What follows belongs to an exercise in optimizing a design on an open flow for small area, a short achievable clock period and few clock cycles; a production flow would make more cautious choices.
At most, simulation tests tie the RTL to the original design; equivalence was not proved.
Not every run is shown, and edits may drop behaviour that the tests do not exercise.
Function not checked in runs 1 to 5: the RTL went through the layout flow alone.

==> run_1/route_heat.png <==
39 x 39 tiles, from black (low) to pale yellow (high), scaled to the fullest tile. Values are wire area over tile area, all layers added.
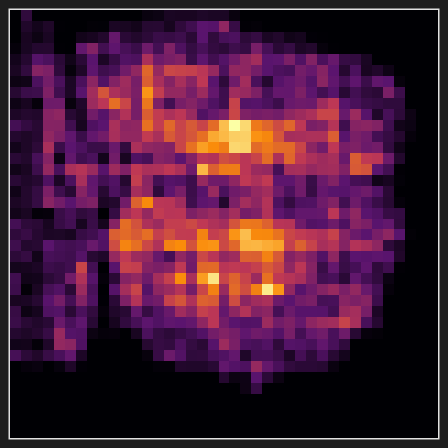
==> run_1/clock_nets.png <==
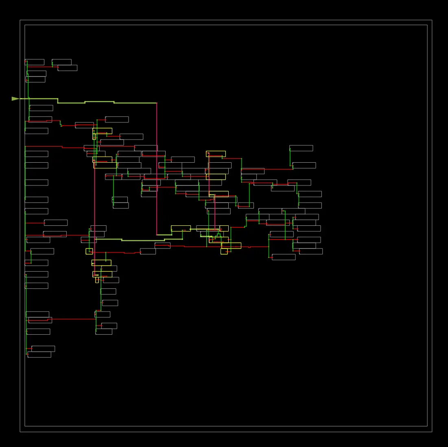
==> run_1/gates.png <==
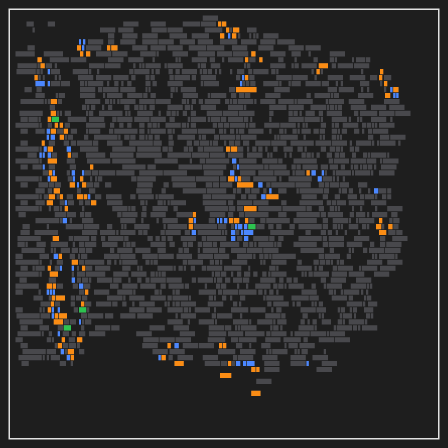
--- flow/design.v: outline only ---
// module geofence: 1359 lines
// module geofence_fa: 6 lines
module geofence (clk, reset, X, Y, valid, is_inside);
  // ...
==> flow/run.sh <==
#!/bin/bash
# synth_recipe.tcl (not shown) runs the flow's synth.tcl, then flattens the netlist and writes it again
# the make line also repeats each setting of config.mk as NAME=value (left out here)
make -C /OpenROAD-flow-scripts/flow DESIGN_CONFIG=/design/flow/config.mk WORK_HOME=/design/flow/orfs CLKGATE_MAP_FILE= SYNTH_SCRIPT=/design/flow/synth_recipe.tcl finish
==> flow/config.mk <==
export PLATFORM = sky130hd
export DESIGN_NAME = geofence
export DESIGN_NICKNAME = geofence
export VERILOG_FILES = /design/flow/design.v
export SDC_FILE = /design/flow/constraint.sdc
export NUM_CORES = 4
export LEC_CHECK = 0
export CAP_MARGIN = 20
export CORE_MARGIN = 2
export CORE_UTILIZATION = 40
export SETUP_SLACK_MARGIN = 5
export SLEW_MARGIN = 20
export SYNTH_HIERARCHICAL = 1
export SYNTH_MINIMUM_KEEP_SIZE = 0
==> flow/constraint.sdc <==
create_clock -name core_clock -period 10.0 [get_ports {clk}]
set_input_delay 2.0000 -clock core_clock [delete_from_list [all_inputs] [get_ports {clk}]]
set_output_delay 2.0000 -clock core_clock [all_outputs]
set_load 0.01 [all_outputs]
==> impl_metrics.py, run 1 <==
metrics = {
    "placement": {
        "place_area_um2": 15390,
        "dp_hpwl_um": 27660,
        "dp_slack_ns": 3.699,
        "io_buffers": 23,
        "routabilityCongestion": 0.8325,
    },
    "drt": {
        "wirelength_um": 39870,
        "wl_per_cell_um": 20.23,
        "num_vias": 10780,
        "drc_errors": 0,
        "ant_nets": 0,
        "dr.pass1.iters": 5,
        "drtIter0Drc": 738,
        "viasPerCell": 5.468,
    },
    "cells_and_area": {
        "final_nets": 1909,
        "design_area_um2": 17060,
        "diodes": 0,
        "syn_to_final_growth_pct": 16.39,
        "drive_gt1_frac": 0.1650,
        "post-route-util": 0.4695,
        "num-fill-cells": 3264,
    },
    "synthesis": {
        "synth.avg_cell_area_um2": 10.45,
        "syn_area_um2": 14660,
        "synth_top_cell_by_area": "fa_1",
        "syn-num-nets": 1814,
        "yosysWarnings": 7,
        "synth.distinct_cells": 63,
        "ys_ff_latch": 94,
        "synth.top_cell.area_share": 0.4479,
        "syn_inst": 1403,
        "yosysMostFrequentCell": "fa_1",
        "synth_area_leaders": "fa_1 45%, edfxtp_1 13%, and2_1 8.7%",
        "ys_seq_area_frac": 0.1744,
        "synthArstFlopShare": 0.05319,
    },
    "sta": {
        "rsz0062_at_grt": "yes",
        "worst_slack_ns": 4.365,
        "period_share": 0.5635,
        "max_freq_ghz": 0.1775,
        "slew_viol_final": 0,
        "slew_headroom": 0.4803,
        "hold_viol": 0,
        "worstMarginPinSlew_ns": 0.7777,
        "tns_ns": 0,
    },
    "run": {
        "max_cap_violations": 0,
    },
    "die": {
        "ios": 24,
        "start_util": 0.4034,
        "die_y_um": 195.5,
        "core_area_um2": 36350,
        "row_count": 70,
        "die_width_um": 195.5,
    },
    "clock_tree": {
        "cts_sinks": 94,
        "clk-insertion-delay-late_ns": 0.35,
        "clock_path_buffers": 2,
        "cts_buffers": 9,
        "clk_pin_slew_worst_paths_ns": 0.07,
        "cts_root_buf": "clkbuf_16",
        "cts_tree": "built",
        "ctsHoldBuffers": 0,
    },
    "critical_path": {
        "rr_worst_depth": 21,
        "path_class": "reg -> reg",
        "cp-start-kind": "flip-flop",
        "rrSetupSlack_ns": 4.36,
        "cp_data_arrival_time_ns": 5.70,
        "critPathRequiredTime_ns": 10.06,
    },
    "min_path": {
        "whs_path_depth": 1,
    },
    "global_route": {
        "grt_max_degree": 24,
        "grt_pass1_vias": 11890,
        "gr-total-overflow": 0,
        "antenna_found_initial": 1,
        "grt_pass1_wl_um": 64650,
    },
    "run_status": {
        "outcome": "no timing/DRC/antenna violations",
    },
}
About route_heat.png:
- mean over tiles: 0.17
- densest ninth of the die: centre
- nearly empty tiles: 31%
- tiles over half the peak: 11%
- fullest tile: 0.82

About clock_nets.png:
sequential cells: 94
Clock Skews: 0.009714 ns

About gates.png:
- orange: aoi and oai cells (cells 102; most used a21oi_1; where spread over the die)
- blue: nor cells (cells 75; most used nor2_1)
- green: mux cells (cells 4; most used mux2i_1)

==> run 1: area by class of cell <==
| class | count | area (µm²) | area share |
|---|---|---|---|
| Sequential cell | 94 | 2575 | 0.1509 |
| Clock inverter | 6 | 66.31 | 0.003886 |
| Timing Repair Buffer | 167 | 1496 | 0.08770 |
| Clock buffer | 10 | 250.2 | 0.01466 |
| Multi-Input combinational cell | 1118 | 11690 | 0.6848 |
| Tap cell | 468 | 585.6 | 0.03432 |
| Inverter | 108 | 405.4 | 0.02376 |
==> run 1: critical path, stage by stage (launching register included) <==
cell and delay, ns:
edfxtp_1 0.50, and2_4 0.21, fa_2 0.35, fa_2 0.47
fa_2 0.54, inv_2 0.04, ha_4 0.25, inv_2 0.03
fa_2 0.38, fa_1 0.48, fa_1 0.52, a31oi_1 0.18
nor3_1 0.07, o21ai_1 0.15, o2111ai_2 0.14, nand3_2 0.14
mux2i_1 0.22, nor3b_2 0.07, buf_4 0.16, buf_6 0.12
o21ai_4 0.14, buf_12 0.16
==> run 1: cell usage in the layout (no fill, tap or decap), types with 5 or more instances in the layout <==
master / netlist / final
or4_1: 6 / 6
nor2_1: 47 / 43
dfrtp_1: 5 / 5
buf_12: 0 / 8
a21oi_1: 29 / 24
a21oi_2: 0 / 5
edfxtp_1: 65 / 65
clkbuf_16: 0 / 10
nand2b_1: 5 / 5
o21ai_0: 21 / 14
nor4_1: 10 / 10
buf_4: 0 / 119
nand2_1: 227 / 223
nor3_1: 11 / 10
and2_1: 205 / 200
nand4_1: 5 / 5
a21o_1: 5 / 5
o21ai_1: 3 / 7
xor2_1: 13 / 13
a31oi_1: 13 / 13
ha_1: 61 / 57
xnor2_1: 24 / 24
fa_1: 328 / 298
inv_1: 108 / 106
nor2b_1: 5 / 5
nand3_1: 16 / 14
o22ai_1: 8 / 6
and2_4: 0 / 5
fa_2: 0 / 30
buf_6: 0 / 13
clkdlybuf4s50_1: 0 / 22
dfxtp_1: 24 / 18
==> run 1: per-stage QoR <==
stage          cells  hold slack, ns
3_5_place_dp    1829          0.4546
4_1_cts         1945          0.4713
5_1_grt         1971          0.5058
6_report        1971          0.4743
2_1_floorplan   1403          0.4296
3_3_place_gp    1829          0.4546
==> run 1: logic make-up (layout without fill, tap and decap cells) <==
logic type,after synthesis,count (layout),share of synthesized area
compound gates,126,127,0.05761
xor+xnor,38,38,0.02321
fa+ha+maj,392,392,0.5020
buf+inv,194,291,0.04984
flops,94,94,0.1744
mux,4,4,0.002731
simple gates,555,557,0.1901
==> run 1: routing by layer <==
metal | vias to the layer above | share of wire | GRT usage
li1 | 4656 | - | -
met1 | 5534 | 0.40 | 0.2868
met2 | 483 | 0.48 | 0.3683
met4 | 2 | 0.033 | 0.07690
met3 | 103 | 0.082 | 0.04750
met5 | - | 0.00033 | 0
==> run 1: timing repair <==
item	in CTS	in global routing
pin swaps	38	26
gates cloned	4	1
endpoints found under the setup margin	52	56
setup buffers	96	25
resized for setup	60	29
==> run_1/layers.png <==
Two of the layers only.
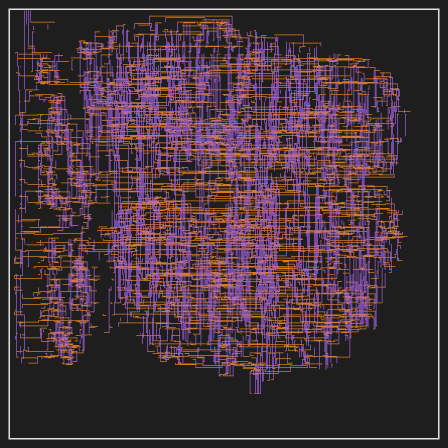

## Run 2: large edit since run 1, in outline
flow/design.v: 1365 -> 1183 lines; modules unchanged: 1
  geofence: edited, 1359 -> 1172 lines
  geofence_sel3: new, 5 lines
==> module geofence_sel3 as of run 2 <==
module geofence_sel3 (s1, a, s2, b, s3, c, y);
input s1, a, s2, b, s3, c;
output y;
assign y = ~((s1 & a) | (s2 & b) | (s3 & c));
endmodule
--- a/flow/config.mk
+++ b/flow/config.mk
@@ -8,5 +8,5 @@
 export CAP_MARGIN = 20
 export CORE_MARGIN = 2
-export CORE_UTILIZATION = 40
+export CORE_UTILIZATION = 60
 export SETUP_SLACK_MARGIN = 5
 export SLEW_MARGIN = 20
==> run_2/layers.png <==
Two of the layers only.
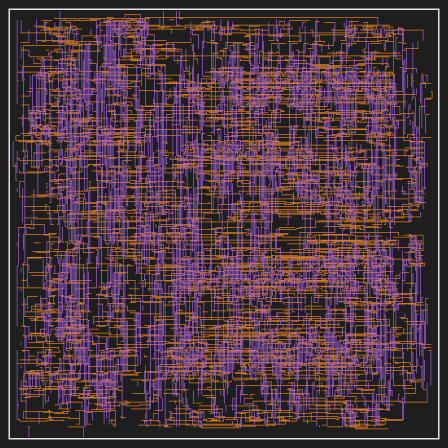
- purple: M2 (wire length 19200 µm)
- orange: M1 (wire length 15300 µm)

==> run 2 against run 1 <==
Setup slack got worse by 0.20 ns. Cell count fell by 17%. Wire length rose by 6.2%. Via count rose by 9.8%. Critical path depth fell by 5. Sequential cell count rose by 22. Worst hold slack got worse by 0.0087 ns. Clock skew fell by 0.00074 ns. Fmax fell by 3.4%. Sequential share of layout area rose by 3.7 points. Critical path type unchanged. Critical endpoint is now bym[3].
==> impl_metrics.py, run 2 <==
metrics = {
    "global_route": {
        "grt_pass1_vias": 11740,
        "antenna_found_initial": 0,
        "grt_max_degree": 24,
        "grt_pass1_wl_um": 63000,
    },
    "drt": {
        "wirelength_um": 42330,
        "wl_per_cell_um": 25.73,
        "dr.pass1.iters": 14,
        "top_layer_used": "met4",
        "drc_errors": 0,
        "wl_met2_um": 19200,
        "num_vias": 11830,
        "ant_nets": 0,
        "drtIter0Drc": 2664,
        "wl_met1_um": 15290,
    },
    "clock_tree": {
        "clock_path_buffers": 2,
        "cts_tree": "built",
        "clk-insertion-delay-late_ns": 0.42,
        "cts_root_buf": "clkbuf_16",
        "clk_pin_slew_worst_paths_ns": 0.06,
        "ctsHoldBuffers": 0,
    },
    "synthesis": {
        "ys_ff_latch": 116,
        "ys_seq_area_frac": 0.2288,
        "synth_fa_ha_area_frac": 0.3371,
        "synth_compound_area_frac": 0.2210,
        "synth_top_cell_by_area": "fa_1",
        "synth_area_leaders": "fa_1 25%, edfxtp_1 15%, a222oi_1 14%",
        "syn_area_um2": 13100,
        "synth.area.mux_share": 0.02005,
        "synthSimpleGateAreaFrac": 0.1049,
        "synthArstFlopShare": 0.04310,
        "synth.top_cell.area_share": 0.2536,
        "yosysWarnings": 7,
        "syn_inst": 1226,
        "synth.distinct_cells": 65,
    },
    "cells_and_area": {
        "num-fill-cells": 1484,
        "syn_to_final_growth_pct": 21.83,
        "drive_gt1_frac": 0.2168,
        "final_common_cell": "a222oi_1",
        "post-route-util": 0.7383,
        "layout_common_cells": "181 x a222oi_1, 156 x fa_1, 137 x inv_1",
        "final_nets": 1625,
    },
    "sta": {
        "setup_violations": 0,
        "worstMarginPinSlew_ns": 1.056,
        "period_share": 0.5831,
        "slew_headroom": 0.2947,
        "max_freq_ghz": 0.1715,
        "hold_slack_ns": 0.4656,
        "slew_viol_final": 0,
        "tns_ns": 0,
        "skew_ns": 0.008969,
    },
    "min_path": {
        "whs_path_depth": 2,
    },
    "critical_path": {
        "cp-start-kind": "flip-flop",
        "path_class": "reg -> reg",
        "rr_worst_depth": 16,
        "rrSetupSlack_ns": 4.17,
        "critPathRequiredTime_ns": 10.11,
    },
    "placement": {
        "dp_hpwl_um": 27660,
        "io_buffers": 23,
        "routabilityCongestion": 0.9508,
    },
    "run": {
        "max_cap_violations": 0,
    },
    "die": {
        "die_y_um": 151.8,
        "row_count": 54,
        "ios": 24,
        "die_width_um": 151.8,
    },
    "run_status": {
        "outcome": "no timing/DRC/antenna violations",
    },
}
==> run_2/clock_nets.png <==
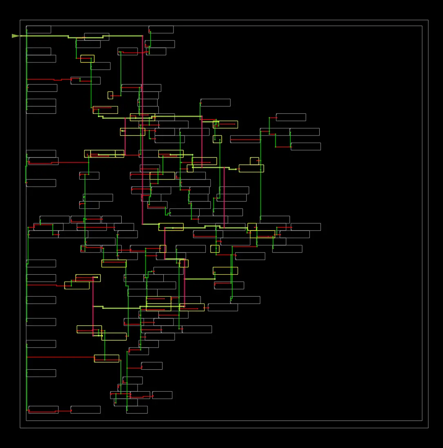
clock sink count: 116
# clk buffers: 22
Num CTS Buffers: 17

[run 2: cell count changes after synthesis, moves of 16 or more]
cell	previous run	this run
xnor2_1	24	40
a21o_1	5	21
dfxtp_1	24	46
and2_1	205	26
clkbuf_1	83	10
inv_1	108	151
ha_1	61	85
nor2b_1	5	51
a21oi_1	29	45
mux2_2	0	18
a222oi_1	1	181
nand2_1	227	69
fa_1	328	166
[run 2: layer usage]
layer	GRT usage	up-vias
met5	0	-
li1	-	5052
met2	0.5610	909
met3	0.1183	184
met4	0.1796	0
met1	0.4552	5687
[run 2: metrics by stage]
step,setup WS (ns),cell area [µm²],cells
floorplan,4.270,13430,1226
global placement,3.253,14080,1536
detailed placement,3.129,14080,1536
CTS,4.237,15600,1626
global route,4.005,15960,1645
finish,4.169,15960,1645
[run 2: kinds of logic (layout without fill, tap and decap cells)]
family / after synthesis / count (layout)
buffers and inverters: 161 / 298
and+or+nand+nor: 264 / 265
DFF: 116 / 116
muxes: 24 / 24
adders and majority gates: 254 / 254
xor gates and xnor gates: 63 / 63
AOI/OAI and AO/OA: 344 / 345
[run 2: repair_timing]
item,in CTS,in global routing
pin swaps,60,41
endpoints found under the setup margin,72,61
gates cloned,2,0
buffers inserted,56,19
resized for setup,124,46
[run 2: critical path, stage by stage (launching register included)]
cell and delay [ns]:
dfxtp_1 0.74, a222oi_1 0.23, fa_1 0.59, inv_1 0.06, fa_1 0.42, fa_1 0.44, fa_1 0.56, fa_1 0.46
a22oi_1 0.20, o21ai_1 0.10, o211a_1 0.30, o21a_1 0.22, o211a_1 0.23, nor3b_2 0.20, o211a_4 0.26, a21boi_2 0.23
or2_4 0.26
[run 2: layout make-up]
| type | count | area, µm² | area share |
|---|---|---|---|
| Clock buffer | 22 | 539.3 | 0.03378 |
| Clock inverter | 10 | 76.32 | 0.004781 |
| Inverter | 151 | 599.3 | 0.03755 |
| Multi-Input combinational cell | 951 | 10410 | 0.6524 |
| Sequential cell | 116 | 3005 | 0.1883 |
| Tap cell | 280 | 350.3 | 0.02195 |
| Timing Repair Buffer | 115 | 978.4 | 0.06129 |
==> run_2/gates.png <==
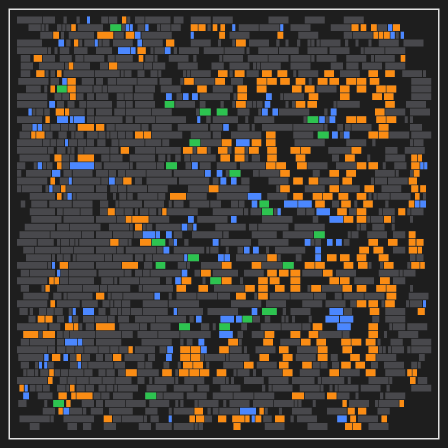

--- run 3: outline of the changes from run 2 ---
flow/design.v: 1183 -> 1180 lines; modules unchanged: 2
  geofence: edited, 1172 -> 1162 lines
  geofence_dec: new, 7 lines
==> module geofence_dec as of run 3 <==
module geofence_dec (a0, a1, s1, s2, s3);
input a0, a1;
output s1, s2, s3;
assign s1 = a0 & ~a1;
assign s2 = ~a0 & a1;
assign s3 = a0 & a1;
endmodule
==> run_3/gates.png <==
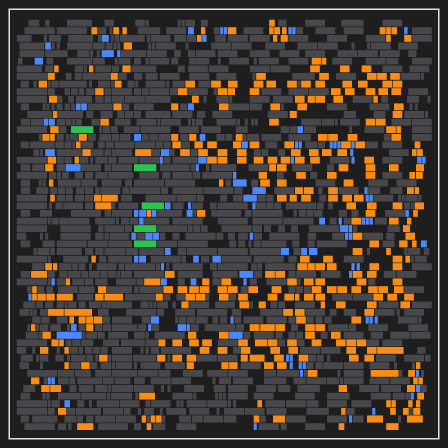
- blue: nor cells (cells 112; most used nor2_1; where spread over the die)
- green: mux cells (cells 5; most used mux2i_4)
- orange: aoi and oai cells (cells 344; most used a222oi_1; where spread over the die)

==> run 3 against run 2 <==
Clock skew up 0.0013 ns. Sequential share of layout area is 0.41 points lower. Die area grew 1.5%. Setup slack lost 0.29 ns. Global-route usage rose by 2.1 points. First-iteration DRC count up 14%. Critical path type unchanged. Worst hold slack improved by 0.021 ns. Wire length increased by 7.5%.
==> impl_metrics.py, run 3 <==
metrics = {
    "synthesis": {
        "synthArstFlopShare": 0.04310,
        "synth.top_cell.area_share": 0.2738,
        "yosysMostFrequentCell": "fa_1",
        "syn_inst": 1199,
        "synth.distinct_cells": 68,
        "synth_top_cell_by_area": "fa_1",
        "synth_common_cells": "182 x fa_1, 181 x a222oi_1, 129 x inv_1",
        "ys.flop_type": "edfxtp_1",
        "syn_area_um2": 13310,
        "synth_area_leaders": "fa_1 27%, edfxtp_1 15%, a222oi_1 14%",
        "synth_edf_count": 65,
        "ys_seq_area_frac": 0.2253,
        "synth.avg_cell_area_um2": 11.10,
        "syn-num-nets": 1494,
        "yosysWarnings": 7,
        "ys_ff_latch": 116,
    },
    "clock_tree": {
        "ctsHoldBuffers": 0,
        "cts_buffers": 17,
        "htreeDepth": 4,
        "cts_root_buf": "clkbuf_16",
        "clk_pin_slew_worst_paths_ns": 0.06,
        "cts_sinks": 116,
        "clock_path_buffers": 2,
        "cts_tree": "built",
        "clk-insertion-delay-late_ns": 0.42,
    },
    "die": {
        "die_y_um": 152.9,
        "ios": 24,
        "row_count": 54,
        "fp.dieArea_um2": 23390,
        "start_util": 0.6098,
        "die_width_um": 152.9,
        "core_area_um2": 21820,
    },
    "cells_and_area": {
        "syn_to_final_growth_pct": 23.24,
        "layout_common_cells": "181 x a222oi_1, 169 x fa_1, 110 x inv_1",
        "final_nets": 1662,
        "diodes": 0,
        "num-fill-cells": 1478,
        "drive_gt1_frac": 0.2609,
        "final_common_cell": "a222oi_1",
    },
    "critical_path": {
        "crit_fanout": 10,
        "cp_data_arrival_time_ns": 6.31,
        "rr_worst_depth": 19,
        "path_class": "reg -> reg",
        "cp-start-kind": "flip-flop",
        "critPathRequiredTime_ns": 10.18,
        "rrSetupSlack_ns": 3.87,
        "crit_path_end_kind": "flip-flop",
    },
    "global_route": {
        "track_usage": 0.3819,
        "antenna_found_initial": 0,
        "grt_pass1_vias": 12940,
        "gr-total-overflow": 0,
        "grt_max_degree": 24,
        "grt_pass1_wl_um": 69500,
    },
    "drt": {
        "num_vias": 12410,
        "wirelength_um": 45520,
        "ant_nets": 0,
        "drc_errors": 0,
        "viasPerCell": 7.474,
        "drtIter0Drc": 3041,
        "wl_per_cell_um": 27.42,
        "dr.pass1.iters": 19,
    },
    "sta": {
        "hold_viol": 0,
        "rsz0062_at_grt": "yes",
        "worstMarginPinSlew_ns": 1.143,
        "slew_headroom": 0.2370,
        "hold_slack_ns": 0.4867,
        "max_freq_ghz": 0.1633,
        "tns_ns": 0,
        "setup_violations": 0,
        "skew_ns": 0.01027,
        "period_share": 0.6125,
        "slew_viol_final": 0,
        "min_period_ns": 6.125,
        "worst_slack_ns": 3.875,
    },
    "min_path": {
        "min_path_type": "reg -> reg",
        "whs_path_depth": 1,
    },
    "placement": {
        "io_buffers": 23,
        "routabilityCongestion": 0.9512,
        "dp_slack_ns": 2.877,
        "dp_hpwl_um": 28690,
    },
    "run": {
        "max_cap_violations": 0,
    },
    "run_status": {
        "outcome": "no timing/DRC/antenna violations",
    },
}
==> run_3/m2.png <==
Cells faint in the background.
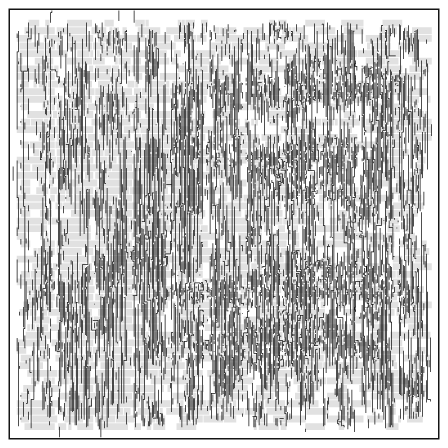
- nets with wire on the layer: 1519
- wire length on this layer: 20.0 mm

-- run 3: what timing repair did --
item,CTS,global route
resized for setup,128,55
gates cloned,10,0
setup endpoints to repair,76,65
pin swaps,101,63
setup buffers,94,18
-- run 3: kinds of logic (layout without fill, tap and decap cells) --
logic type | Yosys count | after routing | synth area share
buf+inv | 140 | 319 | 0.03967
mux | 5 | 5 | 0.003761
fa+ha+maj | 278 | 278 | 0.3632
flops | 116 | 116 | 0.2253
simple gates | 232 | 232 | 0.09749
compound gates | 368 | 370 | 0.2301
xor+xnor | 60 | 60 | 0.04052
-- run 3: layout make-up --
cell class,instances,area (µm²),area share
timing repair buffer,148,1270,0.07743
inverter,131,550.5,0.03356
tap,280,350.3,0.02136
timing repair inverter,8,47.55,0.002899
clock buffer,20,479.2,0.02922
clock inverter,12,122.6,0.007476
multi-input combinational,945,10560,0.6439
sequential,116,3020,0.1841
-- run 3: routing by layer --
metal	track usage	vias to the layer above	wire length (µm)
met5	0	-	0
met4	0.2090	0	3511
met3	0.1256	316	6398
met2	0.5911	1078	20030
met1	0.4767	5920	15580
li1	-	5093	-
-- run 3: metrics by stage --
stage	cells	cell area [µm²]	utilization
2_1_floorplan	1199	13540	-
3_3_place_gp	1506	14170	0.6493
3_5_place_dp	1506	14170	0.6493
4_1_cts	1642	15970	0.7319
5_1_grt	1660	16400	0.7516
6_report	1660	16400	0.7516
-- run 3: critical path, cell delays in order (launching register included) --
cell	delay, ns
dfxtp_1	0.32
inv_1	0.25
a222oi_1	0.57
fa_1	0.51
fa_2	0.36
fa_1	0.51
fa_1	0.43
fa_1	0.51
a31oi_1	0.20
nor2_1	0.06
maj3_2	0.31
o21ai_4	0.16
o2111ai_4	0.17
maj3_2	0.38
a21oi_4	0.26
mux2i_4	0.32
buf_6	0.13
and2_4	0.18
o21ai_4	0.08
buf_12	0.18
==> run_3/cts.png <==
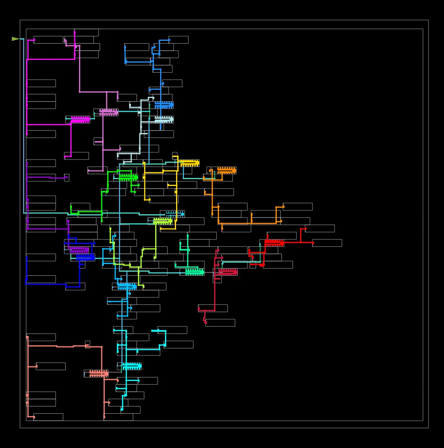

## Run 4: what changed since run 3
--- a/flow/config.mk
+++ b/flow/config.mk
@@ -7,7 +7,7 @@
 export LEC_CHECK = 0
 export CAP_MARGIN = 20
 export CORE_MARGIN = 2
-export CORE_UTILIZATION = 60
+export CORE_UTILIZATION = 40
 export SETUP_SLACK_MARGIN = 5
 export SLEW_MARGIN = 20
 export SYNTH_HIERARCHICAL = 1
==> run_4/cts.png <==
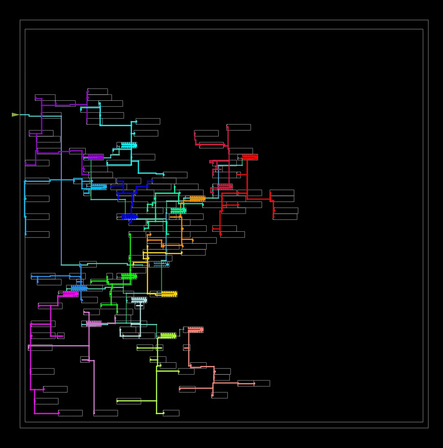
H-tree depth: 4
Clock Tree Root: clkbuf_16

==> run 4 against run 3 <==
Fmax is 2.0% higher. Sequential share of layout area is 0.23 points lower. First-iteration DRC count is 18% lower. Critical path depth is 1 lower. Worst hold slack better by 0.00089 ns. Synthesized area stayed put. Setup slack better by 0.12 ns. Synthesized cell count stayed put. Register-to-register slack better by 0.12 ns.
==> impl_metrics.py, run 4 <==
metrics = {
    "synthesis": {
        "synthArstFlopShare": 0.04310,
        "synth_area_leaders": "fa_1 27%, edfxtp_1 15%, a222oi_1 14%",
        "syn_area_um2": 13310,
        "ys_ff_latch": 116,
        "yosysMostFrequentCell": "fa_1",
        "synth.top_cell.area_share": 0.2738,
        "synth_edf_count": 65,
        "ys_seq_area_frac": 0.2253,
        "synth_top_cell_by_area": "fa_1",
    },
    "critical_path": {
        "slowest_stage": "fa_1",
        "path_cells": "inv_1 > a222oi_1 > fa_1 > fa_2 > fa_2 > fa_1 > fa_1 > a31oi_1 > nor2_1 > maj3_2 > o21ai_2 > o2111ai_2 > maj3_2 > a21oi_4 > mux2i_4 > and2_4 > o21ai_4 > buf_12",
        "cp_slowest_stage_delay_ns": 0.54,
        "cp_data_arrival_time_ns": 6.19,
        "cp-start-kind": "flip-flop",
        "rr_worst_depth": 18,
        "cpMostUsedCell": "fa_1",
    },
    "placement": {
        "io_buffers": 23,
        "dp_hpwl_um": 29130,
        "routabilityCongestion": 0.9085,
    },
    "drt": {
        "wl_per_cell_um": 23.91,
        "wirelength_um": 43640,
    },
    "die": {
        "row_count": 66,
        "core_area_um2": 32620,
        "fp.dieArea_um2": 34750,
        "start_util": 0.4080,
        "ios": 24,
    },
    "cells_and_area": {
        "final_common_cell": "a222oi_1",
        "layout_common_cells": "181 x a222oi_1, 167 x fa_1, 111 x inv_1",
        "stdcell_count": 1825,
        "post-route-util": 0.5090,
    },
    "sta": {
        "skew_ns": 0.01079,
        "setup_violations": 0,
        "hold_viol": 0,
        "max_freq_ghz": 0.1665,
        "worstMarginPinSlew_ns": 0.9041,
        "tns_ns": 0,
        "slew_headroom": 0.3960,
        "period_share": 0.6006,
        "slew_viol_final": 0,
    },
    "run_status": {
        "outcome": "no timing/DRC/antenna violations",
    },
    "run": {
        "max_cap_violations": 0,
    },
    "clock_tree": {
        "clock_path_buffers": 2,
        "cts_tree": "built",
    },
    "global_route": {
        "track_usage": 0.2464,
        "antenna_found_initial": 0,
    },
}
==> run_4/m2.png <==
Cells faint in the background.
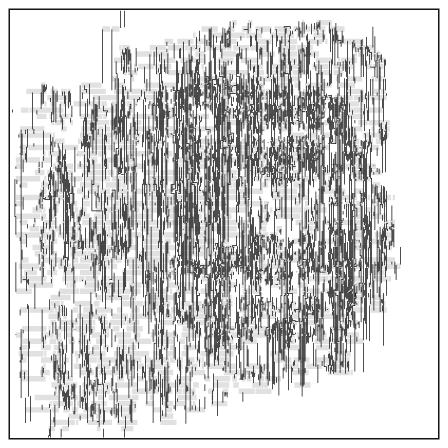
- main direction: vertical
- nets with wire on the layer: 1491
- wire length on this layer: 19500 µm

==> run 4: changes by cell type in the layout (fill, tap and decap cells not counted), moves of 2 or more <==
cell and change:
buf_6 +4, clkinv_2 -3, inv_4 -3, inv_6 +3, nor2b_2 -3, nor2b_4 +3
and2_4 +2, clkbuf_16 -2, clkinv_4 +2, dfxtp_2 +2, fa_1 -2, fa_2 +2
inv_2 +2, inv_8 +2
==> run 4: critical path: cells and delay by family, from the launching register on <==
kind	cells	cell delay, ns
fa+ha+maj	7	3.01
mux	1	0.33
flops	1	0.30
compound gates	6	1.36
buf+inv	2	0.45
simple gates	2	0.33
==> run 4: per-stage QoR <==
stage | area (µm²) | worst slack (ns) | hold slack, ns
6_report | 16600 | 3.994 | 0.4876
4_1_cts | 16120 | 4.074 | 0.4949
3_5_place_dp | 14420 | 2.898 | 0.4389
3_3_place_gp | 14420 | 3.063 | 0.4359
2_1_floorplan | 13540 | 4.068 | 0.4256
5_1_grt | 16600 | 3.830 | 0.4981
==> run 4: cells by family after synthesis <==
logic type | after synthesis | synth area share
AOI/OAI and AO/OA | 368 | 0.2301
xor gates and xnor gates | 60 | 0.04052
adders and majority gates | 278 | 0.3632
buffers and inverters | 140 | 0.03967
DFF | 116 | 0.2253
muxes | 5 | 0.003761
and+or+nand+nor | 232 | 0.09749
==> run 4: cell type report <==
type	count	area, µm²	area share
Timing Repair inverter	7	42.54	0.002562
Inverter	131	540.5	0.03255
Clock inverter	15	172.7	0.01040
Multi-Input combinational cell	945	10530	0.6342
Sequential cell	116	3019	0.1818
Timing Repair Buffer	152	1320	0.07950
Clock buffer	17	425.4	0.02562
Tap cell	442	553.0	0.03331
==> run 4: timing repair <==
action | CTS | global route
cloned | 9 | 0
resized for setup | 132 | 48
endpoints found under the setup margin | 76 | 68
pin swaps | 90 | 55
setup buffers | 80 | 30
==> run 4: metal layers <==
metal | routed length [µm] | track usage
met2 | 19450 | 0.3833
met3 | 5179 | 0.07335
met5 | 0 | 0.008242
met4 | 2135 | 0.1228
met1 | 16870 | 0.3123
==> run_4/route_heat.png <==
37 x 37 tiles, from black (low) to pale yellow (high), scaled to the fullest tile. Values are wire area over tile area, all layers added.
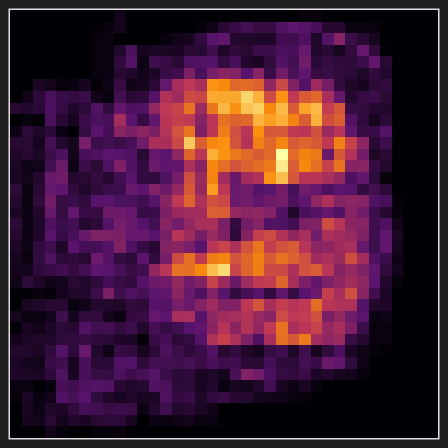

## Run 5: large edit since run 4, in outline
flow/design.v: 1180 -> 1269 lines; modules unchanged: 3
  geofence: edited, 1162 -> 1236 lines
  geofence_aoi: new, 5 lines
  geofence_oai: new, 5 lines
  geofence_mux: new, 5 lines
==> module geofence_mux as of run 5 <==
module geofence_mux (s, a, b, y);
input s, a, b;
output y;
assign y = s ? b : a;
endmodule
==> module geofence_aoi as of run 5 <==
module geofence_aoi (gh, ph, gl, y);
input gh, ph, gl;
output y;
assign y = ~(gh | (ph & gl));
endmodule
==> module geofence_oai as of run 5 <==
module geofence_oai (gh, ph, gl, y);
input gh, ph, gl;
output y;
assign y = ~(gh & (ph | gl));
endmodule
--- a/flow/config.mk
+++ b/flow/config.mk
@@ -8,7 +8,8 @@
 export CAP_MARGIN = 20
 export CORE_MARGIN = 2
-export CORE_UTILIZATION = 40
+export CORE_UTILIZATION = 55
 export SETUP_SLACK_MARGIN = 5
 export SLEW_MARGIN = 20
 export SYNTH_HIERARCHICAL = 1
 export SYNTH_MINIMUM_KEEP_SIZE = 0
+export TNS_END_PERCENT = 0
==> run_5/route_heat.png <==
33 x 33 tiles, from black (low) to pale yellow (high), scaled to the fullest tile. Values are wire area over tile area, all layers added.
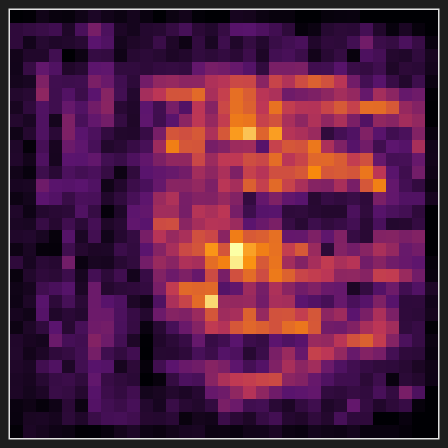
- tiles over half the peak: 12%
- fullest tile: 1.1
- densest ninth of the die: centre
- nearly empty tiles: 4.6%

==> run_5/gates.png <==
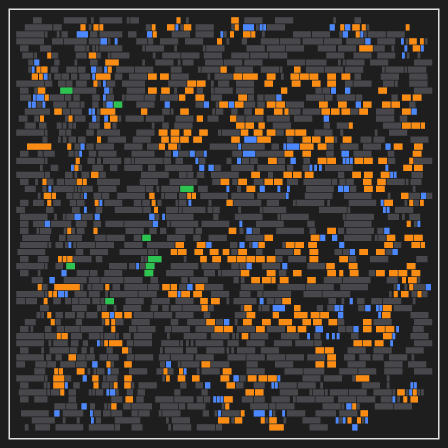
- green: mux cells (cells 9; most used mux2i_1)
- orange: aoi and oai cells (cells 349; most used a222oi_1; where spread over the die)
- blue: nor cells (cells 174; most used nor2_1; where spread over the die)

==> run 5 against run 4 <==
Global-route usage grew 6.4 points. Via count grew 3.3%. Sequential cell count shrank 1. Worst hold slack lost 0.015 ns. Critical endpoint is now nv3ym[9]. Core utilization grew 12 points. Still clean. Register-to-register slack gained 0.54 ns.
==> impl_metrics.py, run 5 <==
metrics = {
    "cells_and_area": {
        "layout_common_cells": "180 x a222oi_1, 174 x fa_1, 106 x inv_1",
        "syn_to_final_growth_pct": 13.80,
        "post-route-util": 0.6330,
        "drive_gt1_frac": 0.1722,
        "final_nets": 1750,
        "diodes": 0,
        "final_common_cell": "a222oi_1",
    },
    "global_route": {
        "grt_pass1_wl_um": 66940,
        "antenna_found_initial": 0,
        "grt_max_degree": 24,
        "track_usage": 0.3104,
    },
    "drt": {
        "wl_per_cell_um": 23.85,
        "dr.pass1.iters": 17,
        "ant_nets": 0,
        "drc_errors": 0,
        "num_vias": 12340,
        "viasPerCell": 6.865,
        "wirelength_um": 42880,
    },
    "synthesis": {
        "synth_top_cell_by_area": "fa_1",
        "ys_ff_latch": 115,
        "synth_area_leaders": "fa_1 25%, edfxtp_1 13%, a222oi_1 13%",
        "synth.avg_cell_area_um2": 10.47,
        "synth.top_cell.area_share": 0.2528,
        "yosysMostFrequentCell": "fa_1",
        "ys_seq_area_frac": 0.2059,
        "synthArstFlopShare": 0.04348,
        "yosysWarnings": 7,
        "synth.distinct_cells": 66,
        "synth_edf_count": 64,
        "syn_area_um2": 14410,
    },
    "sta": {
        "setup_violations": 0,
        "slew_headroom": 0.08575,
        "rsz0062_at_grt": "yes",
        "hold_viol": 0,
        "slew_viol_final": 0,
        "worstMarginPinSlew_ns": 1.368,
        "period_share": 0.5514,
        "max_freq_ghz": 0.1814,
        "tns_ns": 0,
        "skew_ns": 0.01471,
        "min_period_ns": 5.514,
    },
    "critical_path": {
        "path_cells": "clkdlybuf4s50_1 > ha_2 > a211oi_2 > o21bai_1 > o311a_4 > o41ai_4 > buf_6 > xor2_4 > xnor2_1 > ha_1 > fa_2 > a21o_1 > a21oi_2 > o21bai_1 > a21oi_2 > o21ai_1 > xnor2_1",
        "path_class": "in -> reg",
        "rr_worst_depth": 17,
        "crit_path_end_kind": "flip-flop",
        "slowest_stage": "clkdlybuf4s50_1",
        "cp_slowest_stage_delay_ns": 0.48,
        "rrSetupSlack_ns": 4.53,
        "cp_data_arrival_time_ns": 5.82,
        "cp-start-kind": "input pin",
        "critPathRequiredTime_ns": 10.30,
    },
    "die": {
        "ios": 24,
        "start_util": 0.5562,
        "die_width_um": 165.9,
        "row_count": 59,
        "core_area_um2": 25910,
        "fp.dieArea_um2": 27510,
    },
    "placement": {
        "routabilityCongestion": 0.8824,
        "dp_hpwl_um": 30990,
        "io_buffers": 23,
    },
    "clock_tree": {
        "cts_root_buf": "clkbuf_16",
        "htreeDepth": 4,
        "cts_sinks": 115,
        "cts_buffers": 17,
        "cts_tree": "built",
        "clock_path_buffers": 2,
    },
    "min_path": {
        "whs_path_depth": 2,
        "min_path_type": "reg -> reg",
    },
    "run": {
        "max_cap_violations": 0,
    },
    "run_status": {
        "outcome": "no timing/DRC/antenna violations",
    },
}
## run 5: cell count changes in the layout (fill, tap and decap cells not counted), sizes merged, moves of 17 or more
| cell | delta |
|---|---|
| buf | -90 |
| nand2 | +57 |
| nor2 | +37 |
| nor2b | +27 |
| and2 | +19 |
| and2b | +19 |
| inv | -17 |
| xnor2 | +17 |
## run 5: what timing repair did
action | 4_1_cts | 5_1_grt
gates resized for setup | 59 | 36
cloned | 7 | 0
endpoints found under the setup margin | 71 | 61
pin swaps | 22 | 32
hold buffers | 0 | 0
setup buffers | 14 | 9
## run 5: worst max-delay path: cells and delay by family
| family | cells | cell delay (ns) |
|---|---|---|
| adders and majority gates | 3 | 0.88 |
| AOI/OAI and AO/OA | 9 | 1.87 |
| xor gates and xnor gates | 3 | 0.39 |
| buffers and inverters | 2 | 0.66 |
## run 5: cell type report
cell class	instances	area [µm²]
Multi-Input combinational cell	1143	11470
Fill cell	2183	9510
Sequential cell	115	2970
Timing Repair Buffer	64	540.5
Clock buffer	24	503.0
Inverter	109	425.4
Tap cell	335	419.2
Clock inverter	8	71.32
## run 5: kinds of logic (layout without fill, tap and decap cells)
group,after synthesis,after routing,share of synthesized area
XOR/XNOR,79,79,0.05001
AO/OA/AOI/OAI,375,375,0.2184
flip-flops,115,115,0.2059
multiplexers,9,9,0.006946
buffers and inverters,124,205,0.03316
adder cells (fa/ha/maj),278,278,0.3362
AND/OR/NAND/NOR,396,402,0.1493
## run 5: routing by layer
metal | vias up | global-route usage | share of wire
met5 | - | 0 | 0
met2 | 827 | 0.4922 | 0.45
met4 | 0 | 0.1161 | 0.042
li1 | 5471 | - | -
met1 | 5909 | 0.4196 | 0.39
met3 | 136 | 0.06935 | 0.12
## run 5: metrics by stage
step	worst slack, ns	std cells	hold slack, ns	cell area (µm²)
floorplan	4.427	1376	0.4341	14480
global placement	3.479	1736	0.4689	15180
detailed placement	3.393	1736	0.4645	15180
CTS	4.532	1789	0.4754	16160
global route	4.297	1798	0.4988	16400
finish	4.486	1798	0.4726	16400
==> run_5/clock_nets.png <==
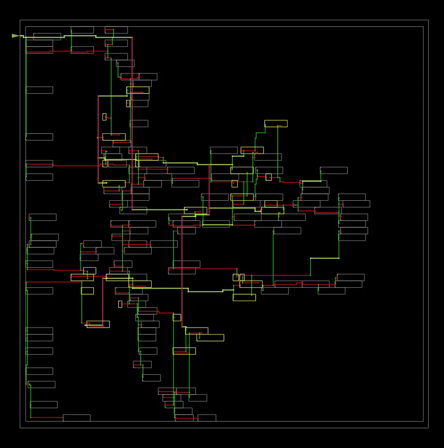

## Run 6: large edit since run 5, in outline
flow/design.v: 1269 -> 1457 lines; modules unchanged: 1
  geofence: edited, 1236 -> 1451 lines
  removed: geofence_aoi, geofence_oai, geofence_mux, geofence_dec, geofence_sel3
--- a/flow/config.mk
+++ b/flow/config.mk
@@ -8,8 +8,7 @@
 export CAP_MARGIN = 20
 export CORE_MARGIN = 2
-export CORE_UTILIZATION = 55
+export CORE_UTILIZATION = 40
 export SETUP_SLACK_MARGIN = 5
 export SLEW_MARGIN = 20
 export SYNTH_HIERARCHICAL = 1
 export SYNTH_MINIMUM_KEEP_SIZE = 0
-export TNS_END_PERCENT = 0
==> run_6/clock_nets.png <==
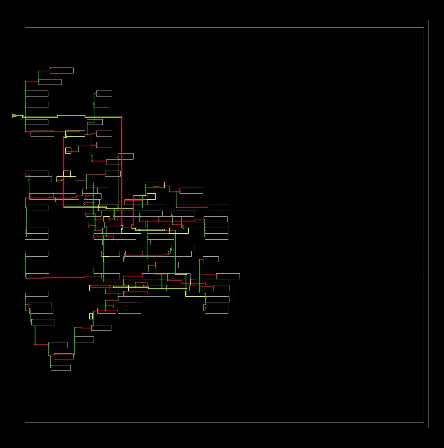
later-pin clock latency in the skew report: 0.35 ns
clock sink count: 94
Num CTS Buffers: 9

==> run 6 against run 5 <==
Clock skew about the same. Highest routed layer unchanged. Worst hold slack improved by 0.015 ns. Critical path depth is the same. Global-route usage decreased by 10 points. Critical endpoint is now bym[2]. Non-clock buffer count grew 81. Sequential cell count is 21 lower. Setup slack worse by 0.16 ns. Still clean. Die area grew 37%. Wire length decreased by 12%. Largest cell class unchanged. Cell area grew 2.1%.
==> impl_metrics.py, run 6 <==
metrics = {
    "sta": {
        "setup_violations": 0,
        "rsz0062_at_grt": "yes",
        "tns_ns": 0,
        "skew_ns": 0.01447,
        "slew_headroom": 0.3586,
        "slew_viol_final": 0,
    },
    "critical_path": {
        "rr_worst_depth": 17,
        "rrSetupSlack_ns": 4.33,
        "slowest_stage": "fa_1",
        "cp-start-kind": "flip-flop",
        "critPathRequiredTime_ns": 10.07,
        "path_class": "reg -> reg",
    },
    "drt": {
        "viasPerCell": 5.396,
        "drc_errors": 0,
        "num_vias": 10670,
        "ant_nets": 0,
        "wirelength_um": 37590,
    },
    "synthesis": {
        "syn_area_um2": 14450,
        "synth.avg_cell_area_um2": 10.06,
        "ys_seq_area_frac": 0.1770,
        "synth_area_leaders": "fa_1 45%, edfxtp_1 14%, nand2_1 10%",
        "synth.top_cell.area_share": 0.4489,
        "yosysWarnings": 7,
        "synth_top_cell_by_area": "fa_1",
        "synth_edf_count": 65,
    },
    "die": {
        "ios": 24,
        "fp.dieArea_um2": 37660,
        "core_area_um2": 35570,
        "start_util": 0.4063,
        "die_width_um": 194.1,
    },
    "clock_tree": {
        "cts_tree": "built",
        "ctsHoldBuffers": 0,
        "htreeDepth": 3,
        "clock_path_buffers": 2,
    },
    "cells_and_area": {
        "syn_to_final_growth_pct": 15.91,
        "diodes": 0,
        "layout_common_cells": "393 x nand2_1, 305 x fa_1, 151 x inv_1",
        "design_area_um2": 16750,
        "final_nets": 1926,
    },
    "placement": {
        "place_area_um2": 15180,
        "io_buffers": 23,
    },
    "min_path": {
        "whs_path_depth": 1,
        "min_path_type": "reg -> reg",
    },
    "global_route": {
        "grt_max_degree": 24,
    },
    "run": {
        "max_cap_violations": 0,
    },
    "run_status": {
        "outcome": "no timing/DRC/antenna violations",
    },
}
Testbench counts for the RTL of run 6, summed over its fixed seeds: cycles 21,600.
==> run_6/m2.png <==
Cells faint in the background.
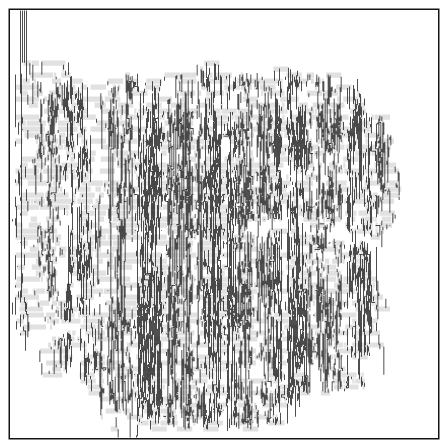
- longest straight run: 101 µm
- nets with wire on the layer: 1699

## run 6: cell families after synthesis
family                     after synthesis  share of synthesized area
adders and majority gates              394                     0.5093
muxes                                    4                   0.003723
DFF                                     94                     0.1770
buffers and inverters                  241                    0.06278
xor gates and xnor gates                40                    0.02528
and+or+nand+nor                        535                     0.1575
AOI/OAI and AO/OA                      128                    0.06442
## run 6: cell type report
type	count	area, µm²
clock buffers	9	225.2
inverters	158	593.1
clock inverters	7	55.05
flip-flops and latches	94	2576
multi-input cells	1103	11390
repair buffers	145	1335
fillers	3325	18820
well taps	461	576.8
## run 6: what timing repair did
item                       CTS  global route
setup endpoints to repair   53            51
buffers inserted            85            18
resized for setup           46            48
gates cloned                 1             3
pin swaps                   23            25
## run 6: per-layer routing
layer  track usage  up-vias  part of all wire
li1              -     4689                 -
met1        0.2711     5489              0.40
met2        0.3515      432              0.51
met3       0.04088       58             0.074
met4       0.05135        0             0.024
met5             0        -                 0
## run 6: metrics by stage
| stage | std cells | hold slack (ns) | setup WS, ns |
|---|---|---|---|
| final | 1977 | 0.4879 | 4.327 |
| after global routing | 1977 | 0.5203 | 4.132 |
| after global placement | 1854 | 0.4751 | 4.054 |
| after CTS | 1956 | 0.4949 | 4.372 |
| after detailed placement | 1854 | 0.4846 | 3.949 |
| after floorplan | 1436 | 0.4463 | 4.681 |
## run 6: worst max-delay path, delay by kind of cell, from the launching register on
family                   cells  cell delay [ns]
AO/OA/AOI/OAI                3             0.46
adder cells (fa/ha/maj)      6             3.09
buffers and inverters        2             0.18
flip-flops                   1             0.40
AND/OR/NAND/NOR              6             1.28
==> run_6/route_heat.png <==
39 x 39 tiles, from black (low) to pale yellow (high), scaled to the fullest tile. Values are wire area over tile area, all layers added.
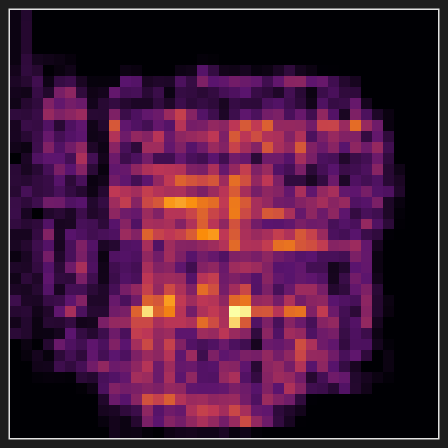

## Run 7: what changed since run 6
--- a/flow/config.mk
+++ b/flow/config.mk
@@ -7,7 +7,8 @@
 export LEC_CHECK = 0
 export CAP_MARGIN = 20
 export CORE_MARGIN = 2
-export CORE_UTILIZATION = 40
+export CORE_UTILIZATION = 60
+export PLACE_DENSITY = 0.8
 export SETUP_SLACK_MARGIN = 5
 export SLEW_MARGIN = 20
 export SYNTH_HIERARCHICAL = 1
==> run_7/route_heat.png <==
32 x 32 tiles, from black (low) to pale yellow (high), scaled to the fullest tile. Values are wire area over tile area, all layers added.
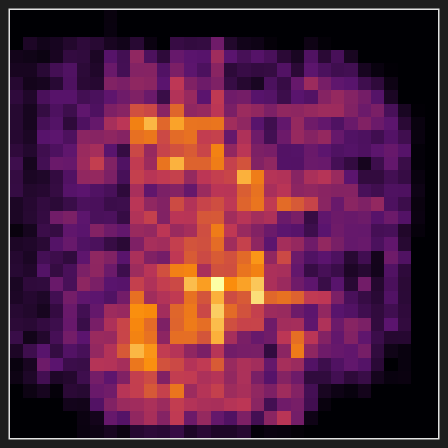
- densest ninth of the die: centre
- fullest tile: 1.1
- nearly empty tiles: 18%
- tiles over half the peak: 15%
- mean over tiles: 0.29

==> run_7/clock_nets.png <==
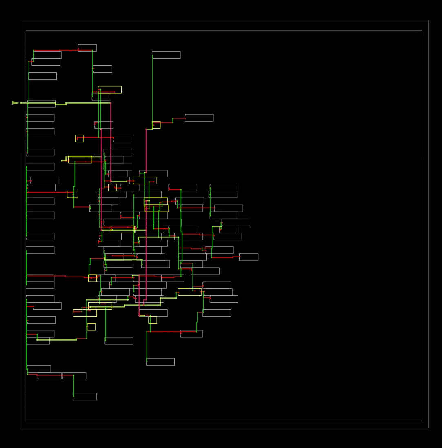
# clk buffers: 9
later-pin clock latency in the skew report: 0.36 ns
Clock Skews: 0.01717 ns

==> run 7 against run 6 <==
Worst hold slack got worse by 0.0022 ns. Synthesized area did not move. Via count rose by 8.9%. Sequential cell count did not move. Clock skew rose by 0.0027 ns. Critical path depth rose by 3. Wire length rose by 8.5%. Core utilization rose by 24 points.
==> impl_metrics.py, run 7 <==
metrics = {
    "run_status": {
        "outcome": "no timing/DRC/antenna violations",
    },
    "die": {
        "ios": 24,
        "core_area_um2": 23540,
        "row_count": 56,
        "die_y_um": 159.2,
        "fp.dieArea_um2": 25340,
        "die_width_um": 159.2,
        "start_util": 0.6138,
    },
    "drt": {
        "wl_per_cell_um": 22.07,
        "viasPerCell": 6.286,
        "drtIter0Drc": 1498,
        "num_vias": 11620,
        "drc_errors": 0,
        "dr.pass1.iters": 8,
        "wirelength_um": 40790,
        "ant_nets": 0,
    },
    "sta": {
        "tns_ns": 0,
        "worstMarginPinSlew_ns": 0.9665,
        "min_period_ns": 5.946,
        "period_share": 0.5946,
        "rsz0062_at_grt": "yes",
        "setup_violations": 0,
        "slew_viol_final": 0,
        "max_freq_ghz": 0.1682,
        "slew_headroom": 0.3541,
        "hold_viol": 0,
    },
    "synthesis": {
        "yosysMostFrequentCell": "nand2_1",
        "synth.avg_cell_area_um2": 10.06,
        "synth.top_cell.area_share": 0.4489,
        "ys_ff_latch": 94,
        "syn_area_um2": 14450,
        "yosysWarnings": 7,
        "synth_common_cells": "399 x nand2_1, 324 x fa_1, 157 x inv_1",
        "syn_inst": 1436,
        "ys.flop_type": "edfxtp_1",
        "synth.distinct_cells": 71,
        "synth_top_cell_by_area": "fa_1",
        "ys_seq_area_frac": 0.1770,
        "synthArstFlopShare": 0.05319,
        "synth_edf_count": 65,
        "syn-num-nets": 1851,
        "synth_area_leaders": "fa_1 45%, edfxtp_1 14%, nand2_1 10%",
    },
    "global_route": {
        "grt_pass1_wl_um": 62710,
        "antenna_found_initial": 1,
        "grt_max_degree": 24,
        "grt_pass1_vias": 12400,
        "track_usage": 0.3140,
        "gr-total-overflow": 0,
    },
    "cells_and_area": {
        "final_common_cell": "nand2_1",
        "drive_gt1_frac": 0.1643,
        "syn_to_final_growth_pct": 15.09,
        "final_nets": 1938,
        "layout_common_cells": "393 x nand2_1, 300 x fa_1, 150 x inv_1",
        "regArea_um2": 2589,
        "multi_input_area_um2": 11390,
        "num-fill-cells": 1594,
    },
    "clock_tree": {
        "htreeDepth": 3,
        "cts_root_buf": "clkbuf_16",
        "ctsHoldBuffers": 0,
        "cts_buffers": 9,
        "clk_pin_slew_worst_paths_ns": 0.08,
        "clock_path_buffers": 2,
        "cts_tree": "built",
        "cts_sinks": 94,
    },
    "critical_path": {
        "path_class": "reg -> reg",
        "cp_data_arrival_time_ns": 6.02,
        "critPathRequiredTime_ns": 10.07,
        "crit_path_end_kind": "flip-flop",
        "rrSetupSlack_ns": 4.05,
        "crit_fanout": 5,
        "cp-start-kind": "flip-flop",
        "rr_worst_depth": 20,
    },
    "run": {
        "max_cap_violations": 0,
    },
    "placement": {
        "routabilityCongestion": 0.9032,
        "dp_hpwl_um": 24730,
        "io_buffers": 23,
    },
    "min_path": {
        "min_path_type": "reg -> reg",
        "whs_path_depth": 1,
    },
}
[run 7: critical path: stages (launching register included)]
cell       delay [ns]
edfxtp_1         0.56
nand2_2          0.12
fa_1             0.51
fa_1             0.56
inv_2            0.06
fa_1             0.54
inv_2            0.06
fa_2             0.36
inv_2            0.08
fa_1             0.45
fa_2             0.65
o22ai_4          0.11
nor4_4           0.33
buf_4            0.18
buf_4            0.10
nand4_1          0.13
o2111ai_2        0.12
o211ai_1         0.13
nand3_2          0.20
nand2b_4         0.27
nand2_4          0.13
[run 7: routing by layer]
metal,up-vias,routed length (µm),global-route usage
met5,-,0,0
li1,4727,-,-
met1,5673,13500,0.3973
met4,0,3185,0.1554
met3,305,4684,0.06460
met2,911,19420,0.5202
[run 7: logic make-up after synthesis]
kind of cell	Yosys count	synth area share
compound gates	128	0.06442
xor+xnor	40	0.02528
fa+ha+maj	394	0.5093
buf+inv	241	0.06278
flops	94	0.1770
mux	4	0.003723
simple gates	535	0.1575
[run 7: metrics by stage]
step	area, µm²	worst slack, ns	instances	util	hold WS [ns]
finish	16630	4.054	1848	0.7064	0.4857
global route	16630	3.966	1848	0.7064	0.5241
CTS	16110	4.350	1810	0.6843	0.4885
detailed placement	14960	3.868	1707	0.6356	0.4738
global placement	14960	3.966	1707	0.6356	0.4736
floorplan	14660	4.681	1436	-	0.4463
[run 7: area by class of cell]
type | instances | area share
antenna | 1 | 0.0001505
clock buffer | 9 | 0.01354
clock inverter | 7 | 0.003837
inverter | 158 | 0.03566
multi-input combinational | 1105 | 0.6848
sequential | 94 | 0.1557
tap | 319 | 0.02400
timing repair buffer | 155 | 0.08238
[run 7: timing repair]
| action | CTS | global route |
|---|---|---|
| resized for setup | 55 | 56 |
| pin swaps | 32 | 36 |
| endpoints found under the setup margin | 53 | 49 |
| buffers inserted | 85 | 34 |
| cloned | 2 | 3 |
==> run_7/gates.png <==
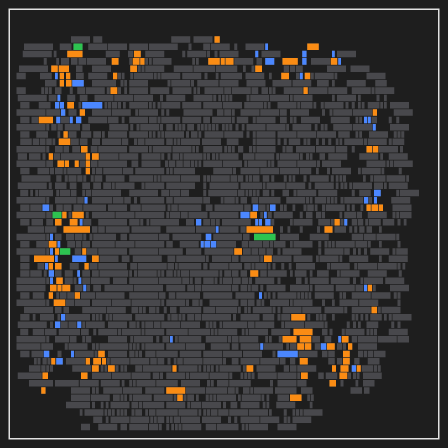

## Run 8: what changed since run 7
--- a/flow/config.mk
+++ b/flow/config.mk
@@ -8,7 +8,6 @@
 export CAP_MARGIN = 20
 export CORE_MARGIN = 2
 export CORE_UTILIZATION = 60
-export PLACE_DENSITY = 0.8
 export SETUP_SLACK_MARGIN = 5
 export SLEW_MARGIN = 20
 export SYNTH_HIERARCHICAL = 1
==> run_8/gates.png <==
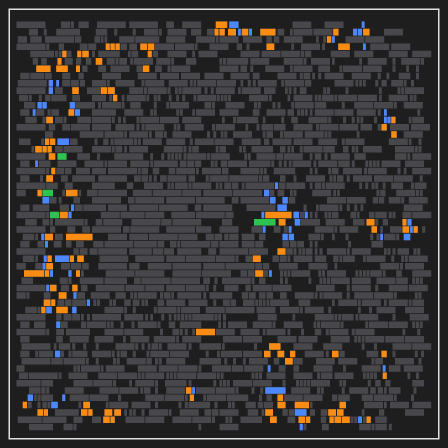
- orange: aoi and oai cells (cells 107; most used a21oi_1; where spread over the die)
- green: mux cells (cells 4; most used mux2i_1; where middle left)
- blue: nor cells (cells 66; most used nor2_1; where spread over the die)

==> run 8 against run 7 <==
Non-clock buffer count fell by 21. Critical path depth shrank 4. Clock skew decreased by 0.0090 ns. Wire length shrank 6.8%. Still clean. First-iteration DRC count fell by 40%. Cell count shrank 1.2%. Register-to-register slack better by 0.33 ns. Synthesized area did not move.
==> impl_metrics.py, run 8 <==
metrics = {
    "sta": {
        "max_freq_ghz": 0.1780,
        "setup_violations": 0,
        "tns_ns": 0,
        "hold_viol": 0,
        "rsz0062_at_grt": "yes",
        "skew_ns": 0.008167,
    },
    "global_route": {
        "gr-total-overflow": 0,
        "track_usage": 0.3185,
        "antenna_found_initial": 0,
    },
    "cells_and_area": {
        "diodes": 0,
        "post-route-util": 0.7013,
        "final_common_cell": "nand2_1",
        "num-fill-cells": 1806,
        "drive_gt1_frac": 0.1453,
    },
    "synthesis": {
        "synth_compound_area_frac": 0.06442,
        "synthSimpleGateAreaFrac": 0.1575,
        "synth_common_cells": "399 x nand2_1, 324 x fa_1, 157 x inv_1",
        "synth_area_leaders": "fa_1 45%, edfxtp_1 14%, nand2_1 10%",
        "syn_area_um2": 14450,
        "synthArstFlopShare": 0.05319,
        "synth.area.mux_share": 0.003723,
        "synth_xor_area_frac": 0.02528,
        "synth.avg_cell_area_um2": 10.06,
    },
    "critical_path": {
        "slowest_stage": "fa_1",
        "critPathRequiredTime_ns": 10.05,
        "rrSetupSlack_ns": 4.38,
        "crit_fanout": 23,
        "path_buf_inv": 1,
    },
    "min_path": {
        "min_path_type": "reg -> reg",
        "whs_path_depth": 1,
    },
    "drt": {
        "drc_errors": 0,
        "drtIter0Drc": 906,
    },
    "die": {
        "die_width_um": 159.2,
        "start_util": 0.6138,
    },
    "clock_tree": {
        "clk-insertion-delay-late_ns": 0.34,
        "cts_tree": "built",
    },
    "placement": {
        "dp_hpwl_um": 25430,
        "dp_cells": 1709,
        "io_buffers": 23,
    },
    "run": {
        "max_cap_violations": 0,
    },
    "run_status": {
        "outcome": "no timing/DRC/antenna violations",
    },
}
==> run_8/route_heat.png <==
32 x 32 tiles, from black (low) to pale yellow (high), scaled to the fullest tile. Values are wire area over tile area, all layers added.
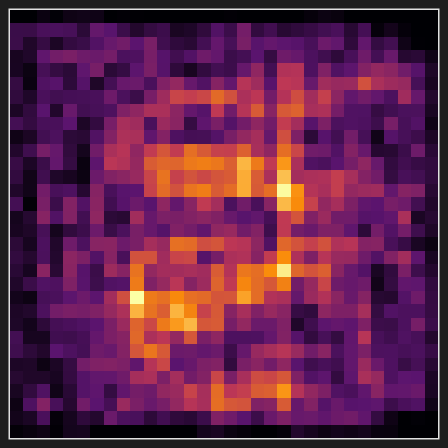
- densest ninth of the die: centre
- fullest tile: 0.85
- mean over tiles: 0.25
- tiles over half the peak: 14%
- nearly empty tiles: 5.3%

==> run 8: cell counts after synthesis <==
Identical to the previous run, type by type.
==> run 8: what timing repair did <==
item                                    CTS  global route
gates resized for setup                  69            20
pin swaps                                31            10
setup buffers                            96             1
cloned                                    3             1
endpoints found under the setup margin   52            50
hold buffers                              0             0
==> run 8: cells by family after synthesis <==
kind of cell | Yosys count
AND/OR/NAND/NOR | 535
adder cells (fa/ha/maj) | 394
buffers and inverters | 241
AO/OA/AOI/OAI | 128
flip-flops | 94
XOR/XNOR | 40
multiplexers | 4
==> run 8: per-stage QoR <==
step | setup slack [ns] | instance area [µm²]
after floorplan | 4.681 | 14660
after global placement | 3.896 | 14980
after detailed placement | 3.743 | 14980
after CTS | 4.433 | 16380
after global routing | 4.224 | 16510
final | 4.383 | 16510
==> run 8: cell type report <==
type,count,share of cell area
Sequential cell,94,0.1565
Multi-Input combinational cell,1105,0.6878
Timing Repair Buffer,134,0.07510
Clock buffer,13,0.01766
Inverter,158,0.03592
Clock inverter,3,0.002804
Tap cell,319,0.02418
==> run 8: per-layer routing <==
| layer | part of all wire | global-route usage | vias to the layer above |
|---|---|---|---|
| met5 | 0 | 0 | - |
| met2 | 0.49 | 0.5308 | 496 |
| met4 | 0.035 | 0.1161 | 0 |
| met3 | 0.084 | 0.05288 | 99 |
| li1 | - | - | 4665 |
| met1 | 0.39 | 0.4264 | 5510 |
==> run_8/layers.png <==
Two of the layers only.
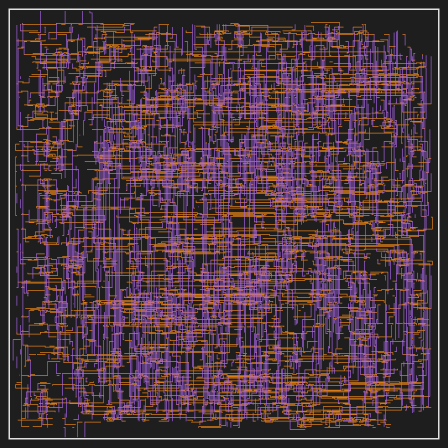

## Run 9: what changed since run 8
--- a/flow/config.mk
+++ b/flow/config.mk
@@ -7,7 +7,7 @@
 export LEC_CHECK = 0
 export CAP_MARGIN = 20
 export CORE_MARGIN = 2
-export CORE_UTILIZATION = 60
+export CORE_UTILIZATION = 75
 export SETUP_SLACK_MARGIN = 5
 export SLEW_MARGIN = 20
 export SYNTH_HIERARCHICAL = 1
==> run_9/layers.png <==
Two of the layers only.
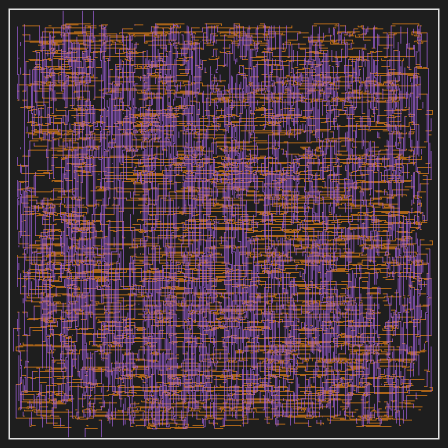
- purple: M2 (wire length 19100 µm)
- orange: M1 (wire length 13200 µm)

==> run 9 against run 8 <==
Cell count down 3.1%. Non-clock buffer count grew 5. Cell area is 1.3% lower. Fmax down 1.1%. Worst hold slack worse by 0.0032 ns. Wire length is 3.6% higher. Register-to-register slack got worse by 0.06 ns. Sequential share of layout area is 0.30 points higher.
==> impl_metrics.py, run 9 <==
metrics = {
    "run_status": {
        "outcome": "no timing/DRC/antenna violations",
    },
    "die": {
        "start_util": 0.7674,
        "row_count": 50,
        "die_width_um": 142.8,
    },
    "cells_and_area": {
        "syn_to_final_growth_pct": 12.82,
        "drive_gt1_frac": 0.1498,
        "diodes": 0,
        "final_common_cell": "nand2_1",
    },
    "min_path": {
        "whs_path_depth": 1,
        "min_path_type": "reg -> reg",
    },
    "synthesis": {
        "synthArstFlopShare": 0.05319,
        "synthSimpleGateAreaFrac": 0.1575,
        "synth_common_cells": "399 x nand2_1, 324 x fa_1, 157 x inv_1",
        "synth.area.mux_share": 0.003723,
        "syn_area_um2": 14450,
        "synth_compound_area_frac": 0.06442,
        "synth_area_leaders": "fa_1 45%, edfxtp_1 14%, nand2_1 10%",
        "synth.avg_cell_area_um2": 10.06,
    },
    "placement": {
        "dp_hpwl_um": 25000,
        "io_buffers": 23,
    },
    "global_route": {
        "track_usage": 0.4081,
        "antenna_found_initial": 0,
        "gr-total-overflow": 0,
    },
    "drt": {
        "num_vias": 11400,
        "drtIter0Drc": 1158,
        "drc_errors": 0,
        "ant_nets": 0,
    },
    "critical_path": {
        "rrSetupSlack_ns": 4.32,
        "critPathRequiredTime_ns": 10.05,
        "crit_fanout": 11,
    },
    "sta": {
        "rsz0062_at_grt": "yes",
        "skew_ns": 0.009318,
        "max_freq_ghz": 0.1761,
        "setup_violations": 0,
        "tns_ns": 0,
        "hold_viol": 0,
    },
    "run": {
        "max_cap_violations": 0,
    },
    "clock_tree": {
        "clk-insertion-delay-late_ns": 0.35,
        "cts_tree": "built",
        "ctsHoldBuffers": 0,
    },
}
==> run_9/cts.png <==
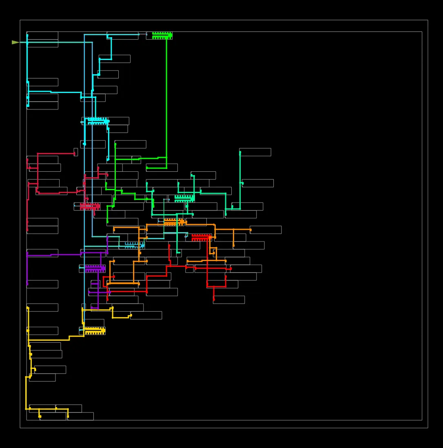
H-tree depth: 3

==> run 9: worst max-delay path: stages (launching register included) <==
cell	delay, ns
edfxtp_1	0.65
nand2_1	0.18
fa_1	0.58
fa_1	0.46
fa_2	0.55
inv_2	0.04
fa_2	0.35
inv_2	0.06
fa_1	0.41
fa_1	0.53
o22ai_2	0.11
buf_4	0.15
o31ai_1	0.31
a21oi_2	0.06
o21a_1	0.19
o2111ai_2	0.18
nand3_2	0.18
nand2b_4	0.25
nand2_8	0.13
==> run 9: kinds of logic after synthesis <==
| family | count (synthesis) |
|---|---|
| AND/OR/NAND/NOR | 535 |
| adder cells (fa/ha/maj) | 394 |
| buffers and inverters | 241 |
| AO/OA/AOI/OAI | 128 |
| flip-flops | 94 |
| XOR/XNOR | 40 |
| multiplexers | 4 |
==> run 9: cell type report <==
cell class                      instances  area (µm²)
Clock buffer                           10       229.0
Clock inverter                          6       37.54
Fill cell                             931        2529
Inverter                              158       593.1
Multi-Input combinational cell       1102       11360
Sequential cell                        94        2600
Tap cell                              260       325.3
Timing Repair Buffer                  139        1154
==> run 9: timing repair <==
| item | CTS | global route |
|---|---|---|
| setup endpoints to repair | 54 | 52 |
| setup buffers | 91 | 17 |
| resized for setup | 66 | 25 |
| pin swaps | 38 | 20 |
| cloned | 1 | 0 |
==> run 9: routing by layer <==
metal / wire [µm] / vias to the layer above / track usage
met5: 0 / - / 0
met4: 2660 / 0 / 0.2324
met3: 4426 / 230 / 0.09490
met2: 19090 / 784 / 0.6657
met1: 13230 / 5711 / 0.5071
li1: - / 4675 / -
==> run 9: metrics by stage <==
stage / instance area, µm² / setup WS, ns / util / hold slack (ns)
final: 16300 / 4.323 / 0.8657 / 0.4884
after global routing: 16300 / 4.126 / 0.8657 / 0.5297
after CTS: 16040 / 4.416 / 0.8516 / 0.4858
after detailed placement: 14860 / 3.726 / 0.7891 / 0.4771
after global placement: 14860 / 3.969 / 0.7891 / 0.4752
after floorplan: 14660 / 4.681 / - / 0.4463
==> run_9/gates.png <==
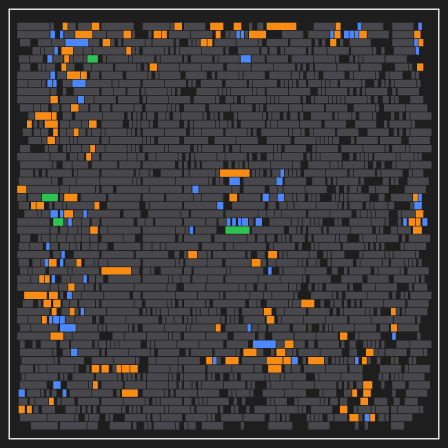

## Run 10: what changed since run 9
--- a/flow/config.mk
+++ b/flow/config.mk
@@ -7,8 +7,8 @@
 export LEC_CHECK = 0
 export CAP_MARGIN = 20
 export CORE_MARGIN = 2
-export CORE_UTILIZATION = 75
-export SETUP_SLACK_MARGIN = 5
+export CORE_UTILIZATION = 40
+export SETUP_SLACK_MARGIN = 3
 export SLEW_MARGIN = 20
 export SYNTH_HIERARCHICAL = 1
 export SYNTH_MINIMUM_KEEP_SIZE = 0
==> run_10/gates.png <==
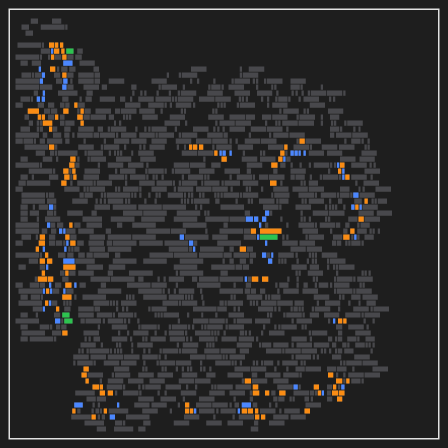
- orange: aoi and oai cells (cells 107; most used a21oi_1; where spread over the die)
- blue: nor cells (cells 66; most used nor2_1; where spread over the die)
- green: mux cells (cells 4; most used mux2i_1)

==> run_10/route_heat.png <==
39 x 39 tiles, from black (low) to pale yellow (high), scaled to the fullest tile. Values are wire area over tile area, all layers added.
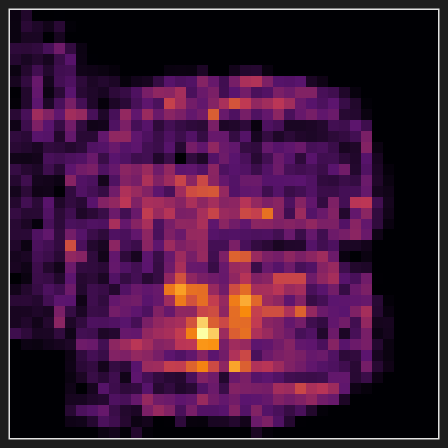
- tiles over half the peak: 4.3%
- emptiest ninth of the die: upper right
- fullest tile: 0.89

==> run 10 against run 9 <==
Clock skew decreased by 0.00092 ns. Die area increased by 85%. Global-route usage fell by 21 points. Highest routed layer is now met5. Synthesized area unchanged. Still clean. Critical path type unchanged. Setup slack lost 0.90 ns. Worst hold slack lost 0.0046 ns. Critical endpoint is now bym[6]. Synthesized cell count unchanged. Cell count increased by 6.0%. First-iteration DRC count fell by 43%. Critical path depth stayed put.
==> impl_metrics.py, run 10 <==
metrics = {
    "placement": {
        "io_buffers": 23,
        "dp_hpwl_um": 26450,
        "routabilityCongestion": 0.8613,
        "place_area_um2": 15100,
    },
    "run": {
        "max_cap_violations": 0,
    },
    "die": {
        "row_count": 69,
        "die_width_um": 194.1,
        "start_util": 0.4063,
        "die_y_um": 194.1,
        "core_area_um2": 35570,
        "fp.dieArea_um2": 37660,
    },
    "clock_tree": {
        "cts_buffers": 9,
        "clk_pin_slew_worst_paths_ns": 0.07,
        "ctsHoldBuffers": 0,
        "cts_tree": "built",
        "htreeDepth": 3,
        "clk-insertion-delay-late_ns": 0.35,
        "cts_setup_buffers": 0,
        "postCtsResizedCells": 0,
    },
    "critical_path": {
        "path_class": "reg -> reg",
        "cp-start-kind": "flip-flop",
        "path_buf_inv": 2,
        "cp_slowest_stage_delay_ns": 0.56,
        "slowest_stage": "fa_1",
        "cpMostUsedCell": "fa_1",
        "rrSetupSlack_ns": 3.42,
        "critical_path_cell_count": 18,
        "path_delay_family": "adder cells",
        "cp_data_arrival_time_ns": 6.57,
        "crit_fanout": 22,
        "critPathRequiredTime_ns": 9.98,
        "path_cells": "buf_4 > nand2_1 > fa_1 > fa_1 > fa_1 > inv_1 > fa_1 > fa_1 > fa_1 > fa_1 > o22ai_1 > nor4_2 > o2111ai_1 > nor4_1 > o211ai_1 > nand3_1 > nand2b_1 > nand2_2",
        "crit_path_end_kind": "flip-flop",
    },
    "drt": {
        "viasPerCell": 5.434,
        "ant_nets": 0,
        "wirelength_um": 35590,
        "wl_per_cell_um": 18.98,
        "drtIter0Drc": 665,
        "drc_errors": 0,
        "num_vias": 10190,
    },
    "synthesis": {
        "ys.flop_type": "edfxtp_1",
        "synthArstFlopShare": 0.05319,
        "synth.area.mux_share": 0.003723,
        "synth_fa_ha_area_frac": 0.5093,
        "syn-num-nets": 1851,
        "syn_inst": 1436,
        "syn_area_um2": 14450,
        "synth.distinct_cells": 71,
        "synth.avg_cell_area_um2": 10.06,
        "ys_ff_latch": 94,
        "synthSimpleGateAreaFrac": 0.1575,
        "ys_seq_area_frac": 0.1770,
        "yosysWarnings": 7,
        "synth_compound_area_frac": 0.06442,
        "synth_area_leaders": "fa_1 45%, edfxtp_1 14%, nand2_1 10%",
        "synth_common_cells": "399 x nand2_1, 324 x fa_1, 157 x inv_1",
        "synth.top_cell.area_share": 0.4489,
    },
    "run_status": {
        "outcome": "no timing/DRC/antenna violations",
    },
    "cells_and_area": {
        "final_common_cell": "nand2_1",
        "syn_to_final_growth_pct": 6.607,
        "final_nets": 1822,
        "drive_gt1_frac": 0.04249,
        "design_area_um2": 15400,
        "num-fill-cells": 3457,
    },
    "sta": {
        "min_period_ns": 6.581,
        "worstMarginPinSlew_ns": 1.047,
        "max_freq_ghz": 0.1519,
        "tns_ns": 0,
        "rsz0062_at_grt": "no",
        "setup_violations": 0,
        "skew_ns": 0.008400,
        "hold_viol": 0,
        "slew_viol_final": 0,
    },
    "global_route": {
        "gr-total-overflow": 0,
        "track_usage": 0.2012,
        "grt.busiest_layer": "met2",
        "grt_use_met1": 0.2703,
        "antenna_found_initial": 1,
        "grt_pass1_vias": 11340,
        "grt_util_met3": 0.03270,
        "met2_usage": 0.3374,
    },
    "min_path": {
        "min_path_type": "reg -> reg",
        "whs_path_depth": 1,
    },
}
[run 10: cell families after synthesis]
family / after synthesis
AND/OR/NAND/NOR: 535
adder cells (fa/ha/maj): 394
buffers and inverters: 241
AO/OA/AOI/OAI: 128
flip-flops: 94
XOR/XNOR: 40
multiplexers: 4
[run 10: layer usage]
layer | routed length [µm] | vias to the layer above
li1 | - | 4473
met1 | 14770 | 5246
met2 | 17190 | 389
met3 | 2634 | 78
met4 | 976 | 2
met5 | 10 | -
[run 10: cell type report]
type	count	area, µm²	area share
tap	461	576.8	0.03744
clock buffer	9	225.2	0.01462
inverter	158	593.1	0.03850
timing repair buffer	43	380.4	0.02469
multi-input combinational	1101	11000	0.7143
sequential	94	2560	0.1662
clock inverter	7	61.31	0.003980
antenna	2	5.005	0.0003249
[run 10: per-stage QoR]
step,util,cells,hold slack (ns),setup slack (ns)
after floorplan,-,1436,0.4492,3.994
after global placement,0.4244,1857,0.4743,3.292
after detailed placement,0.4244,1857,0.4785,3.027
after CTS,0.4325,1873,0.4879,3.011
after global routing,0.4330,1873,0.5251,3.078
final,0.4331,1875,0.4838,3.419
==> run_10/cts.png <==
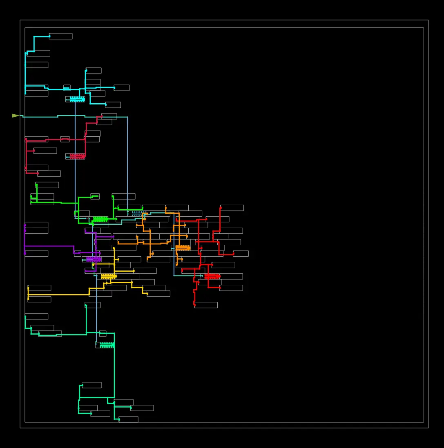

## Run 11: what changed since run 10
--- a/flow/config.mk
+++ b/flow/config.mk
@@ -7,8 +7,9 @@
 export LEC_CHECK = 0
 export CAP_MARGIN = 20
 export CORE_MARGIN = 2
-export CORE_UTILIZATION = 40
-export SETUP_SLACK_MARGIN = 3
+export CORE_UTILIZATION = 50
+export SETUP_SLACK_MARGIN = 5
 export SLEW_MARGIN = 20
 export SYNTH_HIERARCHICAL = 1
 export SYNTH_MINIMUM_KEEP_SIZE = 0
+export TNS_END_PERCENT = 0
==> run_11/cts.png <==
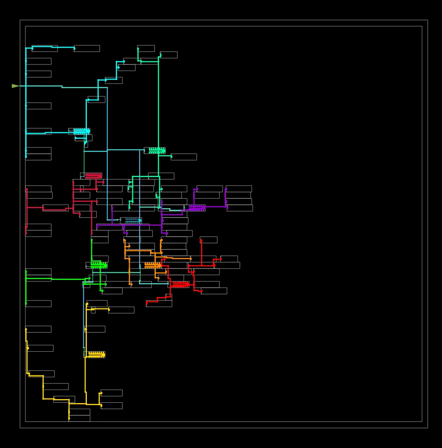

==> run 11 against run 10 <==
Count of clock-buffer cells in the layout did not move. Die area shrank 20%. Setup slack improved by 0.93 ns. Worst hold slack better by 0.0059 ns. Fmax increased by 17%. Core utilization up 13 points. Cell count is 0.37% lower. Critical path depth is 1 higher. Sequential share of layout area fell by 0.57 points.
==> impl_metrics.py, run 11 <==
metrics = {
    "drt": {
        "drc_errors": 0,
        "ant_nets": 0,
        "dr.pass1.iters": 6,
        "wirelength_um": 37540,
        "drtIter0Drc": 702,
        "wl_per_cell_um": 20.09,
        "viasPerCell": 5.624,
        "num_vias": 10510,
    },
    "global_route": {
        "antenna_found_initial": 0,
        "gr-total-overflow": 0,
        "grt_use_met1": 0.3504,
        "track_usage": 0.2656,
        "grt_util_met3": 0.04899,
        "grt_pass1_wl_um": 61600,
        "grt_max_degree": 24,
        "grt.busiest_layer": "met2",
        "met2_usage": 0.4512,
        "grt_pass1_vias": 11490,
    },
    "critical_path": {
        "rrSetupSlack_ns": 4.35,
        "cp-start-kind": "flip-flop",
        "critPathRequiredTime_ns": 10.06,
        "crit_fanout": 23,
        "rr_worst_depth": 19,
        "cp_data_arrival_time_ns": 5.71,
        "path_class": "reg -> reg",
        "crit_path_end_kind": "flip-flop",
    },
    "clock_tree": {
        "clk-insertion-delay-late_ns": 0.34,
        "htreeDepth": 3,
        "cts_tree": "built",
        "cts_buffers": 9,
        "clk_pin_slew_worst_paths_ns": 0.07,
        "clock_path_buffers": 2,
        "cts_sinks": 94,
        "cts_root_buf": "clkbuf_16",
    },
    "die": {
        "core_area_um2": 28550,
        "die_width_um": 174,
        "start_util": 0.5062,
        "row_count": 62,
        "die_y_um": 174,
        "fp.dieArea_um2": 30280,
        "ios": 24,
    },
    "synthesis": {
        "ys_ff_latch": 94,
        "synth.top_cell.area_share": 0.4489,
        "synthArstFlopShare": 0.05319,
        "synth_edf_count": 65,
        "synth.distinct_cells": 71,
        "synth_top_cell_by_area": "fa_1",
        "syn-num-nets": 1851,
        "syn_inst": 1436,
        "synth.avg_cell_area_um2": 10.06,
        "synth_area_leaders": "fa_1 45%, edfxtp_1 14%, nand2_1 10%",
        "ys.flop_type": "edfxtp_1",
        "ys_seq_area_frac": 0.1770,
        "synth_common_cells": "399 x nand2_1, 324 x fa_1, 157 x inv_1",
        "syn_area_um2": 14450,
        "yosysWarnings": 7,
        "yosysMostFrequentCell": "nand2_1",
    },
    "placement": {
        "place_area_um2": 15070,
        "io_buffers": 23,
        "dp_slack_ns": 3.641,
        "dp_cells": 1777,
        "routabilityCongestion": 0.8680,
        "dp_hpwl_um": 25960,
    },
    "min_path": {
        "min_path_type": "reg -> reg",
        "whs_path_depth": 1,
    },
    "cells_and_area": {
        "drive_gt1_frac": 0.1038,
        "post-route-util": 0.5617,
        "syn_to_final_growth_pct": 10.96,
        "design_area_um2": 16030,
        "stdcell_count": 1868,
        "layout_common_cells": "396 x nand2_1, 314 x fa_1, 154 x inv_1",
        "final_nets": 1894,
        "final_common_cell": "nand2_1",
        "diodes": 0,
        "num-fill-cells": 2557,
    },
    "sta": {
        "setup_violations": 0,
        "hold_slack_ns": 0.4897,
        "tns_ns": 0,
        "max_freq_ghz": 0.1770,
        "min_period_ns": 5.648,
        "period_share": 0.5648,
        "slew_viol_final": 0,
        "hold_viol": 0,
        "rsz0062_at_grt": "yes",
        "skew_ns": 0.007317,
        "worst_slack_ns": 4.352,
        "worstMarginPinSlew_ns": 0.9794,
        "slew_headroom": 0.3464,
    },
    "run_status": {
        "outcome": "no timing/DRC/antenna violations",
    },
    "run": {
        "max_cap_violations": 0,
    },
}
==> run_11/route_heat.png <==
35 x 35 tiles, from black (low) to pale yellow (high), scaled to the fullest tile. Values are wire area over tile area, all layers added.
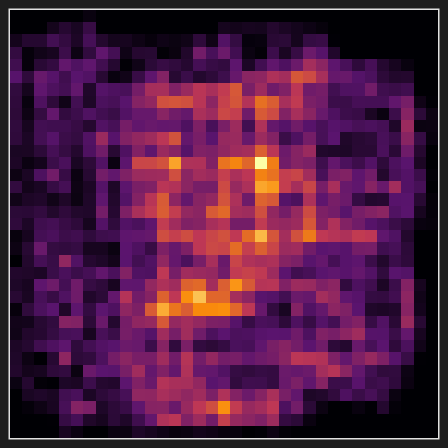
- mean over tiles: 0.20
- nearly empty tiles: 14%
- densest ninth of the die: centre
- tiles over half the peak: 8.4%

## run 11: cell counts after synthesis
No cell type changed its count.
## run 11: cell type report
| cell class | instances | area (µm²) | share of cell area |
|---|---|---|---|
| Inverter | 158 | 593.1 | 0.03699 |
| Multi-Input combinational cell | 1101 | 11110 | 0.6931 |
| Clock buffer | 9 | 225.2 | 0.01405 |
| Sequential cell | 94 | 2572 | 0.1604 |
| Timing Repair Buffer | 115 | 985.9 | 0.06149 |
| Tap cell | 384 | 480.5 | 0.02996 |
| Clock inverter | 7 | 63.81 | 0.003980 |
## run 11: logic make-up after synthesis
logic type,after synthesis,synth area share
and+or+nand+nor,535,0.1575
adders and majority gates,394,0.5093
buffers and inverters,241,0.06278
xor gates and xnor gates,40,0.02528
DFF,94,0.1770
muxes,4,0.003723
AOI/OAI and AO/OA,128,0.06442
## run 11: per-layer routing
layer	share of wire	vias up	wire, µm
li1	-	4624	-
met1	0.39	5390	14640
met2	0.50	420	18600
met3	0.085	71	3204
met4	0.029	0	1094
met5	0	-	0
## run 11: worst max-delay path, stage by stage, from the launching register on
cell and delay [ns]:
dfxtp_1 0.34, buf_8 0.22, nand2_1 0.11, fa_1 0.46, fa_1 0.51, inv_1 0.06
fa_1 0.53, inv_1 0.05, fa_1 0.35, inv_1 0.08, fa_1 0.43, fa_1 0.54
o22ai_1 0.16, nor4_4 0.38, o2111ai_1 0.18, nor4_2 0.26, o211ai_1 0.17, nand3_2 0.20
nand2b_4 0.18, nand2_8 0.13
## run 11: repair_timing
item | CTS | global route
pin swaps | 0 | 1
hold endpoints to repair | 0 | 0
setup buffers | 69 | 6
endpoints found under the setup margin | 51 | 54
gates resized for setup | 21 | 2
gates cloned | 0 | 0
hold buffers | 0 | 0
==> run_11/gates.png <==
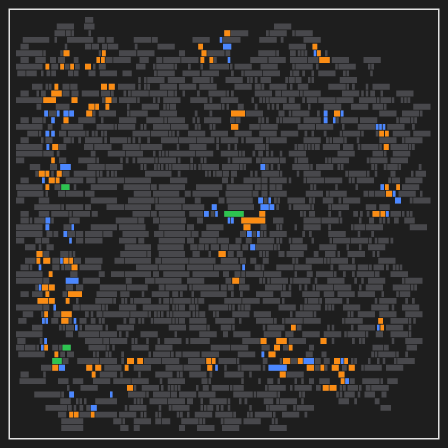

## Run 12: what changed since run 11
--- a/flow/config.mk
+++ b/flow/config.mk
@@ -6,8 +6,9 @@
 export NUM_CORES = 4
 export LEC_CHECK = 0
 export CAP_MARGIN = 20
+export CORE_ASPECT_RATIO = 0.5
 export CORE_MARGIN = 2
-export CORE_UTILIZATION = 50
+export CORE_UTILIZATION = 60
 export SETUP_SLACK_MARGIN = 5
 export SLEW_MARGIN = 20
 export SYNTH_HIERARCHICAL = 1
==> run_12/gates.png <==
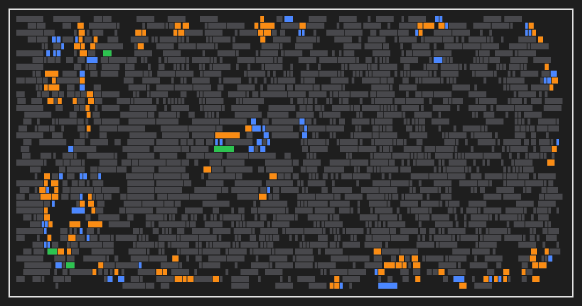
- green: mux cells (cells 4; most used mux2i_1)
- blue: nor cells (cells 66; most used nor2_1; where spread over the die)
- orange: aoi and oai cells (cells 107; most used a21oi_1; where spread over the die)

==> run_12/layers.png <==
Two of the layers only.
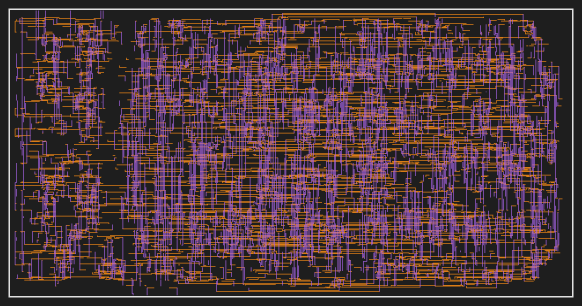
- orange: M1 (wire length 15400 µm)
- purple: M2 (wire length 15800 µm)

==> run 12 against run 11 <==
Sequential cell count is the same. Clock skew about the same. Sequential share of layout area increased by 0.22 points. First-iteration DRC count is 26% higher. Non-clock buffer count is 3 lower. Setup slack lost 0.036 ns. Core utilization grew 11 points. Critical path depth fell by 3. Die area shrank 16%. Fmax shrank 0.64%. Still clean.
==> impl_metrics.py, run 12 <==
metrics = {
    "run_status": {
        "outcome": "no timing/DRC/antenna violations",
    },
    "sta": {
        "skew_ns": 0.007165,
        "max_freq_ghz": 0.1759,
        "hold_slack_ns": 0.4837,
        "slew_headroom": 0.4542,
        "period_share": 0.5684,
        "setup_violations": 0,
        "min_period_ns": 5.684,
    },
    "synthesis": {
        "ys_ff_latch": 94,
        "synthSimpleGateAreaFrac": 0.1575,
        "ys_seq_area_frac": 0.1770,
        "synth_top_family_by_area": "adder cells",
        "ys.flop_type": "edfxtp_1",
        "yosysWarnings": 7,
        "synth_area_leaders": "fa_1 45%, edfxtp_1 14%, nand2_1 10%",
        "synth_top_cell_by_area": "fa_1",
        "syn_inst": 1436,
        "synth.area.mux_share": 0.003723,
        "synth_edf_count": 65,
        "yosysMostFrequentCell": "nand2_1",
        "synthArstFlopShare": 0.05319,
    },
    "min_path": {
        "whs_path_depth": 1,
        "min_path_type": "reg -> reg",
    },
    "placement": {
        "dp_cells": 1701,
        "routabilityCongestion": 0.8919,
        "dp_hpwl_um": 26780,
    },
    "cells_and_area": {
        "stdcell_count": 1796,
        "final_common_cell": "nand2_1",
        "drive_gt1_frac": 0.1080,
        "layout_common_cells": "396 x nand2_1, 314 x fa_1, 154 x inv_1",
    },
    "global_route": {
        "grt_pass1_wl_um": 59350,
        "antenna_found_initial": 0,
        "track_usage": 0.3064,
        "grt_pass1_vias": 11280,
    },
    "die": {
        "ios": 24,
        "die_width_um": 223.5,
        "row_count": 40,
        "fp.dieArea_um2": 25420,
    },
    "critical_path": {
        "cp_slowest_stage_delay_ns": 0.58,
        "cpMostUsedCell": "fa_1",
        "critPathRequiredTime_ns": 10.03,
        "slowest_stage": "fa_1",
        "path_buf_inv": 1,
        "crit_path_end_kind": "flip-flop",
        "cp-start-kind": "flip-flop",
        "critical_path_cell_count": 16,
        "path_delay_family": "adder cells",
    },
    "clock_tree": {
        "clk_pin_slew_worst_paths_ns": 0.06,
        "clock_path_buffers": 2,
        "clk-insertion-delay-late_ns": 0.34,
        "cts_buffers": 9,
        "htreeDepth": 3,
        "cts_root_buf": "clkbuf_16",
    },
    "drt": {
        "wirelength_um": 35960,
        "wl_per_cell_um": 20.02,
        "num_vias": 10540,
        "dr.pass1.iters": 5,
    },
    "run": {
        "max_cap_violations": 0,
    },
}
[run 12: cell count changes in the layout (fill, tap and decap cells not counted)]
cell / delta
clkinvlp_4: +1
nor3_2: +1
a21oi_1: -1
buf_6: -4
clkinv_1: -1
nor3_1: -1
inv_6: -1
clkinv_4: +3
dfxtp_4: +6
dfxtp_1: -6
clkinv_2: -2
a21oi_2: +1
buf_4: +1
[run 12: routing by layer]
metal  vias to the layer above  wire length [µm]  track usage  share of wire
li1                       4616                 -            -              -
met1                      5300             15360       0.4572           0.43
met2                       554             15750       0.4604           0.44
met3                        67              4199      0.07573           0.12
met4                         0               654      0.06844          0.018
met5                         -                 0            0              0
[run 12: per-stage QoR]
step	utilization	setup slack (ns)	area, µm²
floorplan	-	4.681	14630
global placement	0.6269	3.788	14940
detailed placement	0.6269	3.529	14940
CTS	0.6692	4.368	15940
global route	0.6696	4.066	15950
finish	0.6696	4.316	15950
[run 12: layout make-up]
type,instances,area share
multi-input combinational,1101,0.6972
sequential,94,0.1627
timing repair buffer,112,0.05945
inverter,158,0.03718
tap,315,0.02471
clock buffer,9,0.01412
clock inverter,7,0.004706
[run 12: what timing repair did]
action / 4_1_cts / 5_1_grt
buffers inserted: 78 / 0
endpoints found under the setup margin: 53 / 54
pin swaps: 2 / 1
resized for setup: 35 / 0
[run 12: logic make-up (layout without fill, tap and decap cells)]
family,Yosys count,count (layout)
buffers and inverters,241,286
AOI/OAI and AO/OA,128,128
and+or+nand+nor,535,535
muxes,4,4
xor gates and xnor gates,40,40
DFF,94,94
adders and majority gates,394,394
[run 12: worst reg2reg max path: stages (launching register included)]
cell	delay (ns)
dfxtp_4	0.57
nand2_1	0.13
fa_1	0.41
fa_1	0.51
inv_1	0.05
fa_1	0.43
fa_1	0.45
fa_1	0.53
fa_1	0.58
o22ai_1	0.17
nor4_4	0.38
a31oi_1	0.16
o21a_1	0.15
o2111ai_1	0.21
nand3_2	0.22
nand2b_4	0.24
nand2_8	0.17
==> run_12/m2.png <==
Cells faint in the background.
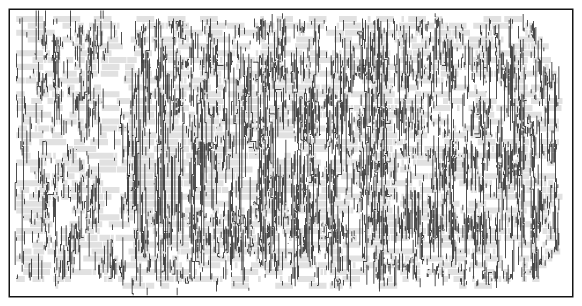

## Run 13: what changed since run 12
--- a/flow/config.mk
+++ b/flow/config.mk
@@ -6,9 +6,9 @@
 export NUM_CORES = 4
 export LEC_CHECK = 0
 export CAP_MARGIN = 20
-export CORE_ASPECT_RATIO = 0.5
 export CORE_MARGIN = 2
 export CORE_UTILIZATION = 60
+export GPL_ROUTABILITY_DRIVEN = 0
 export SETUP_SLACK_MARGIN = 5
 export SLEW_MARGIN = 20
 export SYNTH_HIERARCHICAL = 1
==> run_13/m2.png <==
Cells faint in the background.
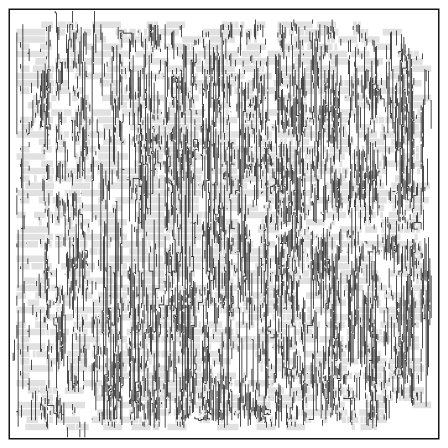
- wire length on this layer: 17700 µm
- share of all routed wire: 49%
- nets with wire on the layer: 1656
- main direction: vertical
- longest straight run: 136 µm

==> run_13/cts.png <==
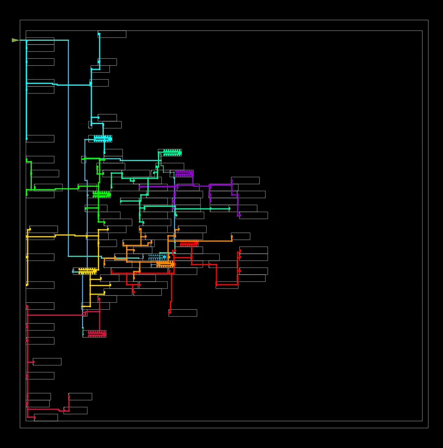

==> run 13 against run 12 <==
Still clean. Via count up 0.13%. Fmax grew 0.68%. Global-route usage down 0.36 points. Critical path type unchanged. Highest routed layer unchanged.
==> impl_metrics.py, run 13 <==
metrics = {
    "run_status": {
        "outcome": "no timing/DRC/antenna violations",
    },
    "critical_path": {
        "path_delay_family": "adder cells",
        "rrSetupSlack_ns": 4.35,
        "crit_path_end_kind": "flip-flop",
        "path_class": "reg -> reg",
        "cp_slowest_stage_delay_ns": 0.57,
        "critPathRequiredTime_ns": 10.05,
        "critical_path_cell_count": 19,
        "path_buf_inv": 3,
        "cp-start-kind": "flip-flop",
        "rr_worst_depth": 19,
        "cpMostUsedCell": "fa_2",
        "slowest_stage": "fa_1",
    },
    "global_route": {
        "grt_max_degree": 24,
        "grt_pass1_vias": 11530,
        "track_usage": 0.3028,
        "antenna_found_initial": 0,
        "grt_pass1_wl_um": 59330,
    },
    "sta": {
        "setup_violations": 0,
        "slew_headroom": 0.3551,
        "slew_viol_final": 0,
        "period_share": 0.5646,
        "rsz0062_at_grt": "yes",
        "skew_ns": 0.006609,
        "tns_ns": 0,
        "hold_viol": 0,
        "max_freq_ghz": 0.1771,
        "worst_slack_ns": 4.354,
        "min_period_ns": 5.646,
    },
    "cells_and_area": {
        "syn_to_final_growth_pct": 10.81,
        "diodes": 0,
        "final_common_cell": "nand2_1",
        "layout_common_cells": "396 x nand2_1, 313 x fa_1, 154 x inv_1",
        "final_nets": 1897,
        "drive_gt1_frac": 0.1083,
        "num-fill-cells": 1882,
    },
    "synthesis": {
        "synthArstFlopShare": 0.05319,
        "yosysWarnings": 7,
        "yosysMostFrequentCell": "nand2_1",
        "syn_inst": 1436,
        "synth_common_cells": "399 x nand2_1, 324 x fa_1, 157 x inv_1",
        "synth_area_leaders": "fa_1 45%, edfxtp_1 14%, nand2_1 10%",
        "synth_edf_count": 65,
        "ys.flop_type": "edfxtp_1",
        "ys_ff_latch": 94,
        "ys_seq_area_frac": 0.1770,
        "syn-num-nets": 1851,
        "synth_top_cell_by_area": "fa_1",
    },
    "die": {
        "core_area_um2": 23540,
        "fp.dieArea_um2": 25340,
        "die_width_um": 159.2,
        "ios": 24,
        "row_count": 56,
        "start_util": 0.6138,
    },
    "min_path": {
        "min_path_type": "reg -> reg",
        "whs_path_depth": 1,
    },
    "clock_tree": {
        "cts_buffers": 9,
        "clk-insertion-delay-late_ns": 0.34,
        "cts_tree": "built",
        "cts_root_buf": "clkbuf_16",
        "clk_pin_slew_worst_paths_ns": 0.06,
        "clock_path_buffers": 2,
        "htreeDepth": 3,
        "cts_sinks": 94,
    },
    "drt": {
        "ant_nets": 0,
        "num_vias": 10550,
        "wl_per_cell_um": 20.12,
        "drtIter0Drc": 824,
        "wirelength_um": 36340,
        "drc_errors": 0,
        "dr.pass1.iters": 6,
    },
    "placement": {
        "dp_slack_ns": 3.691,
        "dp_hpwl_um": 25530,
        "io_buffers": 23,
    },
    "run": {
        "max_cap_violations": 0,
    },
}
-- run 13: cell count changes in the layout (fill, tap and decap cells not counted), sizes merged --
cell | before | now
buf | 89 | 94
clkbuf | 9 | 11
clkinvlp | 2 | 0
bufinv | 1 | 2
clkinv | 5 | 4
nand2 | 399 | 400
-- run 13: what timing repair did --
item | in CTS | in global routing
resized for setup | 22 | 10
endpoints found under the hold margin | 0 | 0
gates cloned | 0 | 1
endpoints found under the setup margin | 53 | 54
buffers inserted | 67 | 14
-- run 13: stage by stage --
| step | hold slack, ns | area (µm²) | utilization | instances |
|---|---|---|---|---|
| final | 0.4886 | 16010 | 0.6801 | 1806 |
| after global routing | 0.5164 | 16010 | 0.6801 | 1806 |
| after CTS | 0.4930 | 15850 | 0.6733 | 1791 |
| after detailed placement | 0.4817 | 14960 | 0.6356 | 1708 |
| after global placement | 0.4867 | 14960 | 0.6356 | 1708 |
| after floorplan | 0.4463 | 14630 | - | 1436 |
-- run 13: area by class of cell --
| type | count | area, µm² | share of cell area |
|---|---|---|---|
| Tap cell | 319 | 399.1 | 0.02493 |
| Multi-Input combinational cell | 1102 | 11140 | 0.6957 |
| Sequential cell | 94 | 2584 | 0.1614 |
| Timing Repair Buffer | 117 | 989.7 | 0.06181 |
| Inverter | 158 | 593.1 | 0.03704 |
| Clock inverter | 5 | 73.82 | 0.004610 |
| Clock buffer | 11 | 232.7 | 0.01453 |
-- run 13: cells by family after synthesis --
| group | Yosys count | synth area share |
|---|---|---|
| AO/OA/AOI/OAI | 128 | 0.06442 |
| XOR/XNOR | 40 | 0.02528 |
| adder cells (fa/ha/maj) | 394 | 0.5093 |
| buffers and inverters | 241 | 0.06278 |
| flip-flops | 94 | 0.1770 |
| multiplexers | 4 | 0.003723 |
| AND/OR/NAND/NOR | 535 | 0.1575 |
-- run 13: metal layers --
layer  share of wire  vias to the layer above  global-route usage
li1                -                     4629                   -
met5               0                        -                   0
met2            0.49                      469              0.5097
met1            0.39                     5354              0.4000
met3           0.085                       99             0.05288
met4           0.038                        0              0.1087
-- run 13: worst register-to-register path, stage by stage (launching register included) --
cell       delay, ns
dfxtp_4         0.49
nand2_4         0.08
fa_2            0.41
fa_2            0.37
fa_1            0.50
inv_2           0.05
fa_2            0.53
inv_2           0.04
fa_2            0.34
inv_2           0.06
fa_1            0.42
fa_1            0.57
o22ai_2         0.11
nor4_4          0.21
o2111ai_1       0.18
nor4_2          0.30
o211ai_1        0.18
nand3_2         0.19
nand2b_4        0.19
nand2_8         0.13
## Run 14: what changed since run 13
--- a/flow/config.mk
+++ b/flow/config.mk
@@ -8,7 +8,7 @@
 export CAP_MARGIN = 20
 export CORE_MARGIN = 2
 export CORE_UTILIZATION = 60
-export GPL_ROUTABILITY_DRIVEN = 0
+export PLACE_DENSITY = 0.5
 export SETUP_SLACK_MARGIN = 5
 export SLEW_MARGIN = 20
 export SYNTH_HIERARCHICAL = 1
==> run_14/gates.png <==
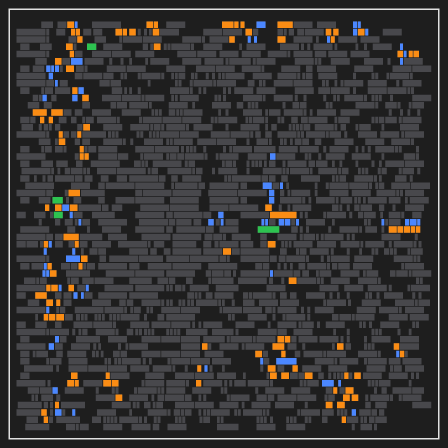
- orange: aoi and oai cells (cells 107; most used a21oi_1; where spread over the die)
- green: mux cells (cells 4; most used mux2i_1; where middle left)
- blue: nor cells (cells 66; most used nor2_1; where spread over the die)

==> run 14 against run 13 <==
Critical path type unchanged. Still clean. Register-to-register slack about the same. Non-clock buffer count unchanged.
==> impl_metrics.py, run 14 <==
metrics = {
    "die": {
        "row_count": 56,
        "fp.dieArea_um2": 25340,
        "core_area_um2": 23540,
        "die_y_um": 159.2,
        "ios": 24,
        "start_util": 0.6138,
        "die_width_um": 159.2,
    },
    "synthesis": {
        "synth.avg_cell_area_um2": 10.06,
        "synth_top_family_by_area": "adder cells",
        "synthSimpleGateAreaFrac": 0.1575,
        "synthArstFlopShare": 0.05319,
        "ys_ff_latch": 94,
        "yosysMostFrequentCell": "nand2_1",
        "synth_xor_area_frac": 0.02528,
        "ys_seq_area_frac": 0.1770,
        "yosysWarnings": 7,
        "syn_area_um2": 14450,
        "synth_fa_ha_area_frac": 0.5093,
        "synth.top_cell.area_share": 0.4489,
        "synth.area.mux_share": 0.003723,
        "synth_compound_area_frac": 0.06442,
        "synth_top_cell_by_area": "fa_1",
        "synth_edf_count": 65,
        "syn-num-nets": 1851,
        "synth_common_cells": "399 x nand2_1, 324 x fa_1, 157 x inv_1",
        "synth_area_leaders": "fa_1 45%, edfxtp_1 14%, nand2_1 10%",
        "syn_inst": 1436,
        "synth.distinct_cells": 71,
        "ys.flop_type": "edfxtp_1",
    },
    "cells_and_area": {
        "final_nets": 1897,
        "syn_to_final_growth_pct": 10.81,
        "final_common_cell": "nand2_1",
        "layout_common_cells": "396 x nand2_1, 313 x fa_1, 154 x inv_1",
        "drive_gt1_frac": 0.1083,
        "diodes": 0,
        "design_area_um2": 16010,
    },
    "clock_tree": {
        "clk_pin_slew_worst_paths_ns": 0.06,
        "clock_path_buffers": 2,
        "cts_tree": "built",
        "cts_root_buf": "clkbuf_16",
        "cts_buffers": 9,
        "clk-insertion-delay-late_ns": 0.34,
        "cts_sinks": 94,
        "htreeDepth": 3,
    },
    "placement": {
        "dp_hpwl_um": 25530,
        "io_buffers": 23,
        "place_area_um2": 14960,
        "routabilityCongestion": 0.9005,
    },
    "global_route": {
        "grt_max_degree": 24,
        "track_usage": 0.3028,
        "grt_pass1_wl_um": 59330,
        "gr-total-overflow": 0,
        "antenna_found_initial": 0,
        "grt_pass1_vias": 11530,
    },
    "critical_path": {
        "path_buf_inv": 3,
        "rrSetupSlack_ns": 4.35,
        "critPathRequiredTime_ns": 10.05,
        "path_delay_family": "adder cells",
        "cp_data_arrival_time_ns": 5.70,
        "crit_fanout": 22,
        "cp-start-kind": "flip-flop",
        "cp_slowest_stage_delay_ns": 0.57,
        "critical_path_cell_count": 19,
        "path_class": "reg -> reg",
        "rr_worst_depth": 19,
        "crit_path_end_kind": "flip-flop",
        "slowest_stage": "fa_1",
        "path_cells": "nand2_4 > fa_2 > fa_2 > fa_1 > inv_2 > fa_2 > inv_2 > fa_2 > inv_2 > fa_1 > fa_1 > o22ai_2 > nor4_4 > o2111ai_1 > nor4_2 > o211ai_1 > nand3_2 > nand2b_4 > nand2_8",
        "cpMostUsedCell": "fa_2",
    },
    "sta": {
        "tns_ns": 0,
        "worstMarginPinSlew_ns": 0.9664,
        "period_share": 0.5646,
        "hold_viol": 0,
        "skew_ns": 0.006609,
        "setup_violations": 0,
        "slew_headroom": 0.3551,
        "rsz0062_at_grt": "yes",
        "min_period_ns": 5.646,
        "slew_viol_final": 0,
        "max_freq_ghz": 0.1771,
    },
    "min_path": {
        "min_path_type": "reg -> reg",
        "whs_path_depth": 1,
    },
    "drt": {
        "num_vias": 10550,
        "drc_errors": 0,
        "ant_nets": 0,
        "drtIter0Drc": 824,
        "wl_per_cell_um": 20.12,
        "wirelength_um": 36340,
        "dr.pass1.iters": 6,
        "viasPerCell": 5.842,
    },
    "run": {
        "max_cap_violations": 0,
    },
    "run_status": {
        "outcome": "no timing/DRC/antenna violations",
    },
}
==> run_14/route_heat.png <==
32 x 32 tiles, from black (low) to pale yellow (high), scaled to the fullest tile. Values are wire area over tile area, all layers added.
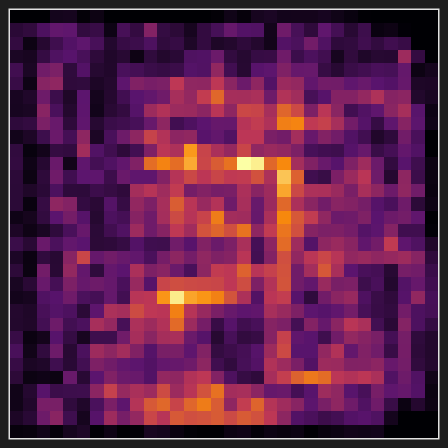
- emptiest ninth of the die: upper left
- tiles over half the peak: 11%
- nearly empty tiles: 4.6%
- fullest tile: 0.86

run 14: cell counts after synthesis:
No cell type changed its count.
run 14: logic make-up after synthesis:
kind of cell	Yosys count
AO/OA/AOI/OAI	128
XOR/XNOR	40
adder cells (fa/ha/maj)	394
buffers and inverters	241
flip-flops	94
multiplexers	4
AND/OR/NAND/NOR	535
run 14: per-layer routing:
layer	wire length, µm	track usage	part of all wire
met4	1367	0.1087	0.038
met2	17710	0.5097	0.49
met3	3071	0.05288	0.085
met1	14190	0.4000	0.39
met5	0	0	0
run 14: timing repair:
action | CTS | global route
cloned | 0 | 1
endpoints found under the setup margin | 53 | 54
setup buffers | 67 | 14
hold buffers | 0 | 0
endpoints found under the hold margin | 0 | 0
resized for setup | 22 | 10
pin swaps | 0 | 0
run 14: cell type report:
class / instances / area, µm²
multi-input cells: 1102 / 11140
fillers: 1882 / 7531
flip-flops and latches: 94 / 2584
repair buffers: 117 / 989.7
inverters: 158 / 593.1
well taps: 319 / 399.1
clock buffers: 11 / 232.7
clock inverters: 5 / 73.82
run 14: through the flow:
step	hold WS [ns]	std cells	utilization	setup slack (ns)
after detailed placement	0.4817	1708	0.6356	3.691
after global routing	0.5164	1806	0.6801	4.163
after floorplan	0.4463	1436	-	4.681
after CTS	0.4930	1791	0.6733	4.389
after global placement	0.4867	1708	0.6356	3.886
final	0.4886	1806	0.6801	4.354
## Run 15: what changed since run 14
--- a/flow/config.mk
+++ b/flow/config.mk
@@ -8,7 +8,6 @@
 export CAP_MARGIN = 20
 export CORE_MARGIN = 2
 export CORE_UTILIZATION = 60
-export PLACE_DENSITY = 0.5
 export SETUP_SLACK_MARGIN = 5
 export SLEW_MARGIN = 20
 export SYNTH_HIERARCHICAL = 1
==> run_15/clock_nets.png <==
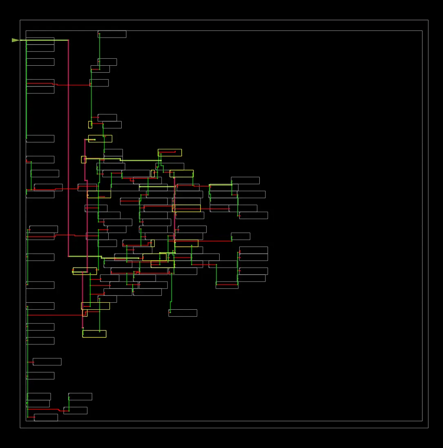
later-pin clock latency in the skew report: 0.34 ns
Clock Skews: 0.006609 ns
# clk buffers: 11

==> run_15/layers.png <==
Two of the layers only.
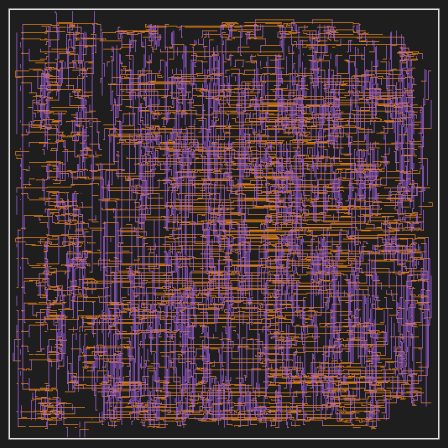
- purple: M2 (wire length 17700 µm)
- orange: M1 (wire length 14200 µm)

==> run 15 against run 14 <==
Sequential cell count is the same. Core utilization unchanged. Cell count unchanged. Register-to-register slack hardly changed. Clock skew is the same. Count of clock-buffer cells in the layout unchanged. Setup slack did not move. Synthesized cell count stayed put. Fmax unchanged. Critical path type unchanged. Largest cell class unchanged.
==> impl_metrics.py, run 15 <==
metrics = {
    "run_status": {
        "outcome": "no timing/DRC/antenna violations",
    },
    "clock_tree": {
        "cts_buffers": 9,
        "clock_path_buffers": 2,
    },
    "synthesis": {
        "ys_ff_latch": 94,
        "yosysWarnings": 7,
        "synth_top_cell_by_area": "fa_1",
        "synth_edf_count": 65,
        "synth_common_cells": "399 x nand2_1, 324 x fa_1, 157 x inv_1",
        "yosysMostFrequentCell": "nand2_1",
        "ys_seq_area_frac": 0.1770,
    },
    "critical_path": {
        "rr_worst_depth": 19,
        "crit_path_end_kind": "flip-flop",
        "critPathRequiredTime_ns": 10.05,
    },
    "die": {
        "row_count": 56,
        "core_area_um2": 23540,
        "start_util": 0.6138,
        "ios": 24,
        "die_y_um": 159.2,
    },
    "placement": {
        "io_buffers": 23,
        "dp_slack_ns": 3.691,
        "dp_hpwl_um": 25530,
    },
    "global_route": {
        "grt_pass1_vias": 11530,
        "antenna_found_initial": 0,
        "grt_pass1_wl_um": 59330,
        "track_usage": 0.3028,
    },
    "min_path": {
        "min_path_type": "reg -> reg",
    },
    "cells_and_area": {
        "diodes": 0,
        "layout_common_cells": "396 x nand2_1, 313 x fa_1, 154 x inv_1",
        "num-fill-cells": 1882,
        "multi_input_area_um2": 11140,
    },
    "sta": {
        "hold_viol": 0,
        "tns_ns": 0,
        "worst_slack_ns": 4.354,
        "worstMarginPinSlew_ns": 0.9664,
        "min_period_ns": 5.646,
        "slew_headroom": 0.3551,
    },
    "drt": {
        "dr.pass1.iters": 6,
    },
}
[run 15: cell type report]
type | instances | area share
clock inverter | 5 | 0.004610
clock buffer | 11 | 0.01453
inverter | 158 | 0.03704
multi-input combinational | 1102 | 0.6957
sequential | 94 | 0.1614
timing repair buffer | 117 | 0.06181
tap | 319 | 0.02493
[run 15: logic make-up (layout without fill, tap and decap cells)]
group / after synthesis / after routing / share of synthesized area
muxes: 4 / 4 / 0.003723
and+or+nand+nor: 535 / 536 / 0.1575
DFF: 94 / 94 / 0.1770
xor gates and xnor gates: 40 / 40 / 0.02528
adders and majority gates: 394 / 394 / 0.5093
buffers and inverters: 241 / 291 / 0.06278
AOI/OAI and AO/OA: 128 / 128 / 0.06442
[run 15: worst max-delay path, stage by stage, from the launching register on]
cell and delay [ns]:
dfxtp_4 0.49, nand2_4 0.08, fa_2 0.41, fa_2 0.37, fa_1 0.50, inv_2 0.05
fa_2 0.53, inv_2 0.04, fa_2 0.34, inv_2 0.06, fa_1 0.42, fa_1 0.57
o22ai_2 0.11, nor4_4 0.20, o2111ai_1 0.18, nor4_2 0.30, o211ai_1 0.17, nand3_2 0.19
nand2b_4 0.19, nand2_8 0.13
[run 15: layer usage]
layer	global-route usage	up-vias	routed length, µm
met1	0.4000	5354	14190
met2	0.5097	469	17710
li1	-	4629	-
met3	0.05288	99	3071
met4	0.1087	0	1367
met5	0	-	0
[run 15: repair_timing]
| action | in CTS | in global routing |
|---|---|---|
| gates cloned | 0 | 1 |
| buffers inserted | 67 | 14 |
| endpoints found under the setup margin | 53 | 54 |
| gates resized for setup | 22 | 10 |
[run 15: metrics by stage]
stage / hold WS [ns] / cell area, µm² / util
after floorplan: 0.4463 / 14630 / -
after global routing: 0.5164 / 16010 / 0.6801
after global placement: 0.4867 / 14960 / 0.6356
final: 0.4886 / 16010 / 0.6801
after CTS: 0.4930 / 15850 / 0.6733
after detailed placement: 0.4817 / 14960 / 0.6356
## Run 16: what changed since run 15
--- a/flow/config.mk
+++ b/flow/config.mk
@@ -8,6 +8,7 @@
 export CAP_MARGIN = 20
 export CORE_MARGIN = 2
 export CORE_UTILIZATION = 60
+export PLACE_DENSITY_LB_ADDON = 0.2
 export SETUP_SLACK_MARGIN = 5
 export SLEW_MARGIN = 20
 export SYNTH_HIERARCHICAL = 1
==> run_16/route_heat.png <==
32 x 32 tiles, from black (low) to pale yellow (high), scaled to the fullest tile. Values are wire area over tile area, all layers added.
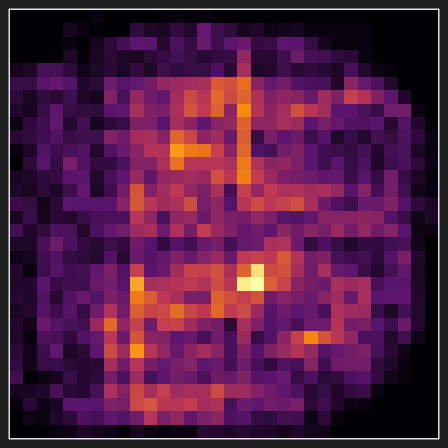
- tiles over half the peak: 8.4%
- mean over tiles: 0.24
- densest ninth of the die: centre
- fullest tile: 1.0

==> run 16 against run 15 <==
Still clean on timing, DRC and antenna. Global-route usage fell by 0.62 points. Cell area fell by 1.1%. Sequential share of layout area rose by 0.28 points. First-iteration DRC count rose by 15%. Die area did not move. Clock skew rose by 0.0022 ns. Critical path type unchanged. Highest routed layer unchanged.
==> impl_metrics.py, run 16 <==
metrics = {
    "drt": {
        "dr.pass1.iters": 5,
        "ant_nets": 0,
        "drtIter0Drc": 949,
        "viasPerCell": 5.969,
        "wl_per_cell_um": 19.95,
        "drc_errors": 0,
        "num_vias": 10640,
        "wirelength_um": 35570,
    },
    "clock_tree": {
        "cts_tree": "built",
        "cts_root_buf": "clkbuf_16",
        "cts_sinks": 94,
        "cts_buffers": 9,
        "htreeDepth": 3,
        "clk_pin_slew_worst_paths_ns": 0.07,
        "ctsHoldBuffers": 0,
        "clk-insertion-delay-late_ns": 0.35,
        "clock_path_buffers": 2,
    },
    "global_route": {
        "grt_pass1_vias": 11720,
        "antenna_found_initial": 0,
        "grt_pass1_wl_um": 58830,
        "track_usage": 0.2966,
        "grt_max_degree": 24,
        "gr-total-overflow": 0,
    },
    "sta": {
        "min_period_ns": 5.798,
        "max_freq_ghz": 0.1725,
        "worst_slack_ns": 4.202,
        "setup_violations": 0,
        "slew_viol_final": 0,
        "hold_viol": 0,
        "worstMarginPinSlew_ns": 0.9325,
        "slew_headroom": 0.3777,
        "period_share": 0.5798,
        "skew_ns": 0.008776,
        "tns_ns": 0,
        "rsz0062_at_grt": "yes",
    },
    "min_path": {
        "whs_path_depth": 1,
        "min_path_type": "reg -> reg",
    },
    "cells_and_area": {
        "diodes": 0,
        "design_area_um2": 15830,
        "drive_gt1_frac": 0.09836,
        "stdcell_count": 1783,
        "final_common_cell": "nand2_1",
        "final_nets": 1874,
        "layout_common_cells": "396 x nand2_1, 314 x fa_1, 154 x inv_1",
        "syn_to_final_growth_pct": 9.576,
    },
    "die": {
        "start_util": 0.6138,
        "ios": 24,
        "die_width_um": 159.2,
        "row_count": 56,
        "fp.dieArea_um2": 25340,
        "core_area_um2": 23540,
        "die_y_um": 159.2,
    },
    "synthesis": {
        "ys_ff_latch": 94,
        "ys.flop_type": "edfxtp_1",
        "synth.avg_cell_area_um2": 10.06,
        "yosysWarnings": 7,
        "synth_top_cell_by_area": "fa_1",
        "synth.top_cell.area_share": 0.4489,
        "syn-num-nets": 1851,
        "ys_seq_area_frac": 0.1770,
        "synth_area_leaders": "fa_1 45%, edfxtp_1 14%, nand2_1 10%",
        "synthArstFlopShare": 0.05319,
        "syn_inst": 1436,
        "yosysMostFrequentCell": "nand2_1",
        "synth_common_cells": "399 x nand2_1, 324 x fa_1, 157 x inv_1",
        "syn_area_um2": 14450,
        "synth_edf_count": 65,
        "synth.distinct_cells": 71,
    },
    "critical_path": {
        "crit_path_end_kind": "flip-flop",
        "slowest_stage": "edfxtp_1",
        "rrSetupSlack_ns": 4.20,
        "cp_slowest_stage_delay_ns": 0.69,
        "path_cells": "nand2_1 > fa_1 > fa_1 > fa_2 > inv_2 > fa_2 > inv_2 > fa_1 > fa_1 > o22ai_2 > nor4_4 > o2111ai_1 > nor4_2 > o211ai_1 > nand3_2 > nand2b_4 > nand2_8",
        "crit_fanout": 11,
        "path_class": "reg -> reg",
        "rr_worst_depth": 17,
        "cpMostUsedCell": "fa_1",
        "cp_data_arrival_time_ns": 5.87,
        "cp-start-kind": "flip-flop",
        "critPathRequiredTime_ns": 10.07,
    },
    "placement": {
        "dp_cells": 1705,
        "dp_slack_ns": 3.719,
        "io_buffers": 23,
        "dp_hpwl_um": 25060,
        "routabilityCongestion": 0.8769,
        "place_area_um2": 14940,
    },
    "run": {
        "max_cap_violations": 0,
    },
    "run_status": {
        "outcome": "no timing/DRC/antenna violations",
    },
}
==> run_16/cts.png <==
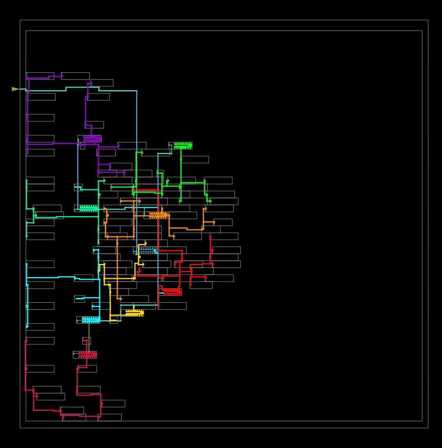

run 16: cell counts after synthesis:
No cell type changed its count.
run 16: cells by family after synthesis:
family	synth area share
muxes	0.003723
adders and majority gates	0.5093
xor gates and xnor gates	0.02528
and+or+nand+nor	0.1575
buffers and inverters	0.06278
AOI/OAI and AO/OA	0.06442
DFF	0.1770
run 16: per-stage QoR:
| stage | hold WS [ns] | utilization |
|---|---|---|
| 2_1_floorplan | 0.4463 | - |
| 3_3_place_gp | 0.4707 | 0.6346 |
| 3_5_place_dp | 0.4756 | 0.6346 |
| 4_1_cts | 0.4849 | 0.6710 |
| 5_1_grt | 0.5190 | 0.6726 |
| 6_report | 0.4799 | 0.6726 |
run 16: layer usage:
layer / wire [µm] / GRT usage / part of all wire
met5: 0 / 0 / 0
met4: 1731 / 0.1293 / 0.049
met3: 3387 / 0.06408 / 0.095
met2: 17450 / 0.4974 / 0.49
met1: 12990 / 0.3751 / 0.37
run 16: final cells by class:
| class | count | area (µm²) |
|---|---|---|
| inverters | 158 | 593.1 |
| repair buffers | 94 | 805.8 |
| fillers | 1826 | 7709 |
| clock inverters | 7 | 80.08 |
| well taps | 319 | 399.1 |
| multi-input cells | 1102 | 11130 |
| flip-flops and latches | 94 | 2600 |
| clock buffers | 9 | 225.2 |
run 16: repair_timing:
| item | 4_1_cts | 5_1_grt |
|---|---|---|
| gates cloned | 0 | 1 |
| setup buffers | 60 | 1 |
| endpoints found under the setup margin | 53 | 55 |
| pin swaps | 0 | 2 |
| resized for setup | 29 | 3 |
run 16: critical path: cells and delay by family, from the launching register on:
kind	cells	cell delay, ns
adders and majority gates	6	2.93
and+or+nand+nor	6	1.34
DFF	1	0.69
AOI/OAI and AO/OA	3	0.46
buffers and inverters	2	0.10
## Run 17: what changed since run 16
==> flow/config.mk (replaced) <==
export PLATFORM = sky130hd
export DESIGN_NAME = geofence
export DESIGN_NICKNAME = geofence
export VERILOG_FILES = /design/flow/design.v
export SDC_FILE = /design/flow/constraint.sdc
export NUM_CORES = 4
export LEC_CHECK = 0
export CAP_MARGIN = 0
export CORE_MARGIN = 2
export CORE_UTILIZATION = 60
export SETUP_SLACK_MARGIN = 5
export SLEW_MARGIN = 0
export SYNTH_HIERARCHICAL = 1
export SYNTH_MINIMUM_KEEP_SIZE = 0
export TNS_END_PERCENT = 0
==> run 17 against run 16 <==
Still clean on timing, DRC and antenna. Via count decreased by 0.86%. Cell count up 1.3%. Count of clock-buffer cells in the layout increased by 2. Setup slack gained 0.15 ns.
==> impl_metrics.py, run 17 <==
metrics = {
    "run_status": {
        "outcome": "no timing/DRC/antenna violations",
    },
    "cells_and_area": {
        "design_area_um2": 16010,
        "syn_to_final_growth_pct": 10.81,
        "stdcell_count": 1806,
        "final_common_cell": "nand2_1",
    },
    "global_route": {
        "antenna_found_initial": 0,
        "grt_pass1_wl_um": 59330,
        "grt_use_met1": 0.4000,
        "grt.busiest_layer": "met2",
    },
    "min_path": {
        "whs_path_depth": 1,
    },
    "synthesis": {
        "ys_ff_latch": 94,
        "synth_edf_count": 65,
        "synth.avg_cell_area_um2": 10.06,
        "syn_inst": 1436,
        "ys.flop_type": "edfxtp_1",
        "yosysMostFrequentCell": "nand2_1",
        "synth.top_cell.area_share": 0.4489,
    },
    "drt": {
        "dr.pass1.iters": 6,
        "wl_per_cell_um": 20.12,
        "ant_nets": 0,
        "wirelength_um": 36340,
        "num_vias": 10550,
    },
    "critical_path": {
        "path_class": "reg -> reg",
        "crit_path_end_kind": "flip-flop",
        "critPathRequiredTime_ns": 10.05,
        "cp_data_arrival_time_ns": 5.70,
        "rrSetupSlack_ns": 4.35,
    },
    "clock_tree": {
        "cts_buffers": 9,
        "htreeDepth": 3,
        "ctsHoldBuffers": 0,
    },
    "sta": {
        "slew_viol_final": 0,
        "tns_ns": 0,
        "period_share": 0.5646,
        "hold_viol": 0,
    },
    "placement": {
        "routabilityCongestion": 0.9005,
        "place_area_um2": 14960,
    },
    "die": {
        "row_count": 56,
    },
}
## run 17: cell type report
| cell class | instances | area [µm²] | share of cell area |
|---|---|---|---|
| Tap cell | 319 | 399.1 | 0.02493 |
| Timing Repair Buffer | 117 | 989.7 | 0.06181 |
| Inverter | 158 | 593.1 | 0.03704 |
| Clock inverter | 5 | 73.82 | 0.004610 |
| Clock buffer | 11 | 232.7 | 0.01453 |
| Multi-Input combinational cell | 1102 | 11140 | 0.6957 |
| Sequential cell | 94 | 2584 | 0.1614 |
## run 17: per-layer routing
| layer | routed length (µm) | vias to the layer above | part of all wire |
|---|---|---|---|
| met2 | 17710 | 469 | 0.49 |
| met5 | 0 | - | 0 |
| met3 | 3071 | 99 | 0.085 |
| met1 | 14190 | 5354 | 0.39 |
| li1 | - | 4629 | - |
| met4 | 1367 | 0 | 0.038 |
## run 17: per-stage QoR
step                  util  worst slack (ns)
floorplan                -             4.681
global placement    0.6356             3.886
detailed placement  0.6356             3.691
CTS                 0.6733             4.389
global route        0.6801             4.163
finish              0.6801             4.354
## run 17: critical path: stages, from the launching register on
cell	delay (ns)
dfxtp_4	0.49
nand2_4	0.08
fa_2	0.41
fa_2	0.37
fa_1	0.50
inv_2	0.05
fa_2	0.53
inv_2	0.04
fa_2	0.34
inv_2	0.06
fa_1	0.42
fa_1	0.57
o22ai_2	0.11
nor4_4	0.20
o2111ai_1	0.18
nor4_2	0.30
o211ai_1	0.17
nand3_2	0.19
nand2b_4	0.19
nand2_8	0.13
## run 17: cells by family after synthesis
group | count (synthesis) | synth area share
fa+ha+maj | 394 | 0.5093
simple gates | 535 | 0.1575
mux | 4 | 0.003723
buf+inv | 241 | 0.06278
compound gates | 128 | 0.06442
xor+xnor | 40 | 0.02528
flops | 94 | 0.1770
## run 17: timing repair
| item | 4_1_cts | 5_1_grt |
|---|---|---|
| setup buffers | 67 | 14 |
| endpoints found under the setup margin | 53 | 54 |
| gates cloned | 0 | 1 |
| resized for setup | 22 | 10 |

## separate check: timing with driven ports
The results above use ideal ports. As a check the final layouts listed here were re-extracted and re-timed, cells and wires unchanged.
Step 1: set_driving_cell puts a clkbuf_16 on clk and a buf_2 on each other input, an assumption about the parent block.
Step 2 times the ports against the registers' clock, not the clock port: input delays grow and output delays shrink by t, the midpoint of the rising clock arrivals with the driver on.
Three values: no drivers, after step 1, after step 2; two values: the first two.
run | shift t [ns] | slack for setup (ns) | latest minus earliest clock arrival (ns) | worst register clock-pin slew, ns
run 1 | 0.390 | 4.365 / 4.365 / 4.365 | 0.009 / 0.010 | 0.07 / 0.07
run 2 | 0.466 | 4.169 / 4.169 / 4.052 | 0.009 / 0.010 | 0.06 / 0.06
run 3 | 0.456 | 3.875 / 3.875 / 3.672 | 0.011 / 0.010 | 0.06 / 0.06
run 4 | 0.458 | 3.994 / 3.994 / 3.848 | 0.011 / 0.010 | 0.06 / 0.06
run 5 | 0.470 | 4.486 / 4.510 / 4.041 | 0.015 / 0.015 | 0.06 / 0.06
run 6 | 0.378 | 4.327 / 4.327 / 4.327 | 0.015 / 0.015 | 0.07 / 0.07
run 7 | 0.387 | 4.054 / 4.054 / 4.054 | 0.017 / 0.017 | 0.08 / 0.08
run 8 | 0.378 | 4.383 / 4.383 / 4.383 | 0.009 / 0.010 | 0.07 / 0.07
run 9 | 0.383 | 4.323 / 4.323 / 4.323 | 0.010 / 0.009 | 0.07 / 0.07
run 10 | 0.387 | 3.419 / 3.419 / 3.419 | 0.008 / 0.009 | 0.07 / 0.07
run 11 | 0.378 | 4.352 / 4.352 / 4.319 | 0.007 / 0.007 | 0.07 / 0.07
run 12 | 0.374 | 4.316 / 4.316 / 4.156 | 0.007 / 0.007 | 0.07 / 0.07
run 13 | 0.382 | 4.354 / 4.354 / 4.190 | 0.006 / 0.007 | 0.06 / 0.06
run 14 | 0.382 | 4.354 / 4.354 / 4.190 | 0.006 / 0.007 | 0.06 / 0.06
run 15 | 0.382 | 4.354 / 4.354 / 4.190 | 0.006 / 0.007 | 0.06 / 0.06
run 16 | 0.387 | 4.202 / 4.202 / 4.155 | 0.009 / 0.009 | 0.07 / 0.07
run 17 | 0.382 | 4.354 / 4.354 / 4.190 | 0.006 / 0.007 | 0.06 / 0.06
After both steps every run listed still meets setup and hold. For run 5, which loses most, drivers alone change the setup slack by +0.024 ns; drivers and shift together by -0.445 ns.
